From an optimization exercise on the open Yosys and OpenROAD flow, aimed at small area; shortcuts taken in it are not production practice. The RTL was checked by simulation tests, not by an equivalence proof against the original design. Some runs may be left out. An edit can pass the tests and still lose a function that they never use. No driver is modelled on the clock port, so clocking that relies on it looks cheaper here than on a real chip.

**design.v**
```verilog
module sync_fifo #(
  parameter int W = 72,
  parameter int DEPTH = 16
) (
  input  logic clk,
  input  logic rst_n,
  input  logic        push,
  input  logic [W-1:0] push_data,
  input  logic        pop,
  output logic [W-1:0] pop_data,
  output logic [W-1:0] peek_data,    
  output logic empty,
  output logic full,
  output logic [$clog2(DEPTH+1)-1:0] count,
  output logic overflow,
  output logic underflow
);
  localparam int AW = (DEPTH <= 2) ? 1 : $clog2(DEPTH);
  logic [W-1:0] mem [0:DEPTH-1];
  logic [AW-1:0] wptr;
  logic [AW-1:0] rptr;
  function automatic [AW-1:0] inc_ptr(input [AW-1:0] ptr);
    if (ptr == DEPTH-1) inc_ptr = '0;
    else inc_ptr = ptr + 1'b1;
  endfunction
  always_comb begin
    empty = (count == 0);
    full  = (count == DEPTH);
  end
  assign peek_data = empty ? '0 : mem[rptr];
  always_ff @(posedge clk or negedge rst_n) begin
    if (!rst_n) begin
      wptr      <= '0;
      rptr      <= '0;
      count     <= '0;
      pop_data  <= '0;
      overflow  <= 1'b0;
      underflow <= 1'b0;
    end else begin
      logic do_pop;
      logic do_push;
      overflow  <= 1'b0;
      underflow <= 1'b0;
      do_pop  = pop && !empty;
      do_push = push && (!full || do_pop);
      if (pop && empty) underflow <= 1'b1;
      if (push && full && !do_pop) overflow <= 1'b1;
      if (do_pop) begin
        pop_data <= mem[rptr];
        rptr <= inc_ptr(rptr);
      end
      if (do_push) begin
        mem[wptr] <= push_data;
        wptr <= inc_ptr(wptr);
      end
      unique case ({do_push, do_pop})
        2'b10: count <= count + 1'b1;
        2'b01: count <= count - 1'b1;
        default: count <= count;
      endcase
    end
  end
endmodule
module event_monitor_core #(
  parameter int PROBE_W = 32,
  parameter int ID_W = 8,
  parameter int TS_W = 32,
  parameter int FIFO_DEPTH = 16
)(
  input logic clk,
  input logic rst_n,
  input logic en,
  input logic arm,
  input logic clear_sticky, 
  input logic ts_load,
  input logic [TS_W-1:0] ts_load_value,
  output logic [TS_W-1:0] ts_value,
  input logic [1:0] trig_mode,
  input logic [PROBE_W-1:0] trig_value,
  input logic [PROBE_W-1:0] trig_mask,
  input logic [ID_W-1:0] probe_id,
  input logic [PROBE_W-1:0] probe_data,
  input logic evt_pop,
  output logic [TS_W + ID_W + PROBE_W - 1:0] evt_data,
  output logic evt_valid,
  output logic triggered_sticky,
  output logic fifo_overflow_sticky,
  output logic fifo_empty,
  output logic fifo_full,
  output logic [$clog2(FIFO_DEPTH + 1)-1:0] fifo_count
);
  localparam int EVT_W = TS_W + ID_W + PROBE_W;
  logic [TS_W-1:0] ts;
  logic [PROBE_W-1:0] masked_probe;
  logic [PROBE_W-1:0] masked_value;
  logic [PROBE_W-1:0] masked_probe_d;
  logic trig_hit_now;
  logic push_pending;
  logic [EVT_W-1:0] pending_event;
  logic [EVT_W-1:0] fifo_pop_data;
  logic [EVT_W-1:0] fifo_peek_data;
  logic [EVT_W-1:0] last_popped;
  logic last_popped_valid;
  logic fifo_overflow;
  logic fifo_underflow;
  assign masked_probe = probe_data & trig_mask;
  assign masked_value = trig_value & trig_mask;
  always_comb begin
    trig_hit_now = 1'b0;
    unique case (trig_mode)
      2'd0: trig_hit_now = (masked_probe == masked_value);
      2'd1: trig_hit_now = ((masked_probe_d == '0) && (masked_probe != '0));
      default: trig_hit_now = 1'b0;
    endcase
  end
  always_ff @(posedge clk or negedge rst_n) begin
    if (!rst_n) begin
      ts <= '0;
      masked_probe_d <= '0;
    end else begin
      if (ts_load) ts <= ts_load_value;
      else if (en) ts <= ts + 1'b1;
      masked_probe_d <= masked_probe;
    end
  end
  always_ff @(posedge clk or negedge rst_n) begin
    if (!rst_n) begin
      push_pending <= 1'b0;
      pending_event <= '0;
      triggered_sticky <= 1'b0;
      fifo_overflow_sticky <= 1'b0;
    end else begin
      push_pending <= 1'b0;
      if (en && arm && trig_hit_now) begin
        triggered_sticky <= 1'b1;
        pending_event <= {ts, probe_id, probe_data};
        push_pending <= 1'b1;
      end
      if (fifo_overflow) fifo_overflow_sticky <= 1'b1;
      if (clear_sticky) begin
         triggered_sticky <= 1'b0;
         fifo_overflow_sticky <= 1'b0;
      end
    end
  end
  sync_fifo #(.W(EVT_W), .DEPTH(FIFO_DEPTH)) u_fifo (
    .clk(clk),
    .rst_n(rst_n),
    .push(push_pending),
    .push_data(pending_event),
    .pop(evt_pop && !fifo_empty),
    .pop_data(fifo_pop_data),
    .peek_data(fifo_peek_data),
    .empty(fifo_empty),
    .full(fifo_full),
    .count(fifo_count),
    .overflow(fifo_overflow),
    .underflow(fifo_underflow)
  );
  always_ff @(posedge clk or negedge rst_n) begin
    if (!rst_n) begin
      last_popped <= '0;
      last_popped_valid <= 1'b0;
    end else begin
      last_popped_valid <= 1'b0;
      if (evt_pop && !fifo_empty) begin
        last_popped <= fifo_peek_data;
        last_popped_valid <= 1'b1;
      end
    end
  end
  assign evt_data = last_popped_valid ? last_popped : fifo_peek_data;
  assign evt_valid = !fifo_empty;
  assign ts_value = ts;
endmodule
module reg_block_simple #(
  parameter int PROBE_W = 32,
  parameter int ID_W = 8,
  parameter int TS_W = 32,
  parameter int FIFO_DEPTH = 16
) (
  input logic clk,
  input logic rst_n,
  input logic bus_wr,
  input logic bus_rd,
  input logic [7:0] bus_addr,
  input logic [31:0] bus_wdata,
  output logic [31:0] bus_rdata,
  output logic en,
  output logic arm,
  output logic [1:0] trig_mode,
  output logic [PROBE_W-1:0] trig_value,
  output logic [PROBE_W-1:0] trig_mask,
  output logic clear_sticky,
  output logic ts_load,
  output logic [TS_W-1:0] ts_load_value,
  input logic [TS_W-1:0] ts_value,
  output logic evt_pop,
  input logic [TS_W+ID_W+PROBE_W-1:0] evt_data,
  input logic evt_valid,
  input logic fifo_empty,
  input logic fifo_full,
  input logic [$clog2(FIFO_DEPTH + 1)-1:0] fifo_count, 
  input logic triggered_sticky,
  input logic fifo_overflow_sticky
);
  localparam logic [7:0] ADDR_CONTROL    = 8'h00;
  localparam logic [7:0] ADDR_TRIG_VALUE = 8'h04;
  localparam logic [7:0] ADDR_TRIG_MASK  = 8'h08;
  localparam logic [7:0] ADDR_STATUS     = 8'h0C;
  localparam logic [7:0] ADDR_EVENT_BASE = 8'h10;
  localparam logic [7:0] ADDR_TIMESTAMP  = 8'h1C;
  logic [31:0] control_reg;
  always_ff @(posedge clk or negedge rst_n) begin
    if (!rst_n) begin
      control_reg <= 32'h0;
      trig_value <= '0;
      trig_mask <= '0;
    end else begin
      if (bus_wr) begin
        unique case (bus_addr)
          ADDR_CONTROL:    control_reg <= bus_wdata;
          ADDR_TRIG_VALUE: trig_value <= bus_wdata[PROBE_W-1:0];
          ADDR_TRIG_MASK:  trig_mask <= bus_wdata[PROBE_W-1:0];
          default: begin end
        endcase
      end
    end
  end
  always_comb begin
    en = control_reg[0];
    arm = control_reg[1];
    trig_mode = {1'b0, control_reg[2]};
    clear_sticky = bus_wr && (bus_addr == ADDR_CONTROL) && bus_wdata[3];
    ts_load = bus_wr && (bus_addr == ADDR_TIMESTAMP);
    ts_load_value = bus_wdata[TS_W-1:0];
    evt_pop = bus_rd && evt_valid && (bus_addr == (ADDR_EVENT_BASE + 8'h08));
    bus_rdata = 32'h0;
    unique case (bus_addr)
      ADDR_CONTROL:    bus_rdata = control_reg;
      ADDR_TRIG_VALUE: bus_rdata = trig_value;
      ADDR_TRIG_MASK:  bus_rdata = trig_mask;
      ADDR_STATUS: begin
        bus_rdata[0] = fifo_empty;
        bus_rdata[1] = fifo_full;
        bus_rdata[15:8] = fifo_count; 
        bus_rdata[16] = triggered_sticky;
        bus_rdata[17] = fifo_overflow_sticky;
      end
      ADDR_EVENT_BASE: begin
        if (evt_valid) bus_rdata = evt_data[PROBE_W-1:0];
      end
      (ADDR_EVENT_BASE + 8'h04): begin
        if (evt_valid) begin
          bus_rdata[7:0] = evt_data[PROBE_W +: ID_W];
          bus_rdata[31:8] = evt_data[PROBE_W + ID_W +: 24];
        end
      end
      (ADDR_EVENT_BASE + 8'h08): begin
        if (evt_valid) bus_rdata[7:0] = evt_data[PROBE_W + ID_W + 24 +: 8];
      end
      ADDR_TIMESTAMP:  bus_rdata = ts_value;
      default: begin end
    endcase
  end
endmodule
module event_monitor_top #(
  parameter int PROBE_W = 32,
  parameter int ID_W = 8,
  parameter int TS_W = 32,
  parameter int FIFO_DEPTH = 16
)(
  input logic clk,
  input logic rst_n,
  input logic [ID_W-1:0] probe_id,
  input logic [PROBE_W-1:0] probe_data,
  input logic bus_wr,
  input logic bus_rd,
  input logic [7:0] bus_addr,
  input logic [31:0] bus_wdata,
  output logic [31:0] bus_rdata
);
  logic en;
  logic arm;
  logic [1:0] trig_mode;
  logic [PROBE_W-1:0] trig_value;
  logic [PROBE_W-1:0] trig_mask;
  logic clear_sticky;
  logic ts_load;
  logic [TS_W-1:0] ts_load_value;
  logic [TS_W-1:0] ts_value;
  logic evt_pop;
  logic [TS_W + ID_W + PROBE_W - 1:0] evt_data;
  logic evt_valid;
  logic fifo_empty;
  logic fifo_full;
  logic [$clog2(FIFO_DEPTH + 1)-1:0] fifo_count;
  logic triggered_sticky;
  logic fifo_overflow_sticky;
  event_monitor_core #(
    .PROBE_W(PROBE_W),
    .ID_W(ID_W),
    .TS_W(TS_W),
    .FIFO_DEPTH(FIFO_DEPTH)
  ) u_core (
    .clk(clk),
    .rst_n(rst_n),
    .en(en),
    .arm(arm),
    .clear_sticky(clear_sticky),
    .ts_load(ts_load),
    .ts_load_value(ts_load_value),
    .ts_value(ts_value),
    .trig_mode(trig_mode),
    .trig_value(trig_value),
    .trig_mask(trig_mask),
    .probe_id(probe_id),
    .probe_data(probe_data),
    .evt_pop(evt_pop),
    .evt_data(evt_data),
    .evt_valid(evt_valid),
    .triggered_sticky(triggered_sticky),
    .fifo_overflow_sticky(fifo_overflow_sticky),
    .fifo_empty(fifo_empty),
    .fifo_full(fifo_full),
    .fifo_count(fifo_count)
  );
  reg_block_simple #(
    .PROBE_W(PROBE_W),
    .ID_W(ID_W),
    .TS_W(TS_W),
    .FIFO_DEPTH(FIFO_DEPTH)
  ) u_regs (
    .clk(clk),
    .rst_n(rst_n),
    .bus_wr(bus_wr),
    .bus_rd(bus_rd),
    .bus_addr(bus_addr),
    .bus_wdata(bus_wdata),
    .bus_rdata(bus_rdata),
    .en(en),
    .arm(arm),
    .trig_mode(trig_mode),
    .trig_value(trig_value),
    .trig_mask(trig_mask),
    .clear_sticky(clear_sticky),
    .ts_load(ts_load),
    .ts_load_value(ts_load_value),
    .ts_value(ts_value),
    .evt_pop(evt_pop),
    .evt_data(evt_data),
    .evt_valid(evt_valid),
    .fifo_empty(fifo_empty),
    .fifo_full(fifo_full),
    .fifo_count(fifo_count),
    .triggered_sticky(triggered_sticky),
    .fifo_overflow_sticky(fifo_overflow_sticky)
  );
endmodule
```
**run.sh**
```bash
#!/bin/bash
# synth_recipe.tcl (not shown) runs the flow's synth.tcl, then flattens the netlist and writes it again
# the make line also repeats each setting of config.mk as NAME=value (left out here)
make -C /OpenROAD-flow-scripts/flow DESIGN_CONFIG=/design/flow/config.mk WORK_HOME=/design/flow/orfs CLKGATE_MAP_FILE= SYNTH_SCRIPT=/design/flow/synth_recipe.tcl finish
```
**config.mk**
```make
export PLATFORM = sky130hd
export DESIGN_NAME = event_monitor_top
export DESIGN_NICKNAME = event_monitor_top
export VERILOG_FILES = /design/flow/design.v
export SDC_FILE = /design/flow/constraint.sdc
export NUM_CORES = 4
export LEC_CHECK = 0
export CAP_MARGIN = 20
export CORE_MARGIN = 2
export CORE_UTILIZATION = 40
export SLEW_MARGIN = 20
```
**constraint.sdc**
```tcl
create_clock -name core_clock -period 10.0 [get_ports {clk}]
set_input_delay 2.0000 -clock core_clock [delete_from_list [all_inputs] [get_ports {clk}]]
set_output_delay 2.0000 -clock core_clock [all_outputs]
set_load 0.01 [all_outputs]
```
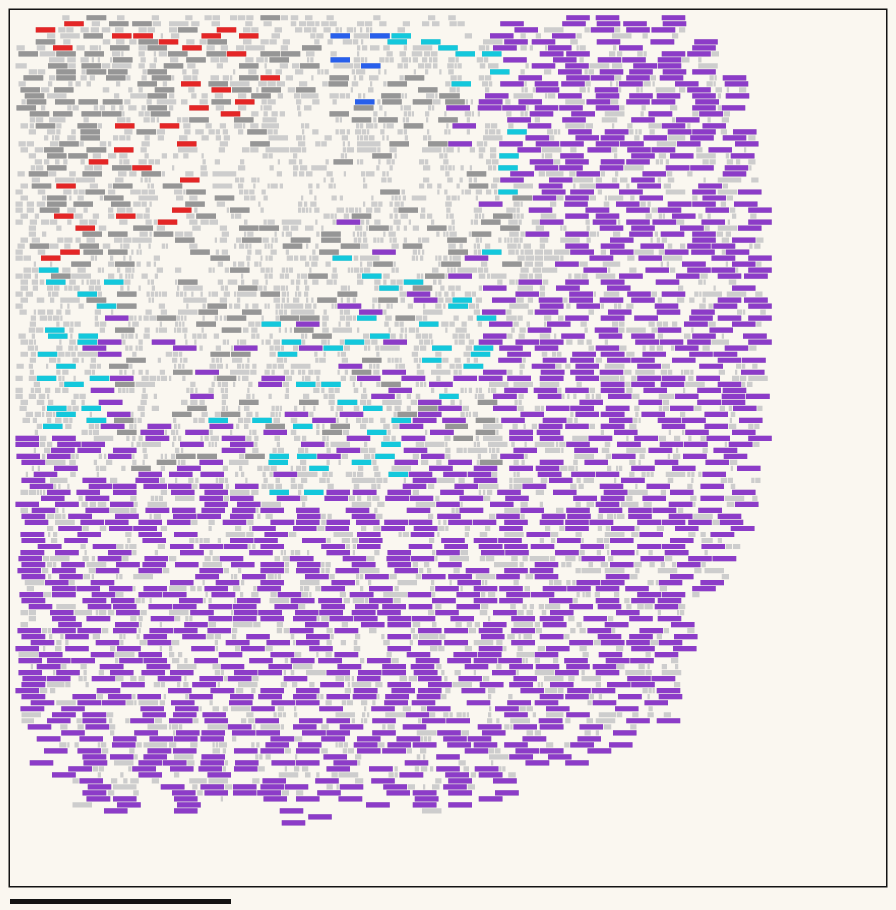
(run_1/flops_by_reg.png)
Bar = 100 um. Other sequential cells in the stronger grey, the rest of the logic in the fainter grey.
- u_regs.trig_value: red (flops 32; where top left)
- u_core.u_fifo.mem: purple (flops 1,152; where widely spread)
- u_core.u_fifo.count: blue (flops 5; where top middle)
- u_core.pending_event: cyan (flops 72)
- not coloured: 213

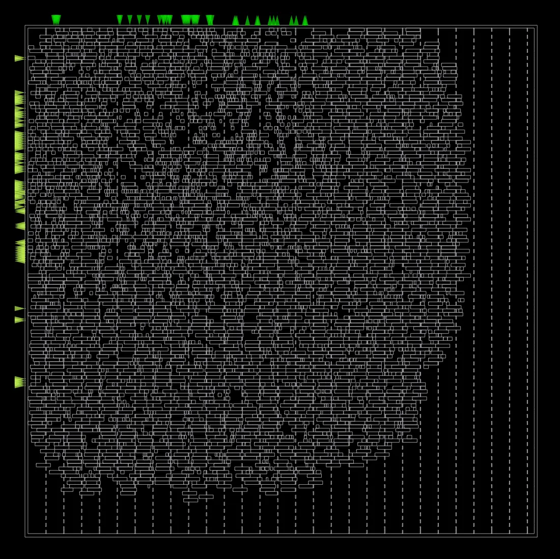
(run_1/placement.png)
tap cell count: 2,044
row cnt: 144
Cell Count, Final, Fillers Out: 6,566
Util after Layout: 45.6%

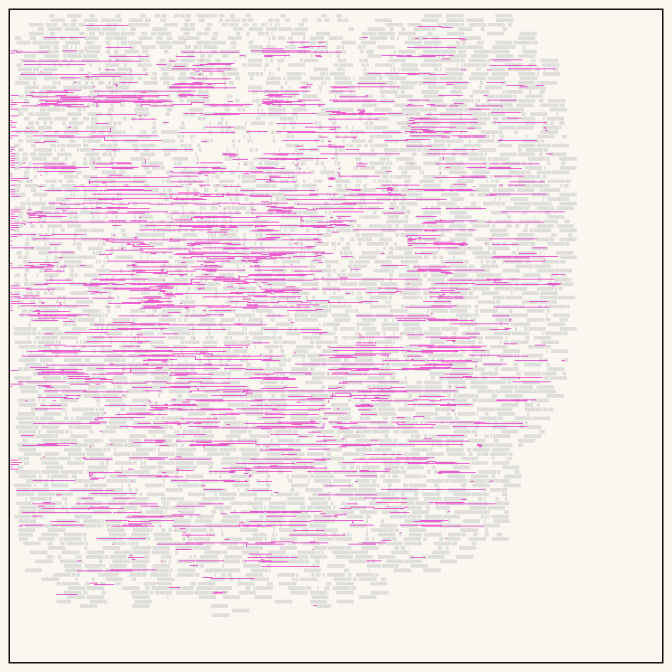
(run_1/layer_met3.png)
Cells faint in the background.
- main direction: horizontal
- wire length on this layer: 20.1 mm
- nets with wire on the layer: 611
- longest straight run: 153 um
- share of all routed wire: 9.4%

==> reports/summary.log, run 1 <==
qor: global_route.grt_most_used_layer met2
qor: global_route.global_route_met3_utilization 4.68%
qor: finish.regMostFlops u_core.u_fifo.mem
qor: global_route.number_of_global_route_vias_before_repair 40,405
qor: logic_synthesis.post_synth.cell_area_avg 14.1 sq um
qor: logic_synthesis.yosys.cell_types.count 80
qor: placed_design.dpl_worst_slack 1.59 ns
qor: floorplan.floorplan.core_area 0.154 sq mm
qor: logic_synthesis.number_of_synthesized_flops_with_an_enable_pin 1,152
qor: global_route.antenna_violations_before_repair 5
qor: finish.layout.cells.most_common_list 1,152 x sky130_fd_sc_hd__edfxtp_1, 319 x sky130_fd_sc_hd__dfrtp_1, 306 x sky130_fd_sc_hd__nand2_1
qor: global_route.grt.overflow.total 0
qor: logic_synthesis.yosysTopAreaCell sky130_fd_sc_hd__edfxtp_1
qor: worst_setup_path.critPathCapture bus_rdata[22]
qor: min_path.worst_hold_path.num_cells 2
qor: timing.max_slew_headroom 18.5%
qor: clocking.cts.repair.resized 0
qor: finish.antenna_cells 2
qor: drt.route.final.wire_length 214,000 um
qor: floorplan.io-pin-count 116
qor: floorplan.start_util 40.2%
qor: logic_synthesis.synth_seq_area_share 69.2%
qor: clocking.cts.sinks 1,474
qor: worst_setup_path.timing.setup.critical_path_class input pin to primary output
qor: timing.worst-slew-pin-transition 1.22 ns
qor: logic_synthesis.synth_async_sr_flop_share 21.8%
qor: clocking.clock_tree.root_cell sky130_fd_sc_hd__clkbuf_16
qor: drt.wire_length_on_met1 86,800 um
qor: clocking.htree_levels 4
qor: finish.n_clock_buffer 209
qor: worst_setup_path.timing.reg2reg.worst_path_depth 8
qor: run_status.status timing/DRC/antenna clean
qor: worst_setup_path.critical_path.reg2reg.endpoint u_core.u_fifo.mem[0][26]$_DFFE_PP_
qor: finish.num-nets-final 4,492
qor: drt.number_of_violations_reported_at_the_end_of_detailed_routing_iteration_0 6,226
qor: logic_synthesis.synth-compound-area-share 15.3%
qor: logic_synthesis.ys_top_cells_by_count 1,152 x sky130_fd_sc_hd__edfxtp_1, 322 x sky130_fd_sc_hd__dfrtp_1, 309 x sky130_fd_sc_hd__nand2_1
qor: drt.dr_wl_met2 99,100 um
qor: placed_design.quantity_of_i_o_buffers_inserted_on_ports 115
qor: worst_setup_path.path_common_cell sky130_fd_sc_hd__clkdlybuf4s50_1
qor: drt.drt-pass1-iter-count 7
qor: finish.multi_input_area_share 25.3%
qor: finish.n_fill_cell 13,697
qor: logic_synthesis.synth_top_cell_area_share 56.1%
qor: min_path.min_path_type flip-flop to flip-flop
qor: logic_synthesis.ys_top_cells_by_area sky130_fd_sc_hd__edfxtp_1 56%, sky130_fd_sc_hd__dfrtp_1 13%, sky130_fd_sc_hd__mux2_2 2.3%, sky130_fd_sc_hd__a22oi_1 2.2%, sky130_fd_sc_hd__nand2_1 1.9%
qor: clocking.cts.path.max_buffers 3
qor: clocking.holdBufCountCts 0
qor: clocking.clk_latency 0.80 ns
qor: worst_setup_path.crit_path_end_kind primary output
qor: global_route.global_routing_usage_on_met1 37.5%
qor: clocking.tritoncts.num_buffers 154
qor: logic_synthesis.postSynthRegisterBits 1,474
qor: worst_setup_path.worst-r2r-setup-slack 5.13 ns
qor: timing.number_of_hold_violations_in_the_final_report 0
qor: global_route.gr-usage-all-layers 26.7%
qor: finish.drive_above_1_share 11.5%
qor: global_route.use_met2 41.5%
qor: floorplan.die_boundary_width 397 um
qor: drt.wl_met3 20,100 um
qor: finish.area_growth 13.6%
qor: timing.setup-tns-final 0 ns
qor: global_route.grt_max_degree 145
qor: finish.n_sequential_cell 1,474
qor: finish.layout.cell_area.non_filler 0.0700 sq mm
qor: timing.hold-worst-slack 0.484 ns
qor: finish.reg_top3 u_core.u_fifo.mem (1152), u_core.last_popped (72), u_core.pending_event (72)
qor: logic_synthesis.synth-warning-count 4
qor: worst_setup_path.critical_path.startpoint_type input pin
qor: logic_synthesis.synth_simple_gate_area_share 7.44%
qor: logic_synthesis.yosys.cell_count.top_type sky130_fd_sc_hd__edfxtp_1
qor: timing.grt_setup_unrepaired no
qor: finish.largest_reg_flops 1,152
qor: placed_design.dpl_cell_area 0.0651 sq mm
qor: timing.fin_crit 8.60 ns
qor: worst_setup_path.critical_path.cell_chain clkdlybuf4s50_1, nor4b_1, nand3_1, or3_1, nor2_2, a21oi_1, o21ai_0, clkdlybuf4s50_1
qor: drt.route.vias.total 42,690
qor: worst_setup_path.timing.critical_path.required 8.00 ns
qor: finish.leading_cell_type_in_the_layout_fill_and_taps_excluded sky130_fd_sc_hd__edfxtp_1
qor: worst_setup_path.crit_start bus_addr[3]
qor: drt.route.top_layer_used met5
qor: min_path.timing.hold.worst_endpoint u_core.last_popped[16]$_DFFE_PN0P_
qor: timing.final_min_period_over_clock_period 86.0%
qor: logic_synthesis.synthesis.area 0.0616 sq mm
qor: logic_synthesis.xor_xnor_fraction_of_synth_area 0.980%
qor: logic_synthesis.synth_fa_ha_area_share 0.296%
qor: logic_synthesis.syn-num-nets 4,479
==> run 2: changes to the inputs <==
==> design.v (replaced) <==
module event_monitor_top (
  input  logic        clk,
  input  logic        rst_n,
  input  logic [7:0]  probe_id,
  input  logic [31:0] probe_data,
  input  logic        bus_wr,
  input  logic        bus_rd,
  input  logic [7:0]  bus_addr,
  input  logic [31:0] bus_wdata,
  output logic [31:0] bus_rdata
);
  logic a_ctrl, a_tval, a_tmask, a_stat, a_ed, a_eid, a_ehi, a_ts;
  assign a_ctrl  = (bus_addr == 8'h00);
  assign a_tval  = (bus_addr == 8'h04);
  assign a_tmask = (bus_addr == 8'h08);
  assign a_stat  = (bus_addr == 8'h0C);
  assign a_ed    = (bus_addr == 8'h10);
  assign a_eid   = (bus_addr == 8'h14);
  assign a_ehi   = (bus_addr == 8'h18);
  assign a_ts    = (bus_addr == 8'h1C);
  logic [31:0] control, trig_value, trig_mask, ts;
  logic        clear_sticky;
  assign clear_sticky = bus_wr & a_ctrl & bus_wdata[3];
  always_ff @(posedge clk or negedge rst_n) begin
    if (!rst_n) begin
      control    <= '0;
      trig_value <= '0;
      trig_mask  <= '0;
    end else begin
      if (bus_wr & a_ctrl)  control    <= bus_wdata;
      if (bus_wr & a_tval)  trig_value <= bus_wdata;
      if (bus_wr & a_tmask) trig_mask  <= bus_wdata;
    end
  end
  logic en, arm, mode;
  assign en   = control[0];
  assign arm  = control[1];
  assign mode = control[2];
  always_ff @(posedge clk or negedge rst_n) begin
    if (!rst_n)               ts <= '0;
    else if (bus_wr & a_ts)   ts <= bus_wdata;
    else if (en)              ts <= ts + 32'd1;
  end
  logic [31:0] masked;
  logic        m_zero, prev_zero, hit, capture;
  assign masked = probe_data & trig_mask;
  assign m_zero = (masked == 32'd0);
  assign hit = mode ? (prev_zero & ~m_zero)
                    : (((probe_data ^ trig_value) & trig_mask) == 32'd0);
  assign capture = en & arm & hit;
  always_ff @(posedge clk or negedge rst_n) begin
    if (!rst_n) prev_zero <= 1'b1;
    else        prev_zero <= m_zero;
  end
  logic        push_pending;
  logic [71:0] pending;
  always_ff @(posedge clk) pending <= {ts, probe_id, probe_data};
  logic [71:0] mem [0:15];
  logic [3:0]  wptr, rptr;
  logic [4:0]  count;
  logic        empty, full, pop, push, ovf_d;
  logic        trig_sticky, ovf_sticky;
  assign empty = (count == 5'd0);
  assign full  = count[4];
  assign pop   = bus_rd & a_ehi & ~empty;
  assign push  = push_pending & (~full | pop);
  always_ff @(posedge clk or negedge rst_n) begin
    if (!rst_n) begin
      push_pending <= 1'b0;
      wptr  <= '0;
      rptr  <= '0;
      count <= '0;
      ovf_d <= 1'b0;
      trig_sticky <= 1'b0;
      ovf_sticky  <= 1'b0;
    end else begin
      push_pending <= capture;
      ovf_d <= push_pending & full & ~pop;
      if (push) wptr <= wptr + 4'd1;
      if (pop)  rptr <= rptr + 4'd1;
      if (push & ~pop) count <= count + 5'd1;
      else if (pop & ~push) count <= count - 5'd1;
      if (clear_sticky) begin
        trig_sticky <= 1'b0;
        ovf_sticky  <= 1'b0;
      end else begin
        if (capture) trig_sticky <= 1'b1;
        if (ovf_d)   ovf_sticky  <= 1'b1;
      end
    end
  end
  always_ff @(posedge clk) begin
    if (push) mem[wptr] <= pending;
  end
  logic [71:0] shown;
  always_ff @(posedge clk) shown <= empty ? pending : mem[rptr];
  always_comb begin
    bus_rdata = 32'd0;
    if (a_ctrl)  bus_rdata = bus_rdata | control;
    if (a_tval)  bus_rdata = bus_rdata | trig_value;
    if (a_tmask) bus_rdata = bus_rdata | trig_mask;
    if (a_stat)  bus_rdata = bus_rdata | {14'd0, ovf_sticky, trig_sticky, 3'd0, count, 6'd0, full, empty};
    if (a_ed & ~empty)  bus_rdata = bus_rdata | shown[31:0];
    if (a_eid & ~empty) bus_rdata = bus_rdata | shown[63:32];
    if (a_ehi & ~empty) bus_rdata = bus_rdata | {24'd0, shown[71:64]};
    if (a_ts)    bus_rdata = bus_rdata | ts;
  end
endmodule
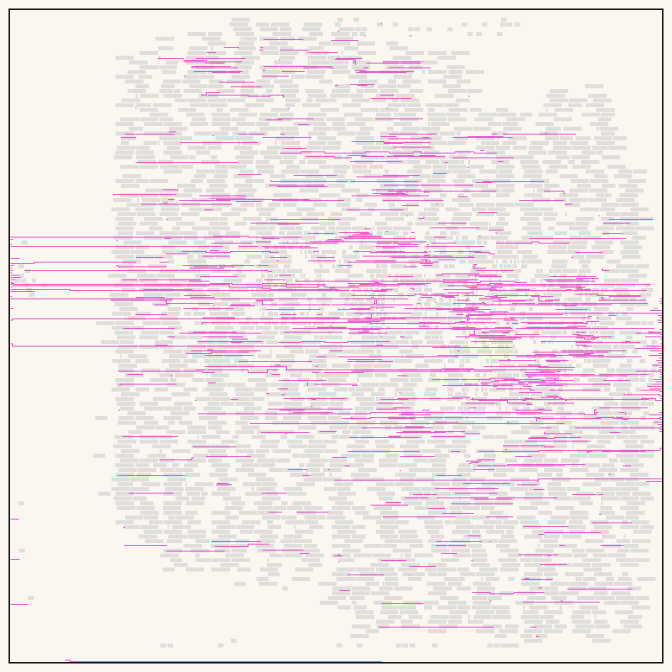
(run_2/layer_met3.png)
Cells faint in the background.
detailed-route wire length: 148,000 um
Via Count: 27,426

==> reports/summary.log, run 2 <==
qor: placed_design.dpl_worst_slack 1.92 ns [+0.332 ns]
qor: global_route.grt_max_degree 168 [+16%]
qor: logic_synthesis.yosys.cell_types.count 54 [-33%]
qor: clocking.clock_tree.root_cell sky130_fd_sc_hd__clkbuf_16
qor: min_path.timing.hold.worst_endpoint ovf_sticky$_DFFE_PN0P_
qor: placed_design.detailedPlacementHpwl 85,600 um
qor: timing.max_slew_headroom 17.2% [-1.3 points]
qor: drt.number_of_violations_reported_at_the_end_of_detailed_routing_iteration_0 3,525 [-43%]
qor: timing.number_of_hold_violations_in_the_final_report 0 [unchanged]
qor: worst_setup_path.critical_path.startpoint_type input pin
qor: min_path.worst_hold_path.num_cells 1 [-1]
qor: worst_setup_path.critical_path.cell_chain clkdlybuf4s50_1, or3_1, buf_4, or4b_1, nor2_2, a222oi_1, o211ai_1, clkdlybuf4s50_1
qor: logic_synthesis.synth_async_sr_flop_share 10.1% [-12 points]
qor: worst_setup_path.worst-path-max-fanout 20
qor: placed_design.dpl_cell_area 0.0582 sq mm [-11%]
qor: logic_synthesis.ys_top_cells_by_area sky130_fd_sc_hd__edfxtp_1 63%, sky130_fd_sc_hd__mux4_2 15%, sky130_fd_sc_hd__dfrtp_1 6.6%, sky130_fd_sc_hd__dfxtp_1 5.3%, sky130_fd_sc_hd__mux2_2 2.8%
qor: timing.fin_crit 7.86 ns [-0.740 ns]
qor: finish.regMostFlops mem
qor: floorplan.floorplan.core_area 0.136 sq mm [-12%]
qor: clocking.tritoncts.num_buffers 144 [-6.5%]
qor: timing.worst-slew-pin-transition 1.24 ns [+0.0201 ns]
qor: min_path.min_path_type flip-flop to flip-flop
qor: finish.drive_above_1_share 27.9% [+16 points]
qor: drt.dr_wl_met2 67,900 um [-32%]
qor: worst_setup_path.timing.setup.critical_path_class input pin to primary output
qor: logic_synthesis.synth-compound-area-share 2.25% [-13 points]
qor: worst_setup_path.timing.critical_path.required 8.00 ns [about the same]
qor: floorplan.start_util 40.4% [+0.21 points]
qor: worst_setup_path.critPathCapture bus_rdata[0]
qor: global_route.global_routing_usage_on_met1 30.3% [-7.2 points]
qor: logic_synthesis.synthesis.area 0.0548 sq mm [-11%]
qor: finish.multi_input_area_share 21.0% [-4.3 points]
qor: logic_synthesis.yosysTopAreaCell sky130_fd_sc_hd__edfxtp_1
qor: logic_synthesis.synth-warning-count 1 [-3]
qor: finish.multi_input_gates 986
qor: finish.num-nets-final 2,846 [-37%]
qor: finish.area_growth 15.1%
qor: worst_setup_path.crit_start bus_addr[7]
qor: finish.clock_cell_area_share 7.65%
qor: logic_synthesis.synth_seq_area_share 75.0% [+5.8 points]
qor: global_route.antenna_violations_before_repair 27 [+22]
qor: logic_synthesis.yosys.cell_count.top_type sky130_fd_sc_hd__edfxtp_1
qor: logic_synthesis.synth_fa_ha_area_share 0.265% [-0.032 points]
qor: logic_synthesis.synth_top_cell_area_share 63.1% [+7.0 points]
qor: logic_synthesis.ys_top_cells_by_count 1,152 x sky130_fd_sc_hd__edfxtp_1, 360 x sky130_fd_sc_hd__mux4_2, 145 x sky130_fd_sc_hd__dfrtp_1
qor: global_route.grt.overflow.total 0 [unchanged]
qor: clocking.cts.path.max_buffers 3 [unchanged]
qor: drt.antenna_violating_nets_post_route 0
qor: finish.reg_top3 mem (1152), pending (72), shown (72)
qor: global_route.use_met2 32.0% [-9.5 points]
qor: worst_setup_path.critical_path.reg2reg.endpoint count[4]$_DFFE_PN0P_
qor: drt.route.top_layer_used met5
qor: placed_design.quantity_of_i_o_buffers_inserted_on_ports 115 [unchanged]
qor: logic_synthesis.postSynthRegisterBits 1,442 [-2.2%]
qor: logic_synthesis.number_of_synthesized_flops_with_an_enable_pin 1,152 [unchanged]
qor: clocking.cts.sinks 1,442 [-2.2%]
qor: global_route.global_route_met3_utilization 5.96% [+1.3 points]
qor: global_route.number_of_global_route_vias_before_repair 27,898 [-31%]
qor: drt.drt-pass1-iter-count 9 [+2]
qor: finish.leading_cell_type_in_the_layout_fill_and_taps_excluded sky130_fd_sc_hd__edfxtp_1
qor: run_status.status timing/DRC/antenna clean
qor: finish.layout.cells.non_filler 4,658 [-29%]
qor: global_route.gr-usage-all-layers 21.2% [-5.5 points]
qor: finish.n_fill_cell 11,193 [-18%]
qor: logic_synthesis.post_synth.cell_area_avg 21.3 sq um [+52%]
qor: logic_synthesis.synth_simple_gate_area_share 1.91% [-5.5 points]
qor: global_route.grt_most_used_layer met2
qor: drt.wire_length_on_met1 61,900 um [-29%]
qor: floorplan.die_boundary_width 374 um [-5.6%]
qor: clocking.htree_levels 4 [unchanged]
qor: finish.antenna_cells 3 [+1]
qor: finish.layout.cells.most_common_list 1,152 x sky130_fd_sc_hd__edfxtp_1, 360 x sky130_fd_sc_hd__mux4_2, 145 x sky130_fd_sc_hd__clkbuf_16
qor: worst_setup_path.crit_path_end_kind primary output
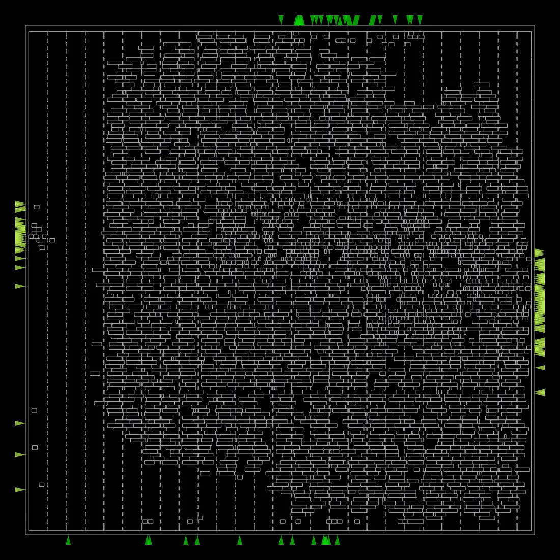
(run_2/placement.png)
Util after Layout: 46.5%
tap cell count: 1,781
row cnt: 135

==> run 3: changes to the inputs <==
--- a/config.mk
+++ b/config.mk
@@ -7,5 +7,7 @@
 export LEC_CHECK = 0
 export CAP_MARGIN = 20
 export CORE_MARGIN = 2
-export CORE_UTILIZATION = 40
+export CORE_UTILIZATION = 60
+export CTS_BUF_LIST = sky130_fd_sc_hd__clkbuf_8
+export CTS_CLUSTER_SIZE = 20
 export SLEW_MARGIN = 20
==> reports/summary.log, run 3 <==
qor: run_status.status timing/DRC/antenna clean
qor: finish.biggestCellCategory flip-flops and latches
qor: finish.layout.cell_area.non_filler 0.0620 sq mm
qor: global_route.use_met2 48.6% [+17 points]
qor: drt.number_of_violations_reported_at_the_end_of_detailed_routing_iteration_0 3,736 [+6.0%]
qor: worst_setup_path.worst-path-max-fanout 20 [unchanged]
qor: worst_setup_path.timing.critical_path.arrival 6.40 ns
qor: global_route.global_route_met3_utilization 7.75% [+1.8 points]
qor: logic_synthesis.synth_async_sr_flop_share 10.1% [unchanged]
qor: timing.setup_viol_count_final 0
qor: drt.route.final.wire_length 149,000 um [+0.52%]
qor: clocking.tritoncts.num_buffers 218 [+51%]
qor: finish.layout.cells.non_filler 4,206 [-9.7%]
qor: min_path.min_path_type flip-flop to flip-flop
qor: finish.area_growth 13.2%
qor: drt.route.top_layer_used met5
qor: global_route.gr-usage-all-layers 32.6% [+11 points]
qor: finish.n_clock_buffer 269
qor: placed_design.quantity_of_i_o_buffers_inserted_on_ports 115 [unchanged]
qor: logic_synthesis.synth_top_cell_area_share 63.1% [unchanged]
qor: drt.wl_met3 16,100 um
qor: drt.route.vias.total 28,458 [+3.8%]
qor: clocking.clock_tree.root_cell sky130_fd_sc_hd__clkbuf_8
qor: drt.wire_length_on_met1 59,500 um [-3.8%]
qor: min_path.worst_hold_path.num_cells 1 [unchanged]
qor: logic_synthesis.post_synth.cell_area_avg 21.3 sq um [unchanged]
qor: drt.antenna_violating_nets_post_route 0 [unchanged]
qor: worst_setup_path.worst_r2r_src count[0]$_DFFE_PN0P_
qor: floorplan.io-pin-count 116
qor: finish.seq-cell-share 66.3%
qor: global_route.number_of_global_route_vias_before_repair 28,958 [+3.8%]
qor: global_route.grt_most_used_layer met2
qor: worst_setup_path.worstSetupPathDepth 8
qor: floorplan.start_util 60.7% [+20 points]
qor: logic_synthesis.syn-num-nets 2,663
qor: finish.reg_top3 mem (1152), pending (72), shown (72)
qor: clocking.clock_edge_transition_at_the_registers_on_the_reported_setup_and_hold_paths 0.07 ns
qor: clocking.cts.path.max_buffers 3 [unchanged]
qor: worst_setup_path.critical_path.startpoint_type input pin
qor: logic_synthesis.post_synth_inst_count 2,568
qor: floorplan.die_boundary_width 306 um [-18%]
qor: placed_design.detailedPlacementHpwl 85,500 um [-0.11%]
qor: finish.layout.cells.most_common_list 1,152 x sky130_fd_sc_hd__edfxtp_1, 360 x sky130_fd_sc_hd__mux4_2, 269 x sky130_fd_sc_hd__clkbuf_8
qor: drt.drt-pass1-iter-count 11 [+2]
qor: worst_setup_path.critical_path.cell_chain clkdlybuf4s50_1, or3_1, or4b_1, nor3_4, buf_4, a222oi_1, o211ai_1, clkdlybuf4s50_1
qor: finish.antenna_cells 7 [+4]
qor: worst_setup_path.critical_path.reg2reg.endpoint count[4]$_DFFE_PN0P_
qor: logic_synthesis.ys_top_cells_by_area sky130_fd_sc_hd__edfxtp_1 63%, sky130_fd_sc_hd__mux4_2 15%, sky130_fd_sc_hd__dfrtp_1 6.6%, sky130_fd_sc_hd__dfxtp_1 5.3%, sky130_fd_sc_hd__mux2_2 2.8%
qor: finish.register_area 0.0411 sq mm
qor: logic_synthesis.synth-warning-count 1 [unchanged]
qor: timing.worst-slew-pin-transition 1.23 ns [-0.0160 ns]
qor: logic_synthesis.yosys_most_used_dff sky130_fd_sc_hd__edfxtp_1
qor: global_route.grt.overflow.total 0 [unchanged]
qor: placed_design.placed_cells 3,780
qor: finish.multi_input_gates 986 [unchanged]
qor: clocking.cts.repair.resized 0
qor: logic_synthesis.ys_top_cells_by_count 1,152 x sky130_fd_sc_hd__edfxtp_1, 360 x sky130_fd_sc_hd__mux4_2, 145 x sky130_fd_sc_hd__dfrtp_1
qor: global_route.global_routing_usage_on_met1 48.2% [+18 points]
qor: floorplan.floorplan.core_area 0.0903 sq mm [-34%]
qor: clocking.clk_latency 0.90 ns
qor: drt.drt-vias-per-instance 6.77
qor: finish.clock_cell_area_share 7.18% [-0.46 points]
qor: worst_setup_path.crit_start bus_addr[7]
qor: logic_synthesis.yosys.cell_count.top_type sky130_fd_sc_hd__edfxtp_1
qor: finish.final-nonclk-buf-share 2.67%
qor: timing.max_slew_headroom 17.7% [+0.44 points]
qor: clocking.cts.sinks 1,442 [unchanged]
qor: timing.slew_viol_final 0
qor: worst_setup_path.timing.setup.critical_path_class input pin to primary output
qor: global_route.grt_max_degree 139 [-17%]
qor: worst_setup_path.critPathMaxStageDelay 0.86 ns
qor: finish.num-nets-final 2,920 [+2.6%]
qor: logic_synthesis.postSynthRegisterBits 1,442 [unchanged]
qor: worst_setup_path.critPathCapture bus_rdata[30]
qor: logic_synthesis.synth_simple_gate_area_share 1.91% [unchanged]
qor: global_route.antenna_violations_before_repair 17 [-37%]
qor: logic_synthesis.synth_seq_area_share 75.0% [unchanged]
qor: drt.dr_wl_met2 68,100 um [+0.36%]
qor: worst_setup_path.path_common_cell sky130_fd_sc_hd__clkdlybuf4s50_1
qor: finish.leading_cell_type_in_the_layout_fill_and_taps_excluded sky130_fd_sc_hd__edfxtp_1
qor: logic_synthesis.synth-compound-area-share 2.25% [unchanged]
qor: placed_design.globalplace.congestion 0.966
qor: clocking.holdBufCountCts 0
qor: floorplan.n_tap_cell 1,176 [-34%]
qor: timing.setup-tns-final 0 ns
qor: worst_setup_path.crit_path_end_kind primary output
qor: floorplan.rows 110 [-19%]
qor: logic_synthesis.yosys.cell_types.count 54 [unchanged]
qor: floorplan.die_area 0.0938 sq mm
qor: worst_setup_path.timing.reg2reg.worst_path_depth 13
qor: worst_setup_path.worst-r2r-setup-slack 5.95 ns
qor: finish.regMostFlops mem
qor: finish.multi_input_area_share 21.4% [+0.36 points]
qor: logic_synthesis.largest_family_of_logic_cells_by_synthesized_area multiplexers
qor: placed_design.dpl_worst_slack 1.69 ns [-0.228 ns]
qor: logic_synthesis.number_of_synthesized_flops_with_an_enable_pin 1,152 [unchanged]
qor: clocking.htree_levels 4 [unchanged]
qor: logic_synthesis.synth.mux.area_fraction 18.3%
qor: logic_synthesis.synth_fa_ha_area_share 0.265% [unchanged]
qor: min_path.timing.hold.worst_endpoint ovf_sticky$_DFFE_PN0P_
qor: finish.drive_above_1_share 29.5% [+1.6 points]
qor: logic_synthesis.xor_xnor_fraction_of_synth_area 1.18%
qor: min_path.timing.hold.worst.start ovf_d$_DFF_PN0_
qor: timing.fin_crit 8.40 ns [+0.539 ns]
qor: timing.number_of_hold_violations_in_the_final_report 0 [unchanged]
qor: drt.route.detailed.wl_per_inst 35.4 um
qor: logic_synthesis.yosysTopAreaCell sky130_fd_sc_hd__edfxtp_1
qor: worst_setup_path.timing.critical_path.required 8.00 ns [about the same]
qor: drt.drc_errors 0
qor: placed_design.dpl_cell_area 0.0575 sq mm [-1.2%]
qor: logic_synthesis.synthesis.area 0.0548 sq mm [unchanged]
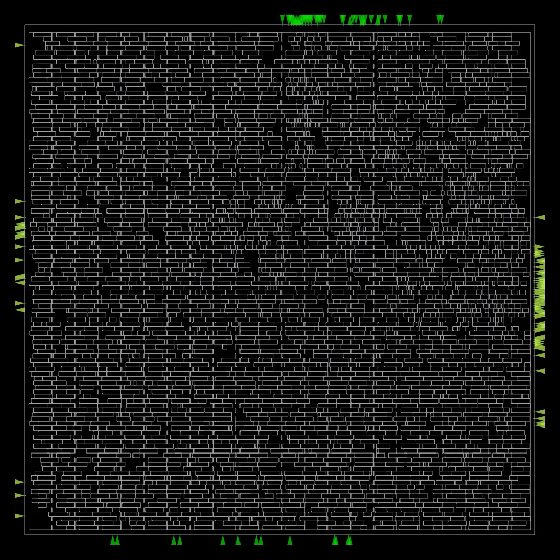
(run_3/placement.png)
number of fillers in the final layout: 5,654
Util after Layout: 68.7%
sequential cell count: 1,442

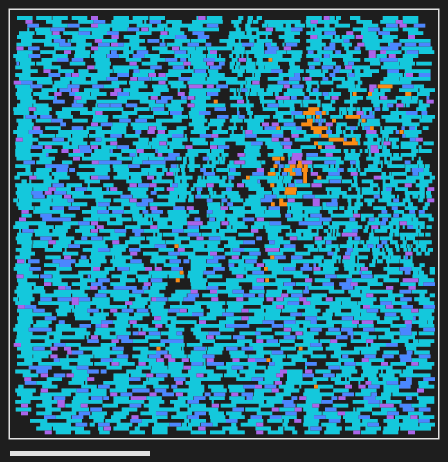
(run_3/sizes.png)
Bar = 100 um.
- _0 and _1 cells: cyan (cells 2,130; share 70%; most used edfxtp_1)
- _3 and _4 cells: orange (cells 64; share 2.1%; most used buf_4)
- _2 cells: blue (cells 536; share 18%; most used mux4_2)
- _6 and larger: purple (cells 293; share 9.7%; most used clkbuf_8)

==> run 4: a larger rewrite; changed files in full <==
==> design.v <==
module fifo_cell_upd (
  input  logic q,
  input  logic we,
  input  logic we_n,
  input  logic d,
  output logic y
);
  assign y = ~((q | we) & (d | we_n));
endmodule
module fifo_sel3 (
  input  logic [2:0] q,
  input  logic [2:0] s,
  output logic       y_n
);
  assign y_n = ~|(q & s);
endmodule
module fifo_sel1 (
  input  logic q,
  input  logic s,
  output logic y_n
);
  assign y_n = ~(q & s);
endmodule
module reg_upd (
  input  logic q,
  input  logic we,
  input  logic we_n,
  input  logic d,
  output logic y
);
  assign y = (q | we) & (d | we_n);
endmodule
module event_monitor_top (
  input  logic        clk,
  input  logic        rst_n,
  input  logic [7:0]  probe_id,
  input  logic [31:0] probe_data,
  input  logic        bus_wr,
  input  logic        bus_rd,
  input  logic [7:0]  bus_addr,
  input  logic [31:0] bus_wdata,
  output logic [31:0] bus_rdata
);
  logic a_ctrl, a_tval, a_tmask, a_stat, a_ed, a_eid, a_ehi, a_ts;
  assign a_ctrl  = (bus_addr == 8'h00);
  assign a_tval  = (bus_addr == 8'h04);
  assign a_tmask = (bus_addr == 8'h08);
  assign a_stat  = (bus_addr == 8'h0C);
  assign a_ed    = (bus_addr == 8'h10);
  assign a_eid   = (bus_addr == 8'h14);
  assign a_ehi   = (bus_addr == 8'h18);
  assign a_ts    = (bus_addr == 8'h1C);
  logic [31:0] control_q, trig_value_q, trig_mask_q;
  logic [31:0] control_d, trig_value_d, trig_mask_d;
  logic        c_wr, v_wr, m_wr;
  logic [2:0]  rwe, rwe_n;
  assign rwe   = {bus_wr & a_tmask, bus_wr & a_tval, bus_wr & a_ctrl};
  assign rwe_n = ~rwe;
  for (genvar b = 0; b < 32; b++) begin : g_reg
    reg_upd u_c (.q(control_q[b]),    .we(rwe[0]), .we_n(rwe_n[0]), .d(bus_wdata[b]), .y(control_d[b]));
    reg_upd u_v (.q(trig_value_q[b]), .we(rwe[1]), .we_n(rwe_n[1]), .d(bus_wdata[b]), .y(trig_value_d[b]));
    reg_upd u_m (.q(trig_mask_q[b]),  .we(rwe[2]), .we_n(rwe_n[2]), .d(bus_wdata[b]), .y(trig_mask_d[b]));
  end
  always_ff @(posedge clk) begin
    control_q    <= control_d;
    trig_value_q <= trig_value_d;
    trig_mask_q  <= trig_mask_d;
  end
  always_ff @(posedge clk or negedge rst_n) begin
    if (!rst_n) begin
      c_wr <= 1'b0;
      v_wr <= 1'b0;
      m_wr <= 1'b0;
    end else begin
      c_wr <= c_wr | rwe[0];
      v_wr <= v_wr | rwe[1];
      m_wr <= m_wr | rwe[2];
    end
  end
  logic en, arm, mode, clear_sticky;
  assign en   = c_wr & control_q[0];
  assign arm  = c_wr & control_q[1];
  assign mode = c_wr & control_q[2];
  assign clear_sticky = bus_wr & a_ctrl & bus_wdata[3];
  logic [31:0] ts;
  always_ff @(posedge clk or negedge rst_n) begin
    if (!rst_n)               ts <= '0;
    else if (bus_wr & a_ts)   ts <= bus_wdata;
    else if (en)              ts <= ts + 32'd1;
  end
  logic m_zero, prev_zero, hit, capture, lvl_hit;
  assign m_zero  = ~m_wr | ((probe_data & trig_mask_q) == 32'd0);
  assign lvl_hit = ~m_wr | (v_wr ? (((probe_data ^ trig_value_q) & trig_mask_q) == 32'd0)
                                 : ((probe_data & trig_mask_q) == 32'd0));
  assign hit = mode ? (prev_zero & ~m_zero) : lvl_hit;
  assign capture = en & arm & hit;
  always_ff @(posedge clk or negedge rst_n) begin
    if (!rst_n) prev_zero <= 1'b1;
    else        prev_zero <= m_zero;
  end
  logic        push_pending;
  logic [71:0] pending;
  always_ff @(posedge clk) pending <= {ts, probe_id, probe_data};
  logic [3:0]  wptr, rptr;
  logic [4:0]  count;
  logic        empty, full, pop, push, ovf_d, lpv;
  logic        trig_sticky, ovf_sticky;
  assign empty = (count == 5'd0);
  assign full  = count[4];
  assign pop   = bus_rd & a_ehi & ~empty;
  assign push  = push_pending & (~full | pop);
  always_ff @(posedge clk or negedge rst_n) begin
    if (!rst_n) begin
      push_pending <= 1'b0;
      wptr  <= '0;
      rptr  <= '0;
      count <= '0;
      ovf_d <= 1'b0;
      lpv   <= 1'b0;
      trig_sticky <= 1'b0;
      ovf_sticky  <= 1'b0;
    end else begin
      push_pending <= capture;
      ovf_d <= push_pending & full & ~pop;
      lpv   <= pop;
      if (push) wptr <= wptr + 4'd1;
      if (pop)  rptr <= rptr + 4'd1;
      if (push & ~pop) count <= count + 5'd1;
      else if (pop & ~push) count <= count - 5'd1;
      if (clear_sticky) begin
        trig_sticky <= 1'b0;
        ovf_sticky  <= 1'b0;
      end else begin
        if (capture) trig_sticky <= 1'b1;
        if (ovf_d)   ovf_sticky  <= 1'b1;
      end
    end
  end
  logic [15:0] we, we_n, rs, ph;
  logic [71:0] mem   [0:15];
  logic [71:0] mem_d [0:15];
  always_comb
    for (int e = 0; e < 16; e++) begin
      we[e] = push & (wptr == e[3:0]);
      rs[e] = (rptr == e[3:0]);
    end
  assign we_n = ~we;
  for (genvar e = 0; e < 16; e++) begin : g_ent
    for (genvar b = 0; b < 72; b++) begin : g_bit
      fifo_cell_upd u_upd (.q(mem[e][b]), .we(we[e]), .we_n(we_n[e]), .d(pending[b]), .y(mem_d[e][b]));
    end
  end
  always_ff @(posedge clk) begin
    for (int e = 0; e < 16; e++) mem[e] <= mem_d[e];
    ph <= we | ~ph;
  end
  logic [71:0] grp_n [0:5];
  for (genvar b = 0; b < 72; b++) begin : g_rd
    for (genvar g = 0; g < 5; g++) begin : g_grp
      fifo_sel3 u_sel (.q({mem[3*g+2][b], mem[3*g+1][b], mem[3*g][b]}),
                       .s(rs[3*g+2:3*g]), .y_n(grp_n[g][b]));
    end
    fifo_sel1 u_sel15 (.q(mem[15][b]), .s(rs[15]), .y_n(grp_n[5][b]));
  end
  logic [71:0] head;
  logic        head_ph;
  assign head_ph = |(ph & rs);
  assign head = ~(grp_n[0] & grp_n[1] & grp_n[2] & grp_n[3] & grp_n[4] & grp_n[5])
                ^ {72{head_ph}};
  logic [71:0] last_head, shown;
  always_ff @(posedge clk) last_head <= head;
  assign shown = lpv ? last_head : head;
  always_comb begin
    bus_rdata = 32'd0;
    if (a_ctrl & c_wr)  bus_rdata = bus_rdata | control_q;
    if (a_tval & v_wr)  bus_rdata = bus_rdata | trig_value_q;
    if (a_tmask & m_wr) bus_rdata = bus_rdata | trig_mask_q;
    if (a_stat)  bus_rdata = bus_rdata | {14'd0, ovf_sticky, trig_sticky, 3'd0, count, 6'd0, full, empty};
    if (a_ed & ~empty)  bus_rdata = bus_rdata | shown[31:0];
    if (a_eid & ~empty) bus_rdata = bus_rdata | shown[63:32];
    if (a_ehi & ~empty) bus_rdata = bus_rdata | {24'd0, shown[71:64]};
    if (a_ts)    bus_rdata = bus_rdata | ts;
  end
endmodule
==> config.mk <==
export PLATFORM = sky130hd
export DESIGN_NAME = event_monitor_top
export DESIGN_NICKNAME = event_monitor_top
export VERILOG_FILES = /design/flow/design.v
export SDC_FILE = /design/flow/constraint.sdc
export NUM_CORES = 4
export LEC_CHECK = 0
export CAP_MARGIN = 20
export CORE_MARGIN = 2
export CORE_UTILIZATION = 65
export CTS_CLUSTER_DIAMETER = 100
export CTS_CLUSTER_SIZE = 25
export SLEW_MARGIN = 20
export SYNTH_HIERARCHICAL = 1
export SYNTH_MINIMUM_KEEP_SIZE = 0
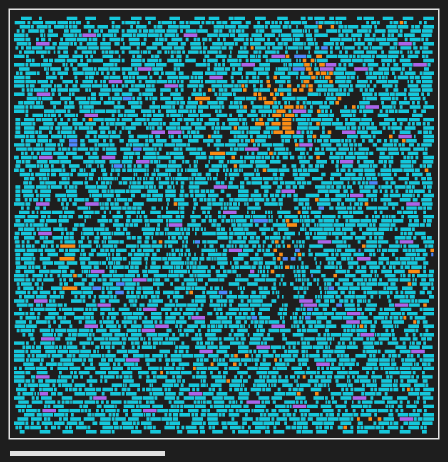
(run_4/sizes.png)
Bar = 100 um.
- _3 and _4 cells: orange (cells 123; share 2.8%; most used buf_4)
- _6 and larger: purple (cells 75; share 1.7%; most used clkbuf_16)
- _0 and _1 cells: cyan (cells 4,127; share 95%; most used dfxtp_1)
- _2 cells: blue (cells 28; share 0.64%; most used xnor2_2)

==> reports/summary.log, run 4 <==
qor: logic_synthesis.synth_async_sr_flop_share 3.69% [-6.4 points]
qor: drt.number_of_violations_reported_at_the_end_of_detailed_routing_iteration_0 8,634 [+130%]
qor: finish.n_clock_buffer 84 [-69%]
qor: finish.utilization 72.3% [+3.6 points]
qor: clocking.htree_levels 3 [-1]
qor: worst_setup_path.worst-path-max-fanout 59 [+200%]
qor: logic_synthesis.ys_top_cells_by_area sky130_fd_sc_hd__dfxtp_1 59%, sky130_fd_sc_hd__o22ai_1 15%, sky130_fd_sc_hd__a222oi_1 8.1%, sky130_fd_sc_hd__dfrtp_1 2.8%, sky130_fd_sc_hd__nand2_1 1.8%
qor: logic_synthesis.synthesis.area 0.0481 sq mm [-12%]
qor: min_path.min_path_type flip-flop to flip-flop
qor: floorplan.start_util 65.8% [+5.1 points]
qor: worst_setup_path.timing.setup.critical_path_class input pin to primary output
qor: drt.wire_length_on_met1 67,500 um [+13%]
qor: logic_synthesis.post_synth.cell_area_avg 11.6 sq um [-46%]
qor: drt.wl_met3 31,300 um [+95%]
qor: finish.regMostFlops mem
qor: logic_synthesis.synth-warning-count 11 [+10]
qor: timing.setup-tns-final 0 ns [unchanged]
qor: clocking.tritoncts.num_buffers 68 [-69%]
qor: global_route.global_route_met3_utilization 15.5% [+7.7 points]
qor: timing.final_min_period_over_clock_period 77.3%
qor: global_route.gr-usage-all-layers 47.0% [+14 points]
qor: logic_synthesis.post_synth_inst_count 4,141 [+61%]
qor: finish.multi_input_area_share 34.8% [+13 points]
qor: timing.slew_viol_final 0 [unchanged]
qor: finish.clock_cell_area_share 3.50% [-3.7 points]
qor: worst_setup_path.worst_r2r_src wptr[3]$_DFFE_PN0P_
qor: timing.number_of_hold_violations_in_the_final_report 0 [unchanged]
qor: floorplan.floorplan.core_area 0.0731 sq mm [-19%]
qor: logic_synthesis.yosys.cell_types.count 60 [+11%]
qor: finish.reg_top3 mem (1152), last_head (72), pending (72)
qor: finish.num-nets-final 4,435 [+52%]
qor: finish.n_fill_cell 5,415 [-4.2%]
qor: finish.drive_above_1_share 5.19% [-24 points]
qor: logic_synthesis.synth_seq_area_share 61.4% [-14 points]
qor: min_path.timing.hold.worst_endpoint ph[13]$_DFF_P_
qor: logic_synthesis.yosys_most_used_dff sky130_fd_sc_hd__dfxtp_1
qor: global_route.number_of_global_route_vias_before_repair 40,272 [+39%]
qor: drt.drt-vias-per-instance 8.17 [+21%]
qor: logic_synthesis.xor_xnor_fraction_of_synth_area 3.03% [+1.8 points]
qor: logic_synthesis.yosysTopAreaCell sky130_fd_sc_hd__dfxtp_1
qor: drt.drc_errors 0 [unchanged]
qor: clocking.holdBufCountCts 0 [unchanged]
qor: finish.layout.cells.most_common_list 1,408 x sky130_fd_sc_hd__dfxtp_1, 1,159 x sky130_fd_sc_hd__o22ai_1, 391 x sky130_fd_sc_hd__a222oi_1
qor: logic_synthesis.synth_top_cell_area_share 58.6% [-4.5 points]
qor: worst_setup_path.critical_path.reg2reg.endpoint mem[9][57]$_DFF_P_
qor: logic_synthesis.synth.mux.area_fraction 0.879% [-17 points]
qor: worst_setup_path.crit_path_end_kind primary output
qor: global_route.grt.overflow.total 0 [unchanged]
qor: clocking.cts.path.max_buffers 3 [unchanged]
qor: placed_design.dpl_worst_slack 2.41 ns [+0.721 ns]
qor: drt.route.vias.total 43,502 [+53%]
qor: drt.drt-pass1-iter-count 26 [+15]
qor: drt.antenna_violating_nets_post_route 0 [unchanged]
qor: worst_setup_path.timing.reg2reg.worst_path_depth 5 [-8]
qor: finish.multi_input_gates 2,584 [+160%]
qor: timing.setup_viol_count_final 0 [unchanged]
qor: clocking.cts.sinks 1,462 [+1.4%]
qor: global_route.global_routing_usage_on_met1 63.9% [+16 points]
qor: timing.fin_crit 7.73 ns [-0.668 ns]
qor: floorplan.rows 99 [-10%]
qor: finish.leading_cell_type_in_the_layout_fill_and_taps_excluded sky130_fd_sc_hd__dfxtp_1
qor: logic_synthesis.synth_fa_ha_area_share 0.380% [+0.11 points]
qor: global_route.use_met2 65.3% [+17 points]
qor: global_route.antenna_violations_before_repair 18 [+1]
qor: logic_synthesis.ys_top_cells_by_count 1,408 x sky130_fd_sc_hd__dfxtp_1, 1,159 x sky130_fd_sc_hd__o22ai_1, 391 x sky130_fd_sc_hd__a222oi_1
qor: logic_synthesis.largest_family_of_logic_cells_by_synthesized_area compound AO/OA/AOI/OAI gates
qor: timing.worst-slew-pin-transition 1.34 ns [+0.115 ns]
qor: logic_synthesis.postSynthRegisterBits 1,462 [+1.4%]
qor: worst_setup_path.worst-r2r-setup-slack 5.61 ns [-0.34 ns]
qor: finish.biggestCellCategory flip-flops and latches
qor: worst_setup_path.timing.critical_path.arrival 5.73 ns [-0.67 ns]
qor: timing.max_slew_headroom 10.7% [-7.0 points]
qor: worst_setup_path.critPathMaxStageDelay 0.88 ns [+0.02 ns]
qor: finish.final-nonclk-buf-share 3.21% [+0.54 points]
qor: global_route.grt_max_degree 73 [-47%]
qor: worst_setup_path.timing.critical_path.required 8.00 ns [about the same]
qor: min_path.timing.hold.worst.start ph[13]$_DFF_P_
qor: finish.layout.cell_area.non_filler 0.0529 sq mm [-15%]
qor: clocking.clk_latency 0.66 ns [-0.24 ns]
qor: placed_design.dpl_cell_area 0.0510 sq mm [-11%]
qor: floorplan.die_boundary_width 276 um [-9.9%]
qor: finish.seq-cell-share 55.9% [-10 points]
qor: finish.area_growth 9.88%
qor: drt.route.final.wire_length 187,000 um [+25%]
qor: worst_setup_path.crit_start bus_addr[2]
qor: drt.route.detailed.wl_per_inst 35.1 um [-0.92%]
qor: placed_design.globalplace.congestion 1.02 [+5.6%]
qor: clocking.clock_tree.root_cell sky130_fd_sc_hd__clkbuf_16
qor: worst_setup_path.path_common_cell sky130_fd_sc_hd__o21ai_0
qor: floorplan.io-pin-count 116 [unchanged]
qor: finish.register_area 0.0295 sq mm [-28%]
qor: min_path.worst_hold_path.num_cells 1 [unchanged]
qor: drt.route.top_layer_used met5
qor: placed_design.detailedPlacementHpwl 105,000 um [+23%]
qor: worst_setup_path.critPathCapture bus_rdata[2]
qor: logic_synthesis.number_of_synthesized_flops_with_an_enable_pin 0 [-100%]
qor: logic_synthesis.synth-compound-area-share 27.8% [+26 points]
qor: drt.dr_wl_met2 74,900 um [+9.9%]
qor: logic_synthesis.synth_simple_gate_area_share 5.55% [+3.6 points]
qor: worst_setup_path.critical_path.startpoint_type input pin
qor: worst_setup_path.critical_path.cell_chain buf_2, buf_4, nor2b_1, and2_1, a2bb2oi_1, o21ai_0, a22oi_1, o21ai_0, clkdlybuf4s50_1
qor: floorplan.die_area 0.0762 sq mm [-19%]
qor: run_status.status timing/DRC/antenna clean
qor: floorplan.n_tap_cell 959 [-18%]
qor: clocking.cts.repair.resized 0 [unchanged]
qor: placed_design.quantity_of_i_o_buffers_inserted_on_ports 115 [unchanged]
qor: placed_design.placed_cells 5,226 [+38%]
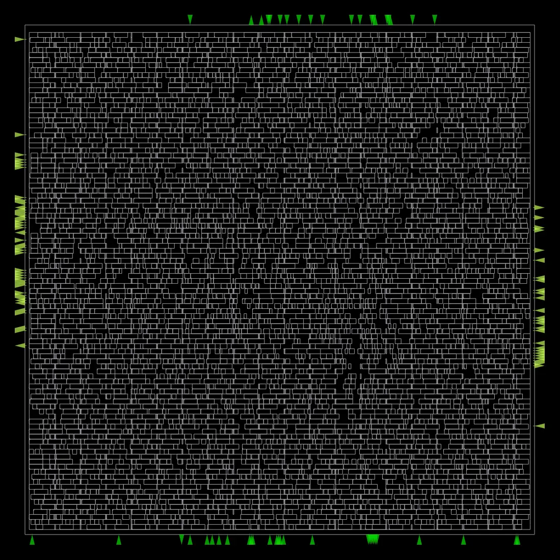
(run_4/placement.png)
sequential cell count: 1,462
Cell Count, Final, Fillers Out: 5,323

==> run_4/placement_by_type.png <==
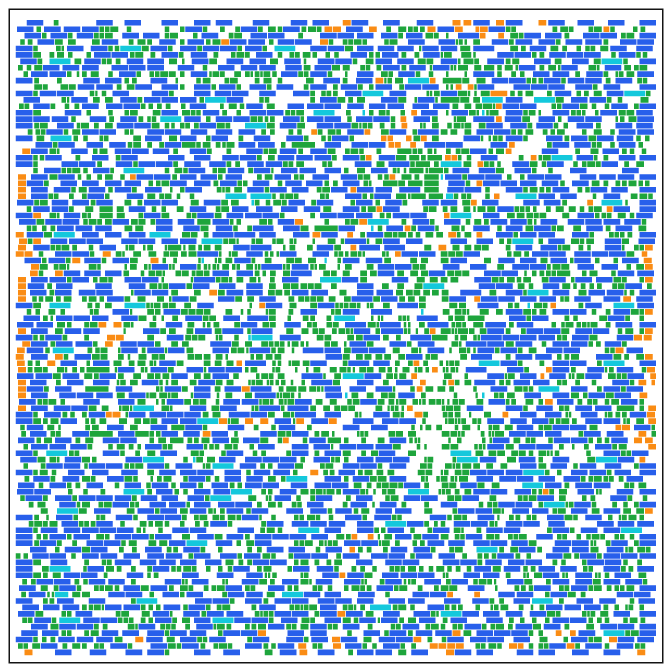

==> run 5: changes to the inputs <==
--- a/design.v
+++ b/design.v
@@ -1,3 +1,11 @@
+module fifo_cell3 (
+  input  logic a, sa,
+  input  logic b, sb,
+  input  logic c, sc,
+  output logic y
+);
+  assign y = ~((a & sa) | (b & sb) | (c & sc));
+endmodule
 module fifo_cell_upd (
   input  logic q,
   input  logic we,
@@ -6,20 +14,6 @@
   output logic y
 );
   assign y = ~((q | we) & (d | we_n));
-endmodule
-module fifo_sel3 (
-  input  logic [2:0] q,
-  input  logic [2:0] s,
-  output logic       y_n
-);
-  assign y_n = ~|(q & s);
-endmodule
-module fifo_sel1 (
-  input  logic q,
-  input  logic s,
-  output logic y_n
-);
-  assign y_n = ~(q & s);
 endmodule
 module reg_upd (
   input  logic q,
@@ -101,7 +95,6 @@
   logic        push_pending;
   logic [71:0] pending;
   always_ff @(posedge clk) pending <= {ts, probe_id, probe_data};
-  logic [3:0]  wptr, rptr;
   logic [4:0]  count;
   logic        empty, full, pop, push, ovf_d, lpv;
   logic        trig_sticky, ovf_sticky;
@@ -112,8 +105,6 @@
   always_ff @(posedge clk or negedge rst_n) begin
     if (!rst_n) begin
       push_pending <= 1'b0;
-      wptr  <= '0;
-      rptr  <= '0;
       count <= '0;
       ovf_d <= 1'b0;
       lpv   <= 1'b0;
@@ -123,8 +114,6 @@
       push_pending <= capture;
       ovf_d <= push_pending & full & ~pop;
       lpv   <= pop;
-      if (push) wptr <= wptr + 4'd1;
-      if (pop)  rptr <= rptr + 4'd1;
       if (push & ~pop) count <= count + 5'd1;
       else if (pop & ~push) count <= count - 5'd1;
       if (clear_sticky) begin
@@ -136,37 +125,33 @@
       end
     end
   end
-  logic [15:0] we, we_n, rs, ph;
+  logic [4:0]  wpos;
+  logic [15:0] we, sh, hd, ph;
   logic [71:0] mem   [0:15];
   logic [71:0] mem_d [0:15];
+  assign wpos = pop ? count - 5'd1 : count;
   always_comb
     for (int e = 0; e < 16; e++) begin
-      we[e] = push & (wptr == e[3:0]);
-      rs[e] = (rptr == e[3:0]);
+      we[e] = push & (wpos == e[4:0]);
+      sh[e] = pop & ~we[e];
+      hd[e] = ~pop & ~we[e];
     end
-  assign we_n = ~we;
-  for (genvar e = 0; e < 16; e++) begin : g_ent
+  for (genvar e = 0; e < 15; e++) begin : g_ent
     for (genvar b = 0; b < 72; b++) begin : g_bit
-      fifo_cell_upd u_upd (.q(mem[e][b]), .we(we[e]), .we_n(we_n[e]), .d(pending[b]), .y(mem_d[e][b]));
+      fifo_cell3 u_upd (.a(mem[e+1][b]), .sa(sh[e]), .b(pending[b]), .sb(we[e]),
+                        .c(mem[e][b]), .sc(hd[e]), .y(mem_d[e][b]));
     end
+  end
+  for (genvar b = 0; b < 72; b++) begin : g_last
+    fifo_cell_upd u_upd (.q(mem[15][b]), .we(we[15]), .we_n(~we[15]), .d(pending[b]), .y(mem_d[15][b]));
   end
   always_ff @(posedge clk) begin
     for (int e = 0; e < 16; e++) mem[e] <= mem_d[e];
-    ph <= we | ~ph;
-  end
-  logic [71:0] grp_n [0:5];
-  for (genvar b = 0; b < 72; b++) begin : g_rd
-    for (genvar g = 0; g < 5; g++) begin : g_grp
-      fifo_sel3 u_sel (.q({mem[3*g+2][b], mem[3*g+1][b], mem[3*g][b]}),
-                       .s(rs[3*g+2:3*g]), .y_n(grp_n[g][b]));
-    end
-    fifo_sel1 u_sel15 (.q(mem[15][b]), .s(rs[15]), .y_n(grp_n[5][b]));
+    for (int e = 0; e < 15; e++) ph[e] <= we[e] | (sh[e] ? ~ph[e+1] : ~ph[e]);
+    ph[15] <= we[15] | ~ph[15];
   end
   logic [71:0] head;
-  logic        head_ph;
-  assign head_ph = |(ph & rs);
-  assign head = ~(grp_n[0] & grp_n[1] & grp_n[2] & grp_n[3] & grp_n[4] & grp_n[5])
-                ^ {72{head_ph}};
+  assign head = mem[0] ^ {72{ph[0]}};
   logic [71:0] last_head, shown;
   always_ff @(posedge clk) last_head <= head;
   assign shown = lpv ? last_head : head;
==> flow/run.sh (new file) <==
#!/bin/bash
# Layout flow: the standard flow (standard.sh, unchanged synthesis), with
# two changes to how the layout is built:
#  - clock tree synthesis without dummy loads, clustering 25 sinks per leaf
#    buffer within 100 um;
#  - every input and output port still gets a buffer, but the smallest one
#    (buf_1) instead of the flow's default choice.
# All make/tool output goes to flow_standard.log in this folder; ORFS also
# keeps each step's own log under orfs/logs/.
set -euo pipefail
export CTS_ARGS="-sink_clustering_enable -repair_clock_nets -sink_clustering_size 25 -sink_clustering_max_diameter 100 -dont_use_dummy_load"
export BUFFER_PORTS_ARGS="-buffer_cell sky130_fd_sc_hd__buf_1"
bash standard.sh > flow_standard.log 2>&1
==> standard.sh (new file) <==
#!/bin/bash
# synth_recipe.tcl (not shown) runs the flow's synth.tcl, then flattens the netlist and writes it again
# the make line also repeats each setting of config.mk as NAME=value (left out here)
make -C /OpenROAD-flow-scripts/flow DESIGN_CONFIG=/design/flow/config.mk WORK_HOME=/design/flow/orfs CLKGATE_MAP_FILE= SYNTH_SCRIPT=/design/flow/synth_recipe.tcl "${@:-finish}"
--- a/config.mk
+++ b/config.mk
@@ -7,7 +7,7 @@
 export LEC_CHECK = 0
 export CAP_MARGIN = 20
 export CORE_MARGIN = 2
-export CORE_UTILIZATION = 65
+export CORE_UTILIZATION = 45
 export CTS_CLUSTER_DIAMETER = 100
 export CTS_CLUSTER_SIZE = 25
 export SLEW_MARGIN = 20
removed: run.sh
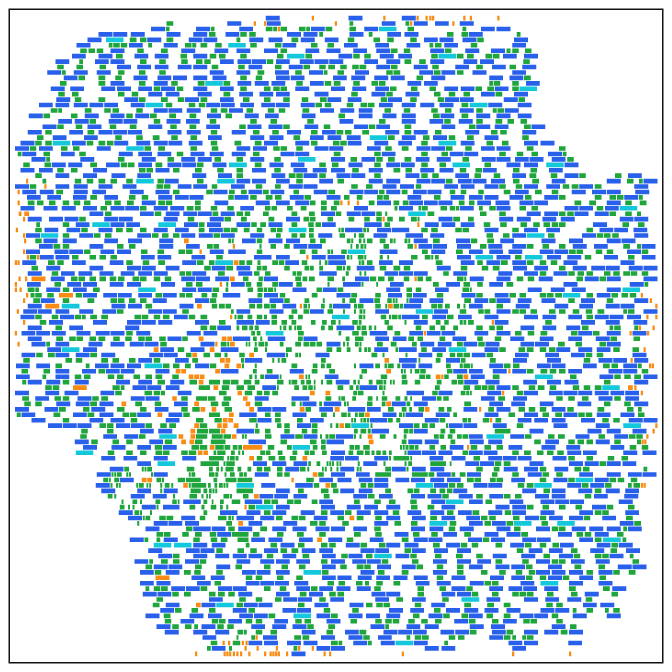
(run_5/placement_by_type.png)
- combinational and other logic: green (cells 1,989; share of their area 35%)
- other buffers and delay cells: orange (cells 202; share of their area 2.3%)
- clock drivers: cyan (cells 68; share of their area 3.4%)
- flops: blue (cells 1,454; share of their area 59%)

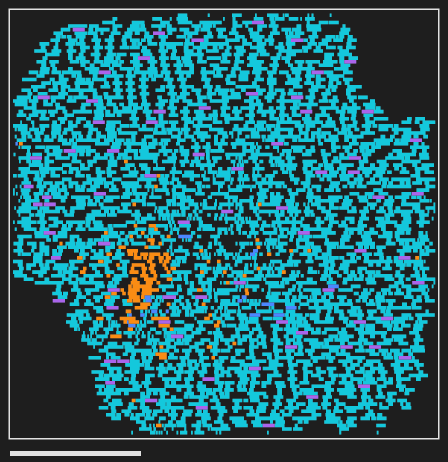
(run_5/sizes.png)
Bar = 100 um.
- _2 cells: blue (cells 20; share 0.54%; most used mux4_2)
- _6 and larger: purple (cells 74; share 2.0%; most used clkbuf_16)
- _3 and _4 cells: orange (cells 141; share 3.8%; most used buf_4)
- _0 and _1 cells: cyan (cells 3,478; share 94%; most used dfxtp_1)

==> reports/summary.log, run 5 <==
qor: clocking.cts.path.max_buffers 3 [unchanged]
qor: worst_setup_path.critical_path.cell_chain buf_1, inv_1, nor2_1, and3_1, buf_4, a222oi_1, o2111ai_1, buf_1
qor: timing.setup_viol_count_final 0 [unchanged]
qor: logic_synthesis.synth_top_cell_area_share 60.3% [+1.7 points]
qor: clocking.tritoncts.num_buffers 68 [unchanged]
qor: drt.wl_met3 17,900 um [-43%]
qor: timing.number_of_hold_violations_in_the_final_report 0 [unchanged]
qor: worst_setup_path.path_common_cell sky130_fd_sc_hd__buf_1
qor: floorplan.start_util 45.3% [-21 points]
qor: timing.max_slew_headroom 16.9% [+6.2 points]
qor: logic_synthesis.yosys_most_used_dff sky130_fd_sc_hd__dfxtp_1
qor: drt.number_of_violations_reported_at_the_end_of_detailed_routing_iteration_0 9,107 [+5.5%]
qor: drt.wire_length_on_met1 71,300 um [+5.7%]
qor: logic_synthesis.yosysTopAreaCell sky130_fd_sc_hd__dfxtp_1
qor: logic_synthesis.largest_family_of_logic_cells_by_synthesized_area compound AO/OA/AOI/OAI gates
qor: placed_design.quantity_of_i_o_buffers_inserted_on_ports 115 [unchanged]
qor: min_path.timing.hold.worst_endpoint ph[15]$_DFF_P_
qor: logic_synthesis.postSynthRegisterBits 1,454 [-0.55%]
qor: global_route.antenna_violations_before_repair 17 [-1]
qor: finish.n_fill_cell 9,316 [+72%]
qor: worst_setup_path.timing.reg2reg.worst_path_depth 11 [+6]
qor: finish.seq-cell-share 57.0% [+1.1 points]
qor: logic_synthesis.synthesis.area 0.0468 sq mm [-2.8%]
qor: finish.biggestCellCategory flip-flops and latches
qor: drt.antenna_violating_nets_post_route 0 [unchanged]
qor: finish.layout.cells.most_common_list 1,407 x sky130_fd_sc_hd__dfxtp_1, 1,090 x sky130_fd_sc_hd__a222oi_1, 125 x sky130_fd_sc_hd__nand2_1
qor: logic_synthesis.number_of_synthesized_flops_with_an_enable_pin 0 [unchanged]
qor: clocking.cts.repair.resized 0 [unchanged]
qor: clocking.cts.sinks 1,454 [-0.55%]
qor: min_path.min_path_type flip-flop to flip-flop
qor: run_status.status timing/DRC/antenna clean
qor: clocking.htree_levels 3 [unchanged]
qor: logic_synthesis.synth-compound-area-share 30.0% [+2.1 points]
qor: finish.layout.cell_area.non_filler 0.0515 sq mm [-2.6%]
qor: global_route.gr-usage-all-layers 30.1% [-17 points]
qor: worst_setup_path.worst-r2r-setup-slack 4.34 ns [-1.27 ns]
qor: floorplan.die_boundary_width 326 um [+18%]
qor: finish.multi_input_area_share 33.9% [-0.85 points]
qor: logic_synthesis.synth_simple_gate_area_share 3.04% [-2.5 points]
qor: placed_design.detailedPlacementHpwl 104,000 um [-1.1%]
qor: timing.final_min_period_over_clock_period 74.3% [-3.0 points]
qor: drt.drc_errors 0 [unchanged]
qor: clocking.clk_latency 0.68 ns [+0.02 ns]
qor: logic_synthesis.synth_fa_ha_area_share 0.107% [-0.27 points]
qor: worst_setup_path.timing.critical_path.arrival 5.43 ns [-0.30 ns]
qor: worst_setup_path.critPathMaxStageDelay 0.79 ns [-0.09 ns]
qor: timing.slew_viol_final 0 [unchanged]
qor: drt.drt-pass1-iter-count 14 [-46%]
qor: finish.leading_cell_type_in_the_layout_fill_and_taps_excluded sky130_fd_sc_hd__dfxtp_1
qor: floorplan.io-pin-count 116 [unchanged]
qor: logic_synthesis.xor_xnor_fraction_of_synth_area 2.62% [-0.41 points]
qor: drt.route.final.wire_length 167,000 um [-11%]
qor: worst_setup_path.critical_path.startpoint_type input pin
qor: placed_design.dpl_cell_area 0.0497 sq mm [-2.6%]
qor: finish.regMostFlops mem
qor: worst_setup_path.worst-path-max-fanout 31 [-47%]
qor: logic_synthesis.synth-warning-count 10 [-1]
qor: worst_setup_path.timing.critical_path.required 8.00 ns [about the same]
qor: clocking.holdBufCountCts 0 [unchanged]
qor: global_route.grt.overflow.total 0 [unchanged]
qor: timing.setup-tns-final 0 ns [unchanged]
qor: logic_synthesis.post_synth.cell_area_avg 13.4 sq um [+15%]
qor: finish.utilization 49.8% [-22 points]
qor: timing.fin_crit 7.43 ns [-0.296 ns]
qor: logic_synthesis.yosys.cell_types.count 64 [+6.7%]
qor: floorplan.floorplan.core_area 0.103 sq mm [+41%]
qor: logic_synthesis.post_synth_inst_count 3,501 [-15%]
qor: placed_design.globalplace.congestion 1.05 [+2.8%]
qor: drt.route.vias.total 38,730 [-11%]
qor: timing.worst-slew-pin-transition 1.25 ns [-0.0936 ns]
qor: drt.dr_wl_met2 72,200 um [-3.6%]
qor: global_route.use_met2 45.3% [-20 points]
qor: drt.route.top_layer_used met5
qor: floorplan.rows 118 [+19%]
qor: logic_synthesis.ys_top_cells_by_area sky130_fd_sc_hd__dfxtp_1 60%, sky130_fd_sc_hd__a222oi_1 23%, sky130_fd_sc_hd__dfrtp_1 2.4%, sky130_fd_sc_hd__xor2_1 2.2%, sky130_fd_sc_hd__o22a_1 1.9%
qor: logic_synthesis.synth_seq_area_share 62.7% [+1.3 points]
qor: logic_synthesis.synth_async_sr_flop_share 3.16% [-0.53 points]
qor: logic_synthesis.ys_top_cells_by_count 1,408 x sky130_fd_sc_hd__dfxtp_1, 1,090 x sky130_fd_sc_hd__a222oi_1, 126 x sky130_fd_sc_hd__nand2_1
qor: worst_setup_path.worst_r2r_src count[0]$_DFFE_PN0P_
qor: min_path.worst_hold_path.num_cells 1 [unchanged]
qor: finish.area_growth 10.1%
qor: finish.clock_cell_area_share 3.30% [-0.20 points]
qor: drt.route.detailed.wl_per_inst 32.8 um [-6.6%]
qor: global_route.number_of_global_route_vias_before_repair 36,292 [-9.9%]
qor: min_path.timing.hold.worst.start ph[15]$_DFF_P_
qor: floorplan.die_area 0.107 sq mm [+40%]
qor: worst_setup_path.critPathCapture bus_rdata[1]
qor: finish.layout.cells.non_filler 5,097 [-4.2%]
==> run 6: changes to the inputs <==
--- a/config.mk
+++ b/config.mk
@@ -7,7 +7,7 @@
 export LEC_CHECK = 0
 export CAP_MARGIN = 20
 export CORE_MARGIN = 2
-export CORE_UTILIZATION = 45
+export CORE_UTILIZATION = 55
 export CTS_CLUSTER_DIAMETER = 100
 export CTS_CLUSTER_SIZE = 25
 export SLEW_MARGIN = 20
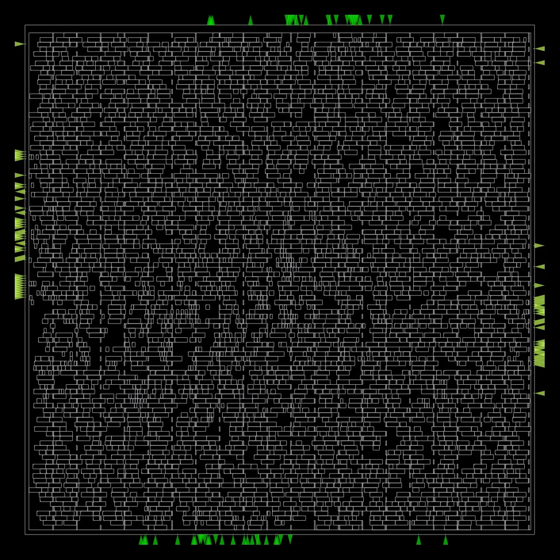
(run_6/placement.png)
number of fillers in the final layout: 6,717
sequential cell count: 1,454
register fraction of the total cell area: 57.4%
Util after Layout: 60.9%
CORE AREA: 0.0840 sq mm

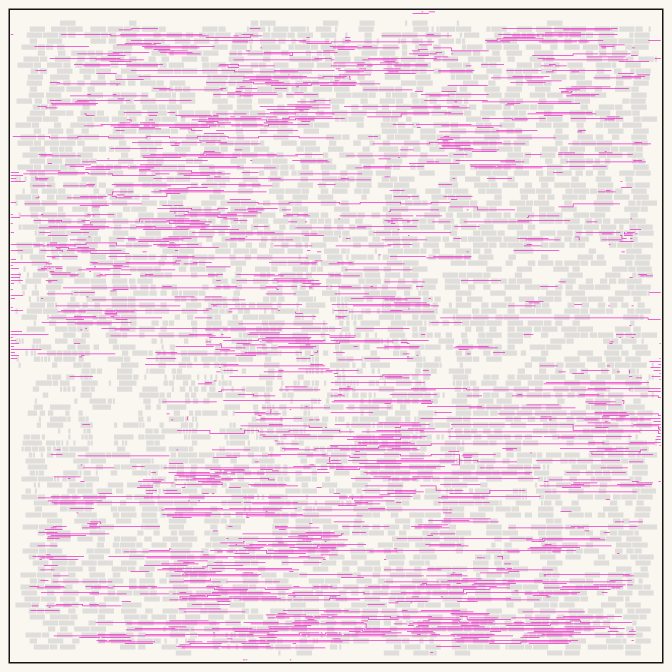
(run_6/layer_met3.png)
Cells faint in the background.
Via Count: 39,244
detailed-route wire length: 170,000 um
global-route met3 utilization: 9.23%

==> reports/summary.log, run 6 <==
qor: run_status.status timing/DRC/antenna clean
qor: clocking.tritoncts built
qor: worst_setup_path.worstSetupPathDepth 8
qor: worst_setup_path.critPathMaxStageDelay 0.87 ns [+0.08 ns]
qor: logic_synthesis.syn-num-nets 3,589
qor: worst_setup_path.critPathCapture bus_rdata[0]
qor: drt.wl_met3 22,400 um [+25%]
qor: floorplan.die_boundary_width 296 um [-9.4%]
qor: finish.multi_input_area 0.0175 sq mm
qor: logic_synthesis.synth.mux.area_fraction 0.797%
qor: finish.multi_input_gates 1,968
qor: logic_synthesis.synth_top_cell_area_share 60.3% [unchanged]
qor: floorplan.die_area 0.0874 sq mm [-18%]
qor: worst_setup_path.critical_path.cell_chain buf_1, or4_4, nor4b_4, nand2_1, o22ai_1, a211oi_1, nand2_1, buf_1
qor: finish.multi_input_area_share 34.2% [+0.29 points]
qor: logic_synthesis.synth_async_sr_flop_share 3.16% [unchanged]
qor: worst_setup_path.timing.critical_path.arrival 5.27 ns [-0.16 ns]
qor: finish.regMostFlops mem
qor: finish.area_growth 9.28%
qor: logic_synthesis.synth-warning-count 10 [unchanged]
qor: logic_synthesis.post_synth.cell_area_avg 13.4 sq um [unchanged]
qor: drt.number_of_violations_reported_at_the_end_of_detailed_routing_iteration_0 10,057 [+10%]
qor: finish.clock_cell_area_share 3.33% [+0.026 points]
qor: global_route.grt.overflow.total 0 [unchanged]
qor: timing.max_slew_headroom 14.6% [-2.3 points]
qor: drt.drt-vias-per-instance 8.10
qor: timing.number_of_hold_violations_in_the_final_report 0 [unchanged]
qor: logic_synthesis.yosysTopAreaCell sky130_fd_sc_hd__dfxtp_1
qor: global_route.global_routing_usage_on_met1 53.3%
qor: drt.wire_length_on_met1 68,500 um [-4.0%]
qor: global_route.grt_most_used_layer met2
qor: finish.final-nonclk-buf-share 2.06%
qor: finish.buffers 188
qor: global_route.gr-usage-all-layers 37.6% [+7.5 points]
qor: drt.route.detailed.wl_per_inst 35.2 um [+7.2%]
qor: clocking.cts.sinks 1,454 [unchanged]
qor: finish.layout.cells.non_filler 4,842 [-5.0%]
qor: placed_design.quantity_of_i_o_buffers_inserted_on_ports 115 [unchanged]
qor: drt.drc_errors 0 [unchanged]
qor: logic_synthesis.yosys.cell_types.count 64 [unchanged]
qor: timing.hold-worst-slack 0.417 ns
qor: global_route.first_pass_grt_wire_length 249,000 um
qor: finish.register_area 0.0293 sq mm
qor: timing.setup-tns-final 0 ns [unchanged]
qor: timing.final_min_period_over_clock_period 72.7% [-1.6 points]
qor: worst_setup_path.worst-r2r-setup-slack 3.91 ns [-0.43 ns]
qor: clocking.cts_setup_buffers 0
qor: logic_synthesis.yosys.cell_count.top_type sky130_fd_sc_hd__dfxtp_1
qor: run.maxCapViolCount 0
qor: logic_synthesis.postSynthRegisterBits 1,454 [unchanged]
qor: worst_setup_path.critical_path.slowest_cell sky130_fd_sc_hd__nor4b_4
qor: placed_design.placed_cells 4,762
qor: clocking.clk_latency 0.64 ns [-0.04 ns]
qor: placed_design.dpl_cell_area 0.0493 sq mm [-0.72%]
qor: logic_synthesis.post_synth_inst_count 3,501 [unchanged]
qor: floorplan.io-pin-count 116 [unchanged]
qor: finish.layout.cells.most_common_list 1,407 x sky130_fd_sc_hd__dfxtp_1, 1,090 x sky130_fd_sc_hd__a222oi_1, 125 x sky130_fd_sc_hd__nand2_1
qor: logic_synthesis.synth-compound-area-share 30.0% [unchanged]
qor: floorplan.chipHeight 296 um
qor: clocking.tritoncts.num_buffers 68 [unchanged]
qor: timing.timing.fmax 138 MHz
qor: worst_setup_path.timing.critical_path.required 8.00 ns [about the same]
qor: worst_setup_path.worst_r2r_src count[0]$_DFFE_PN0P_
qor: worst_setup_path.critical_path.reg2reg.endpoint mem[7][6]$_DFF_P_
qor: logic_synthesis.synth_fa_ha_area_share 0.107% [unchanged]
qor: clocking.cts.repair.resized 0 [unchanged]
qor: floorplan.n_tap_cell 1,134
qor: drt.drt-pass1-iter-count 15 [+1]
qor: logic_synthesis.ys_top_cells_by_count 1,408 x sky130_fd_sc_hd__dfxtp_1, 1,090 x sky130_fd_sc_hd__a222oi_1, 126 x sky130_fd_sc_hd__nand2_1
qor: logic_synthesis.ys_top_cells_by_area sky130_fd_sc_hd__dfxtp_1 60%, sky130_fd_sc_hd__a222oi_1 23%, sky130_fd_sc_hd__dfrtp_1 2.4%, sky130_fd_sc_hd__xor2_1 2.2%, sky130_fd_sc_hd__o22a_1 1.9%
qor: logic_synthesis.xor_xnor_fraction_of_synth_area 2.62% [unchanged]
qor: clocking.clock_tree.root_cell sky130_fd_sc_hd__clkbuf_16
qor: finish.drive_above_1_share 6.08%
qor: placed_design.dpl_worst_slack 2.85 ns
qor: finish.num-nets-final 3,789
qor: worst_setup_path.crit_path_end_kind primary output
qor: finish.n_clock_buffer 68
qor: logic_synthesis.synth_seq_area_share 62.7% [unchanged]
qor: logic_synthesis.synth_simple_gate_area_share 3.04% [unchanged]
qor: worst_setup_path.worst-path-max-fanout 13 [-58%]
qor: drt.antenna_violating_nets_post_route 0 [unchanged]
qor: timing.setup_viol_count_final 0 [unchanged]
qor: clocking.htree_levels 3 [unchanged]
qor: global_route.grt_max_degree 75
qor: drt.dr_wl_met2 73,600 um [+1.9%]
qor: worst_setup_path.timing.setup.critical_path_class input pin to primary output
qor: finish.reg_top3 mem (1152), last_head (72), pending (72)
qor: floorplan.rows 106 [-10%]
qor: timing.worst-slew-pin-transition 1.27 ns [+0.0213 ns]
qor: placed_design.detailedPlacementHpwl 105,000 um [+1.1%]
qor: placed_design.globalplace.congestion 0.957 [-8.7%]
qor: drt.route.top_layer_used met5
qor: finish.layout.cell_area.non_filler 0.0511 sq mm [-0.77%]
qor: worst_setup_path.path_delay_family simple AND/OR/NAND/NOR gates
qor: finish.num-nonclk-inverters 21
qor: global_route.number_of_global_route_vias_before_repair 37,359 [+2.9%]
qor: finish.largest_reg_flops 1,152
qor: global_route.use_met2 55.9% [+11 points]
qor: logic_synthesis.largest_family_of_logic_cells_by_synthesized_area compound AO/OA/AOI/OAI gates
qor: logic_synthesis.number_of_synthesized_flops_with_an_enable_pin 0 [unchanged]
qor: timing.grt_setup_unrepaired no
qor: min_path.timing.hold.worst.start ph[15]$_DFF_P_
qor: clocking.cts.path.max_buffers 3 [unchanged]
qor: timing.slew_viol_final 0 [unchanged]
qor: global_route.antenna_violations_before_repair 22 [+5]
qor: worst_setup_path.crit_start bus_addr[0]
qor: timing.fin_crit 7.27 ns [-0.160 ns]
qor: min_path.timing.hold.worst_endpoint ph[15]$_DFF_P_
qor: finish.antenna_cells 9
qor: finish.biggestCellCategory flip-flops and latches
qor: min_path.min_path_type flip-flop to flip-flop
qor: timing.final.setup.worst_slack 2.73 ns
qor: min_path.worst_hold_path.num_cells 1 [unchanged]
qor: finish.leading_cell_type_in_the_layout_fill_and_taps_excluded sky130_fd_sc_hd__dfxtp_1
qor: timing.worst_setup_skew_after_layout 0.0580 ns
qor: worst_setup_path.critical_path.startpoint_type input pin
qor: worst_setup_path.timing.reg2reg.worst_path_depth 12 [+1]
qor: logic_synthesis.synthesis.area 0.0468 sq mm [unchanged]
qor: clocking.clock_edge_transition_at_the_registers_on_the_reported_setup_and_hold_paths 0.09 ns
qor: clocking.holdBufCountCts 0 [unchanged]
qor: logic_synthesis.yosys_most_used_dff sky130_fd_sc_hd__dfxtp_1
qor: worst_setup_path.worstPathBufferInverterCount 2
qor: floorplan.start_util 55.7% [+10 points]
==> run_6/flops_by_reg.png <==
Bar = 100 um. Other sequential cells in the stronger grey, the rest of the logic in the fainter grey.
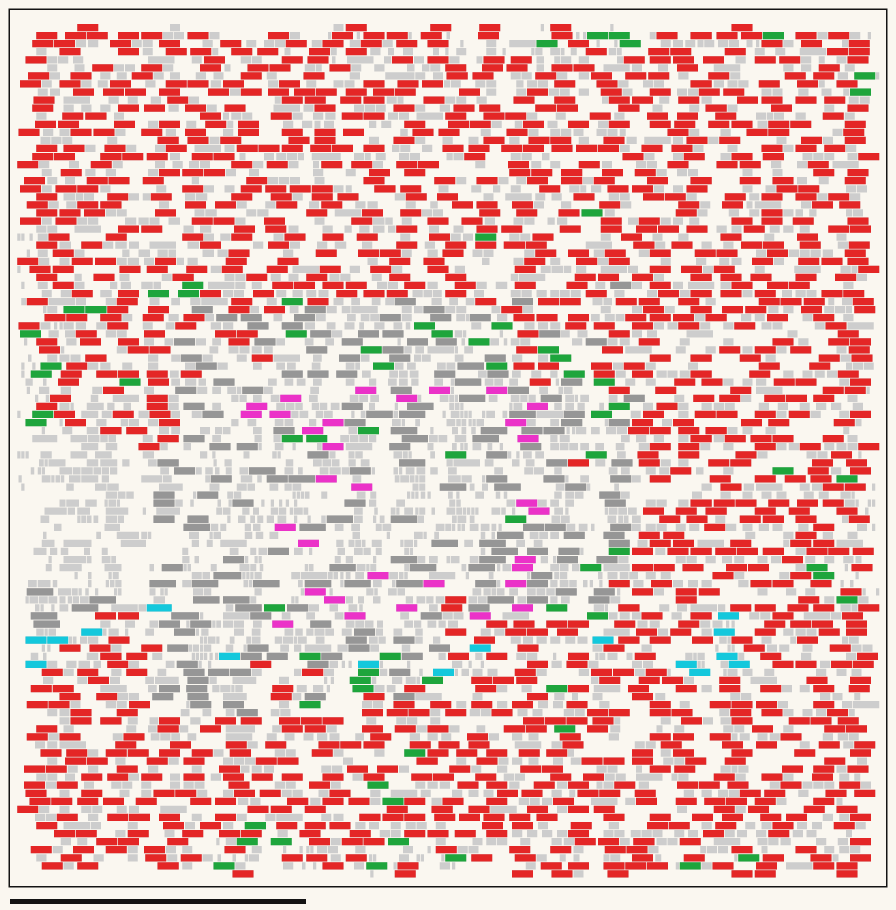

==> run 7: changes to the inputs <==
--- a/design.v
+++ b/design.v
@@ -132,7 +132,7 @@
   assign wpos = pop ? count - 5'd1 : count;
   always_comb
     for (int e = 0; e < 16; e++) begin
-      we[e] = push & (wpos == e[4:0]);
+      we[e] = (e[4:0] >= wpos);
       sh[e] = pop & ~we[e];
       hd[e] = ~pop & ~we[e];
     end
==> flow/run.sh (replaced) <==
#!/bin/bash
# Layout flow: the standard flow (standard.sh, unchanged synthesis), with
# two changes to how the layout is built:
#  - clock tree synthesis without dummy loads, clustering 28 sinks per leaf
#    buffer within 100 um;
#  - every input and output port still gets a buffer, but the smallest one
#    (buf_1) instead of the flow's default choice.
# All make/tool output goes to flow_standard.log in this folder; ORFS also
# keeps each step's own log under orfs/logs/.
set -euo pipefail
export CTS_ARGS="-sink_clustering_enable -repair_clock_nets -sink_clustering_size 28 -sink_clustering_max_diameter 100 -dont_use_dummy_load"
export BUFFER_PORTS_ARGS="-buffer_cell sky130_fd_sc_hd__buf_1"
bash standard.sh > flow_standard.log 2>&1
--- a/config.mk
+++ b/config.mk
@@ -7,9 +7,9 @@
 export LEC_CHECK = 0
 export CAP_MARGIN = 20
 export CORE_MARGIN = 2
-export CORE_UTILIZATION = 55
+export CORE_UTILIZATION = 60
 export CTS_CLUSTER_DIAMETER = 100
-export CTS_CLUSTER_SIZE = 25
+export CTS_CLUSTER_SIZE = 28
 export SLEW_MARGIN = 20
 export SYNTH_HIERARCHICAL = 1
 export SYNTH_MINIMUM_KEEP_SIZE = 0
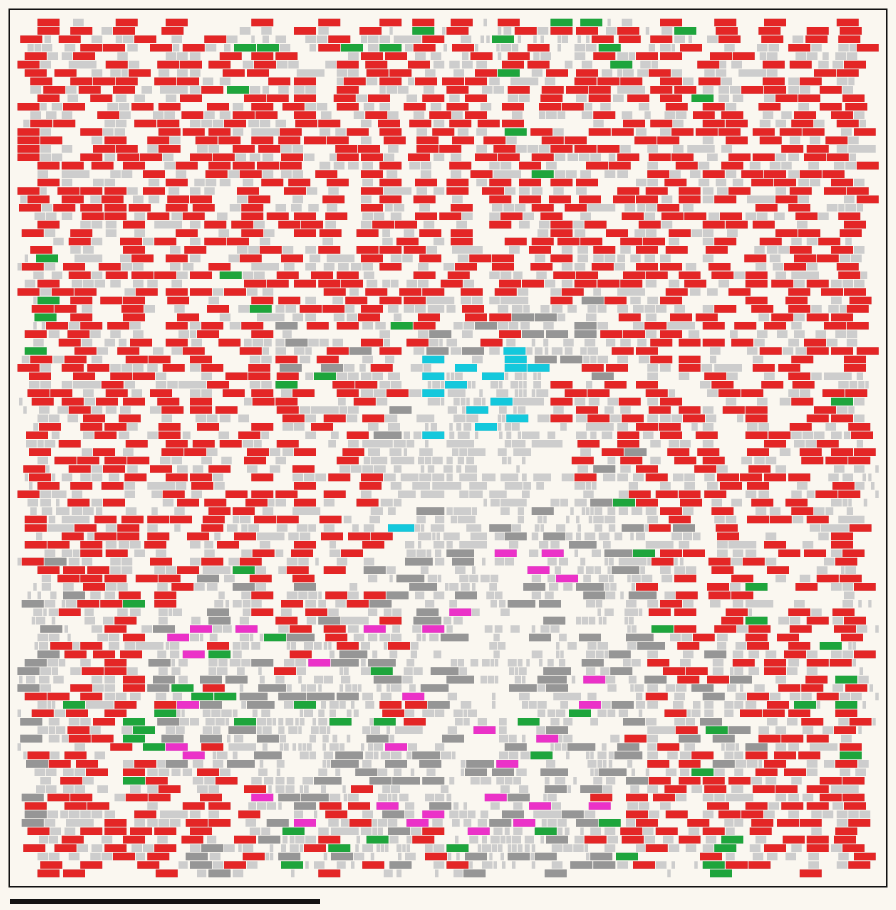
(run_7/flops_by_reg.png)
Bar = 100 um. Other sequential cells in the stronger grey, the rest of the logic in the fainter grey.
area of all sequential standard cells: 0.0293 sq mm
register fraction of the total cell area: 57.8%
Util after Layout: 65.7%

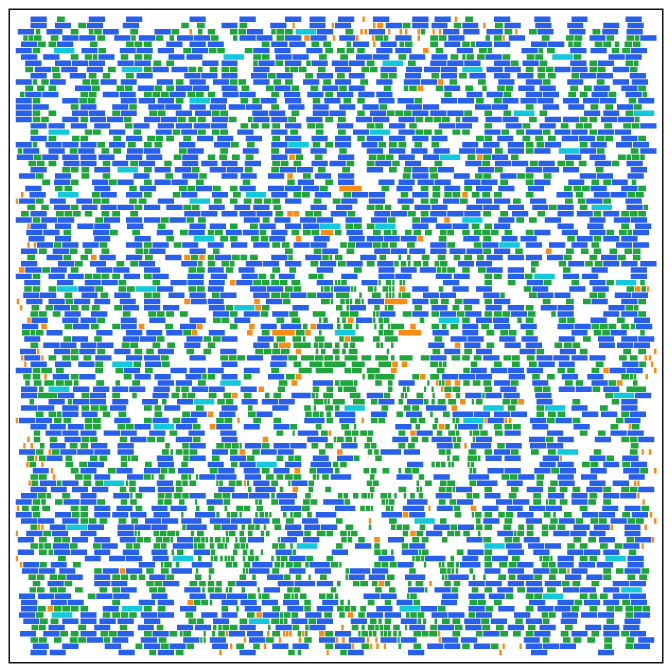
(run_7/placement_by_type.png)
- flops: blue (cells 1,454; share of their area 59%)
- combinational and other logic: green (cells 1,983; share of their area 35%)
- other buffers and delay cells: orange (cells 195; share of their area 2.3%)
- clock drivers: cyan (cells 57; share of their area 2.9%)

==> reports/summary.log, run 7 <==
qor: finish.clock_cell_area_share 2.81% [-0.52 points]
qor: logic_synthesis.yosys.cell_count.top_type sky130_fd_sc_hd__dfxtp_1
qor: global_route.grt_most_used_layer met2
qor: timing.number_of_hold_violations_in_the_final_report 0 [unchanged]
qor: floorplan.n_tap_cell 1,040 [-8.3%]
qor: timing.fin_crit 7.18 ns [-0.0890 ns]
qor: logic_synthesis.synthesis.area 0.0466 sq mm [-0.26%]
qor: worst_setup_path.worst-r2r-setup-slack 3.86 ns [-0.05 ns]
qor: clocking.clk_latency 0.69 ns [+0.05 ns]
qor: logic_synthesis.ys_top_cells_by_count 1,408 x sky130_fd_sc_hd__dfxtp_1, 1,089 x sky130_fd_sc_hd__a222oi_1, 120 x sky130_fd_sc_hd__xor2_1
qor: run.maxCapViolCount 0 [unchanged]
qor: logic_synthesis.post_synth.cell_area_avg 13.3 sq um [-0.12%]
qor: logic_synthesis.synth-warning-count 10 [unchanged]
qor: worst_setup_path.critPathMaxStageDelay 0.76 ns [-0.11 ns]
qor: floorplan.die_boundary_width 283 um [-4.3%]
qor: logic_synthesis.synth.mux.area_fraction 1.40% [+0.61 points]
qor: finish.num-nets-final 3,779 [-0.26%]
qor: timing.grt_setup_unrepaired no
qor: worst_setup_path.timing.critical_path.required 8.00 ns [about the same]
qor: worst_setup_path.critPathCapture bus_rdata[6]
qor: worst_setup_path.critical_path.startpoint_type input pin
qor: logic_synthesis.synth_seq_area_share 62.9% [+0.17 points]
qor: logic_synthesis.number_of_synthesized_flops_with_an_enable_pin 0 [unchanged]
qor: logic_synthesis.yosys_most_used_dff sky130_fd_sc_hd__dfxtp_1
qor: global_route.gr-usage-all-layers 42.2% [+4.6 points]
qor: logic_synthesis.synth_async_sr_flop_share 3.16% [unchanged]
qor: clocking.tritoncts.num_buffers 57 [-16%]
qor: worst_setup_path.timing.reg2reg.worst_path_depth 10 [-2]
qor: timing.timing.fmax 139 MHz [+1.2%]
qor: finish.area_growth 8.75%
qor: floorplan.rows 102 [-3.8%]
qor: worst_setup_path.timing.setup.critical_path_class input pin to primary output
qor: drt.route.detailed.wl_per_inst 37.0 um [+5.3%]
qor: finish.final-nonclk-buf-share 2.22% [+0.16 points]
qor: timing.final.setup.worst_slack 2.82 ns [+0.0889 ns]
qor: floorplan.io-pin-count 116 [unchanged]
qor: finish.layout.cells.non_filler 4,749 [-1.9%]
qor: drt.drt-pass1-iter-count 22 [+7]
qor: run_status.status timing/DRC/antenna clean
qor: global_route.number_of_global_route_vias_before_repair 37,628 [+0.72%]
qor: drt.route.vias.total 40,037 [+2.0%]
qor: worst_setup_path.worst-path-max-fanout 17 [+4]
qor: worst_setup_path.path_delay_family simple AND/OR/NAND/NOR gates
qor: timing.max_slew_headroom 22.3% [+7.7 points]
qor: finish.buffers 195 [+3.7%]
qor: drt.number_of_violations_reported_at_the_end_of_detailed_routing_iteration_0 10,420 [+3.6%]
qor: floorplan.floorplan.core_area 0.0772 sq mm [-8.0%]
qor: floorplan.chipHeight 283 um [-4.3%]
qor: drt.route.top_layer_used met5
qor: finish.drive_above_1_share 5.69% [-0.39 points]
qor: logic_synthesis.postSynthRegisterBits 1,454 [unchanged]
qor: worst_setup_path.critical_path.cell_chain buf_1, nor4_2, buf_4, and3_1, buf_4, nand2_1, o21ai_0, a221oi_1, o211ai_1, buf_1
qor: min_path.min_path_type flip-flop to flip-flop
qor: worst_setup_path.critical_path.reg2reg.endpoint mem[7][42]$_DFF_P_
qor: global_route.antenna_violations_before_repair 24 [+9.1%]
qor: finish.leading_cell_type_in_the_layout_fill_and_taps_excluded sky130_fd_sc_hd__dfxtp_1
qor: logic_synthesis.yosysTopAreaCell sky130_fd_sc_hd__dfxtp_1
qor: global_route.first_pass_grt_wire_length 253,000 um [+1.5%]
qor: clocking.cts.repair.resized 0 [unchanged]
qor: finish.biggestCellCategory flip-flops and latches
qor: finish.multi_input_area_share 34.3% [+0.12 points]
qor: global_route.grt.overflow.total 0 [unchanged]
qor: logic_synthesis.largest_family_of_logic_cells_by_synthesized_area compound AO/OA/AOI/OAI gates
qor: drt.wire_length_on_met1 63,400 um [-7.4%]
qor: finish.n_sequential_cell 1,454 [unchanged]
qor: placed_design.detailedPlacementHpwl 108,000 um [+2.6%]
qor: placed_design.globalplace.congestion 0.954 [-0.39%]
qor: drt.drc_errors 0 [unchanged]
qor: logic_synthesis.post_synth_inst_count 3,496 [-0.14%]
qor: worst_setup_path.worstSetupPathDepth 10 [+2]
qor: finish.antenna_cells 20 [+11]
qor: logic_synthesis.synth_top_cell_area_share 60.4% [+0.16 points]
qor: global_route.global_routing_usage_on_met1 54.6% [+1.4 points]
qor: placed_design.dpl_cell_area 0.0492 sq mm [-0.28%]
qor: timing.slew_viol_final 0 [unchanged]
qor: finish.num-nonclk-inverters 14 [-33%]
qor: drt.wl_met3 23,600 um [+5.3%]
qor: drt.route.final.wire_length 176,000 um [+3.2%]
qor: drt.antenna_violating_nets_post_route 0 [unchanged]
qor: floorplan.start_util 60.4% [+4.7 points]
qor: clocking.htree_levels 2 [-1]
qor: finish.n_clock_buffer 57 [-16%]
qor: logic_synthesis.synth-compound-area-share 29.2% [-0.76 points]
qor: placed_design.placed_cells 4,669 [-2.0%]
qor: finish.multi_input_area 0.0174 sq mm [-0.41%]
qor: min_path.timing.hold.worst.start ph[15]$_DFF_P_
qor: finish.regMostFlops mem
qor: worst_setup_path.worstPathBufferInverterCount 4 [+2]
qor: clocking.tritoncts built
qor: timing.setup-tns-final 0 ns [unchanged]
qor: worst_setup_path.worst_r2r_src count[0]$_DFFE_PN0P_
qor: clocking.cts.path.max_buffers 3 [unchanged]
qor: worst_setup_path.crit_path_end_kind primary output
qor: placed_design.quantity_of_i_o_buffers_inserted_on_ports 115 [unchanged]
qor: drt.drt-vias-per-instance 8.43 [+4.0%]
qor: timing.worst_setup_skew_after_layout 0.0495 ns [-0.00847 ns]
qor: finish.largest_reg_flops 1,152 [unchanged]
qor: drt.dr_wl_met2 78,100 um [+6.1%]
qor: worst_setup_path.critical_path.slowest_cell sky130_fd_sc_hd__and3_1
qor: clocking.holdBufCountCts 0 [unchanged]
qor: finish.n_fill_cell 5,846 [-13%]
qor: timing.final_min_period_over_clock_period 71.8% [-0.89 points]
qor: global_route.global_route_met3_utilization 10.5% [+1.2 points]
qor: clocking.cts_setup_buffers 0 [unchanged]
qor: finish.layout.cell_area.non_filler 0.0507 sq mm [-0.75%]
qor: logic_synthesis.synth_fa_ha_area_share 0.107% [+0.00028 points]
qor: logic_synthesis.synth_simple_gate_area_share 2.99% [-0.048 points]
qor: timing.hold-worst-slack 0.424 ns [+0.00704 ns]
qor: finish.layout.cells.most_common_list 1,407 x sky130_fd_sc_hd__dfxtp_1, 1,089 x sky130_fd_sc_hd__a222oi_1, 120 x sky130_fd_sc_hd__xor2_1
qor: min_path.timing.hold.worst_endpoint ph[15]$_DFF_P_
qor: timing.worst-slew-pin-transition 1.17 ns [-0.102 ns]
qor: clocking.clock_edge_transition_at_the_registers_on_the_reported_setup_and_hold_paths 0.11 ns [+0.02 ns]
qor: worst_setup_path.timing.critical_path.arrival 5.18 ns [-0.09 ns]
qor: timing.setup_viol_count_final 0 [unchanged]
qor: clocking.clock_tree.root_cell sky130_fd_sc_hd__clkbuf_16
qor: logic_synthesis.xor_xnor_fraction_of_synth_area 2.74% [+0.11 points]
qor: finish.reg_top3 mem (1152), last_head (72), pending (72)
qor: placed_design.dpl_worst_slack 2.79 ns [-0.0575 ns]
qor: logic_synthesis.ys_top_cells_by_area sky130_fd_sc_hd__dfxtp_1 60%, sky130_fd_sc_hd__a222oi_1 23%, sky130_fd_sc_hd__dfrtp_1 2.4%, sky130_fd_sc_hd__xor2_1 2.3%, sky130_fd_sc_hd__o22a_1 1.8%
qor: global_route.use_met2 64.5% [+8.6 points]
qor: finish.multi_input_gates 1,969 [+0.051%]
qor: min_path.worst_hold_path.num_cells 1 [unchanged]
qor: clocking.cts.sinks 1,454 [unchanged]
qor: worst_setup_path.crit_start bus_addr[5]
qor: logic_synthesis.syn-num-nets 3,584 [-0.14%]
qor: logic_synthesis.yosys.cell_types.count 64 [unchanged]
qor: floorplan.die_area 0.0800 sq mm [-8.5%]
qor: global_route.grt_max_degree 78 [+4.0%]
==> run 8: changes to the inputs <==
--- a/config.mk
+++ b/config.mk
@@ -10,6 +10,7 @@
 export CORE_UTILIZATION = 60
 export CTS_CLUSTER_DIAMETER = 100
 export CTS_CLUSTER_SIZE = 28
+export PLACE_DENSITY = 0.75
 export SLEW_MARGIN = 20
 export SYNTH_HIERARCHICAL = 1
 export SYNTH_MINIMUM_KEEP_SIZE = 0
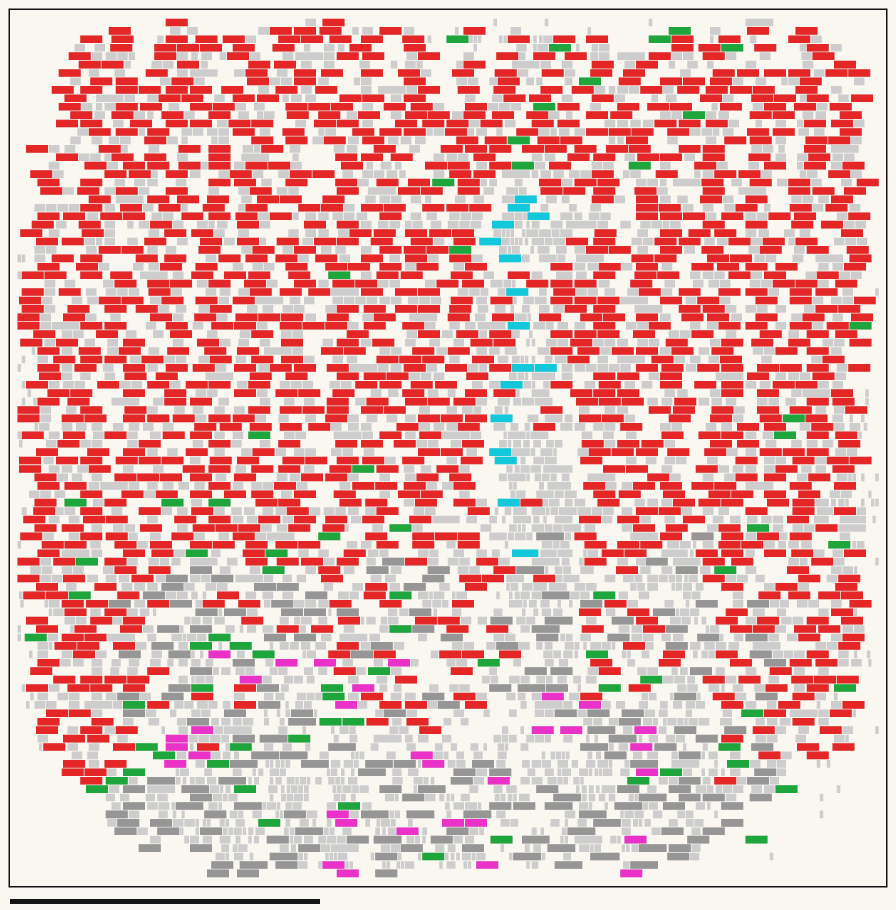
(run_8/flops_by_reg.png)
Bar = 100 um. Other sequential cells in the stronger grey, the rest of the logic in the fainter grey.
- pending: green (flops 72; where widely spread)
- trig_mask_q: magenta (flops 32)
- mem: red (flops 1,152)
- ph: cyan (flops 16)
- not coloured: 182

==> reports/summary.log, run 8 <==
qor: floorplan.floorplan.core_area 0.0772 sq mm [unchanged]
qor: timing.setup-tns-final 0 ns [unchanged]
qor: finish.buffers 185 [-5.1%]
qor: finish.multi_input_gates 1,969 [unchanged]
qor: logic_synthesis.yosysTopAreaCell sky130_fd_sc_hd__dfxtp_1
qor: clocking.cts.sinks 1,454 [unchanged]
qor: finish.clock_cell_area_share 2.82% [+0.0084 points]
qor: drt.antenna_violating_nets_post_route 0 [unchanged]
qor: drt.route.top_layer_used met5
qor: finish.seq-cell-share 58.0% [+0.17 points]
qor: finish.area_growth 8.42%
qor: min_path.timing.hold.worst_endpoint ph[15]$_DFF_P_
qor: worst_setup_path.timing.critical_path.required 8.00 ns [about the same]
qor: finish.antenna_cells 16 [-20%]
qor: drt.wire_length_on_met1 57,100 um [-9.9%]
qor: worst_setup_path.worst-r2r-setup-slack 4.11 ns [+0.25 ns]
qor: finish.largest_reg_flops 1,152 [unchanged]
qor: clocking.cts_setup_buffers 0 [unchanged]
qor: worst_setup_path.critPathCapture bus_rdata[23]
qor: drt.drt-pass1-iter-count 23 [+4.5%]
qor: timing.fin_crit 6.56 ns [-0.621 ns]
qor: timing.timing.fmax 152 MHz [+9.5%]
qor: clocking.clk_latency 0.69 ns [about the same]
qor: finish.n_fill_cell 5,783 [-1.1%]
qor: worst_setup_path.worst_r2r_src count[0]$_DFFE_PN0P_
qor: timing.final.setup.worst_slack 3.44 ns [+0.621 ns]
qor: finish.utilization 65.5% [-0.20 points]
qor: finish.drive_above_1_share 5.46% [-0.23 points]
qor: min_path.timing.hold.worst.start ph[15]$_DFF_P_
qor: finish.multi_input_area_share 34.4% [+0.090 points]
qor: drt.route.vias.total 39,048 [-2.5%]
qor: floorplan.n_tap_cell 1,040 [unchanged]
qor: clocking.tritoncts built
qor: worst_setup_path.critPathMaxStageDelay 0.63 ns [-0.13 ns]
qor: min_path.min_path_type flip-flop to flip-flop
qor: logic_synthesis.synth-compound-area-share 29.2% [unchanged]
qor: logic_synthesis.yosys.cell_types.count 64 [unchanged]
qor: finish.layout.cells.most_common_list 1,407 x sky130_fd_sc_hd__dfxtp_1, 1,089 x sky130_fd_sc_hd__a222oi_1, 120 x sky130_fd_sc_hd__xor2_1
qor: worst_setup_path.critical_path.reg2reg.endpoint mem[0][17]$_DFF_P_
qor: min_path.worst_hold_path.num_cells 1 [unchanged]
qor: clocking.clock_tree.root_cell sky130_fd_sc_hd__clkbuf_16
qor: worst_setup_path.timing.reg2reg.worst_path_depth 14 [+4]
qor: timing.hold-worst-slack 0.402 ns [-0.0212 ns]
qor: finish.layout.cells.non_filler 4,735 [-0.29%]
qor: drt.dr_wl_met2 73,500 um [-5.9%]
qor: finish.n_sequential_cell 1,454 [unchanged]
qor: global_route.grt_most_used_layer met2
qor: run_status.status timing/DRC/antenna clean
qor: timing.final_min_period_over_clock_period 65.6% [-6.2 points]
qor: clocking.cts.path.max_buffers 3 [unchanged]
qor: finish.biggestCellCategory flip-flops and latches
qor: global_route.first_pass_grt_wire_length 232,000 um [-8.2%]
qor: logic_synthesis.yosys_most_used_dff sky130_fd_sc_hd__dfxtp_1
qor: finish.regMostFlops mem
qor: worst_setup_path.crit_start bus_addr[5]
qor: drt.route.final.wire_length 157,000 um [-11%]
qor: floorplan.chipHeight 283 um [unchanged]
qor: global_route.use_met2 60.5% [-4.0 points]
qor: finish.n_clock_buffer 57 [unchanged]
qor: floorplan.die_area 0.0800 sq mm [unchanged]
qor: clocking.tritoncts.num_buffers 57 [unchanged]
qor: logic_synthesis.synth-warning-count 10 [unchanged]
qor: finish.leading_cell_type_in_the_layout_fill_and_taps_excluded sky130_fd_sc_hd__dfxtp_1
qor: timing.setup_viol_count_final 0 [unchanged]
qor: logic_synthesis.synth_fa_ha_area_share 0.107% [unchanged]
qor: finish.reg_top3 mem (1152), last_head (72), pending (72)
qor: timing.worst_setup_skew_after_layout 0.0620 ns [+0.0125 ns]
qor: finish.layout.cell_area.non_filler 0.0506 sq mm [-0.30%]
qor: worst_setup_path.crit_path_end_kind primary output
qor: clocking.htree_levels 2 [unchanged]
qor: worst_setup_path.path_delay_family simple AND/OR/NAND/NOR gates
qor: worst_setup_path.critical_path.startpoint_type input pin
qor: logic_synthesis.syn-num-nets 3,584 [unchanged]
qor: placed_design.globalplace.congestion 0.963 [+1.0%]
qor: global_route.grt_max_degree 81 [+3.8%]
qor: floorplan.die_boundary_width 283 um [unchanged]
qor: timing.worst-slew-pin-transition 1.15 ns [-0.0113 ns]
qor: clocking.cts.repair.resized 0 [unchanged]
qor: placed_design.quantity_of_i_o_buffers_inserted_on_ports 115 [unchanged]
qor: logic_synthesis.number_of_synthesized_flops_with_an_enable_pin 0 [unchanged]
qor: clocking.clock_edge_transition_at_the_registers_on_the_reported_setup_and_hold_paths 0.11 ns [about the same]
qor: global_route.gr-usage-all-layers 37.6% [-4.6 points]
qor: logic_synthesis.ys_top_cells_by_area sky130_fd_sc_hd__dfxtp_1 60%, sky130_fd_sc_hd__a222oi_1 23%, sky130_fd_sc_hd__dfrtp_1 2.4%, sky130_fd_sc_hd__xor2_1 2.3%, sky130_fd_sc_hd__o22a_1 1.8%
qor: floorplan.io-pin-count 116 [unchanged]
qor: logic_synthesis.post_synth_inst_count 3,496 [unchanged]
qor: finish.final-nonclk-buf-share 1.96% [-0.27 points]
qor: worst_setup_path.worstPathBufferInverterCount 3 [-1]
qor: logic_synthesis.synth_async_sr_flop_share 3.16% [unchanged]
qor: timing.grt_setup_unrepaired no
qor: logic_synthesis.ys_top_cells_by_count 1,408 x sky130_fd_sc_hd__dfxtp_1, 1,089 x sky130_fd_sc_hd__a222oi_1, 120 x sky130_fd_sc_hd__xor2_1
qor: global_route.grt.overflow.total 0 [unchanged]
qor: worst_setup_path.critical_path.slowest_cell sky130_fd_sc_hd__or4b_4
qor: logic_synthesis.yosys.cell_count.top_type sky130_fd_sc_hd__dfxtp_1
qor: logic_synthesis.synth_seq_area_share 62.9% [unchanged]
qor: timing.slew_viol_final 0 [unchanged]
qor: clocking.holdBufCountCts 0 [unchanged]
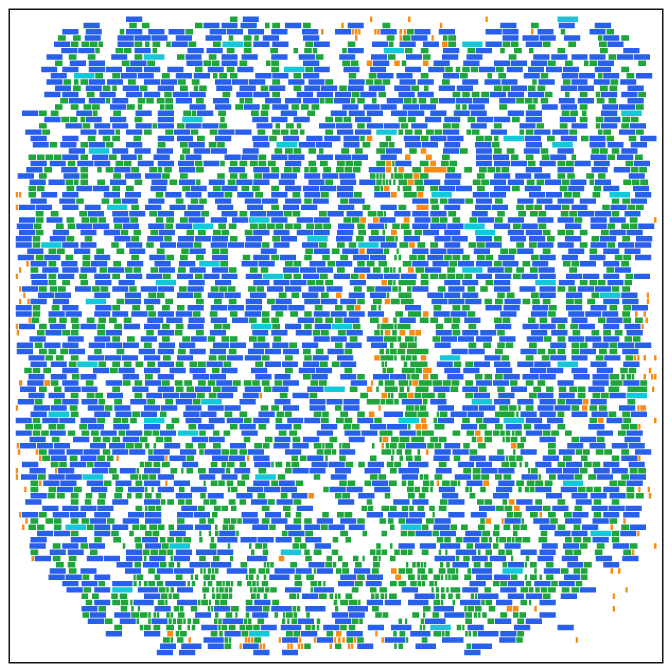
(run_8/placement_by_type.png)
- other buffers and delay cells: orange (cells 185; share of their area 2.0%)
- combinational and other logic: green (cells 1,983; share of their area 35%)
- flops: blue (cells 1,454; share of their area 60%)
- clock drivers: cyan (cells 57; share of their area 2.9%)


==> gallery <==
M3 wires.
Cells faint in the background.
(a)
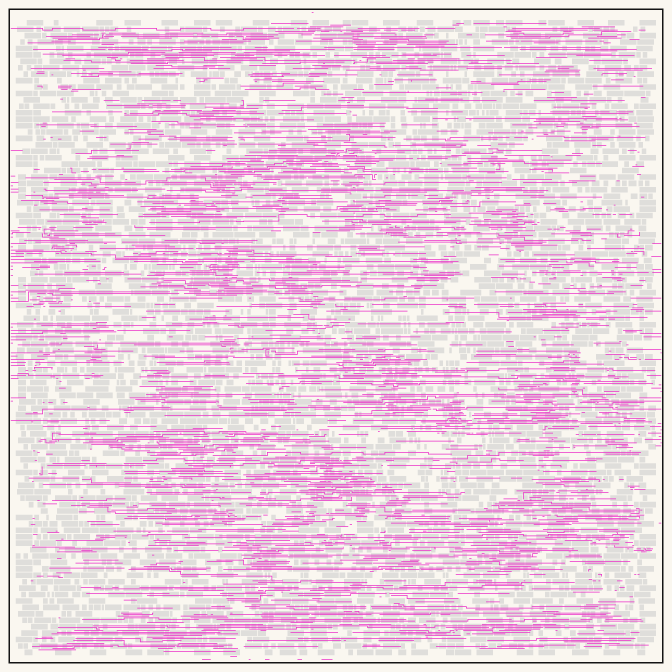
(b)
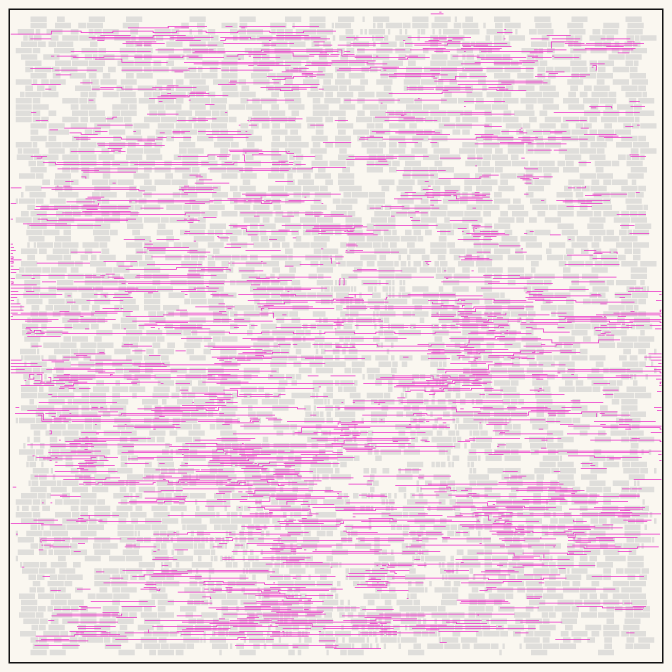
(c)
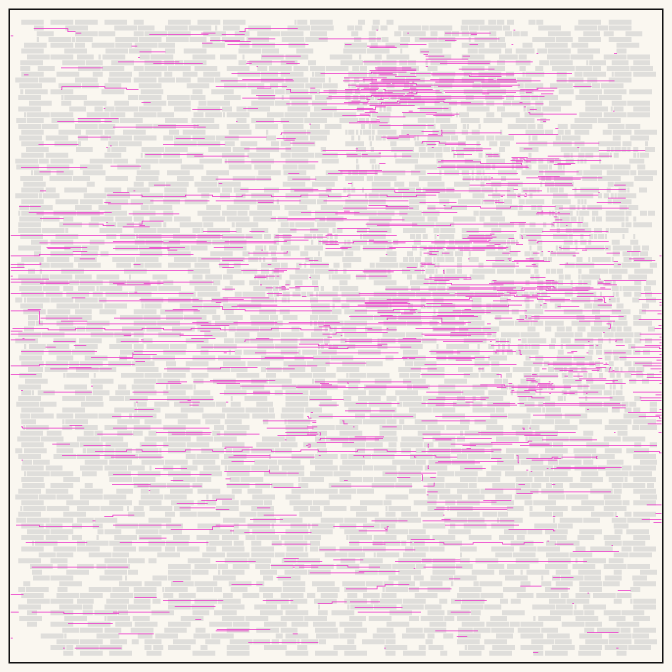
(d)
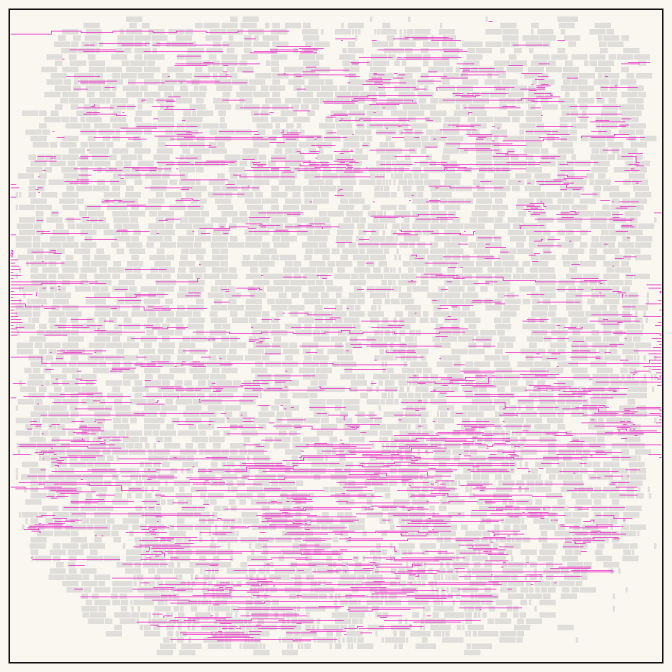
(e)
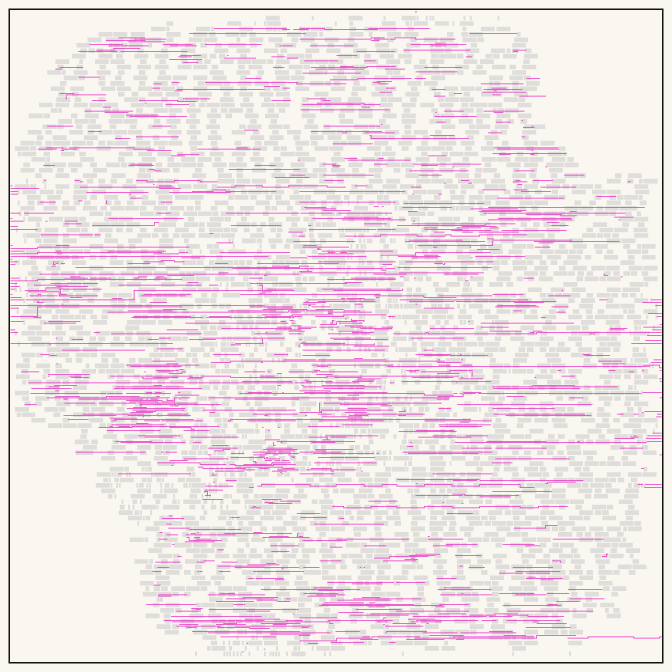
run 7 -> (b)
run 5 -> (e)
run 8 -> (d)
run 4 -> (a)
run 3 -> (c)

Key to (a):
- main direction: horizontal
- nets with wire on the layer: 596
- share of all routed wire: 17%


==> notes/layouts.md <==
Pictures saved along the way, in no particular order.

Placed standard cells.
Plate I
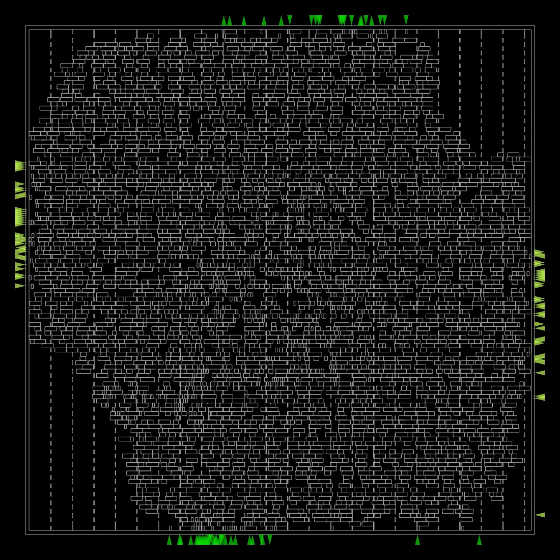
Plate II
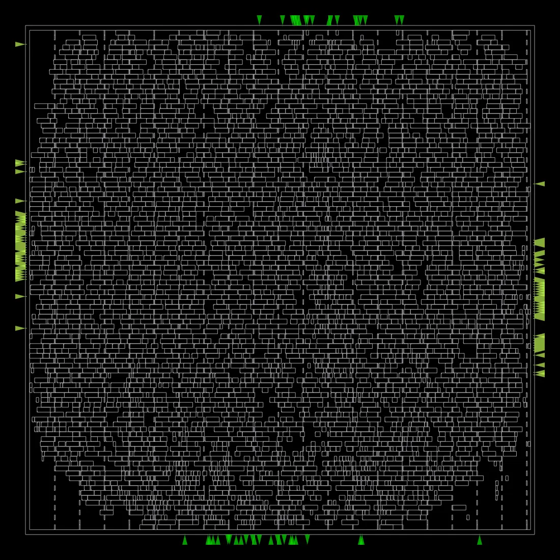
Plate III
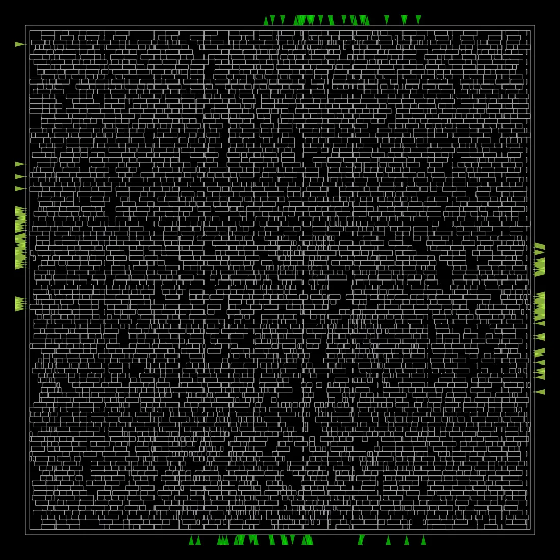
| from | picture |
|---|---|
| run 5 | Plate I |
| run 7 | Plate III |
| run 8 | Plate II |

[port drivers added, routing unchanged]
The flow's constraints put no driver on any port. The routed layouts listed below were extracted and timed again, unchanged, in two steps. Step 1, drivers: a clkbuf_16 drives clk and a buf_2 each remaining input, both assumed. Step 2 adds t to the input delays and takes it off the output delays; t is the mean of the earliest and latest rising clock arrival at the registers after step 1. Input paths then give back, and output paths get back, about the clock's delay inside the block. Slacks: no drivers / after step 1 / after step 2; pairs: no drivers / after step 1.
run	t, ns	setup slack, ns	hold WS [ns]	worst setup path after step 2	worst slew at a driven data input, ns
run 1	0.867	1.403 / 1.371 / 1.371	0.484 / 0.484 / 0.484	input to output	0.05
run 2	0.845	2.143 / 2.120 / 2.120	0.453 / 0.453 / 0.453	input to output	0.24
run 3	0.946	1.604 / 1.572 / 1.572	0.469 / 0.469 / 0.469	input to output	0.24
run 4	0.714	2.272 / 2.249 / 2.249	0.390 / 0.390 / 0.390	input to output	0.13
run 5	0.725	2.568 / 2.537 / 2.537	0.407 / 0.407 / 0.407	input to output	0.17
run 6	0.693	2.728 / 2.698 / 2.698	0.417 / 0.417 / 0.417	input to output	0.17
run 7	0.732	2.817 / 2.792 / 2.776	0.424 / 0.424 / 0.424	input to register	0.21
run 8	0.722	3.438 / 3.411 / 3.191	0.402 / 0.402 / 0.402	input to register	0.21
After both steps every run listed still meets setup and hold. The setup slack of run 8, which loses most, moves by -0.027 ns with the drivers and by -0.247 ns with both steps.
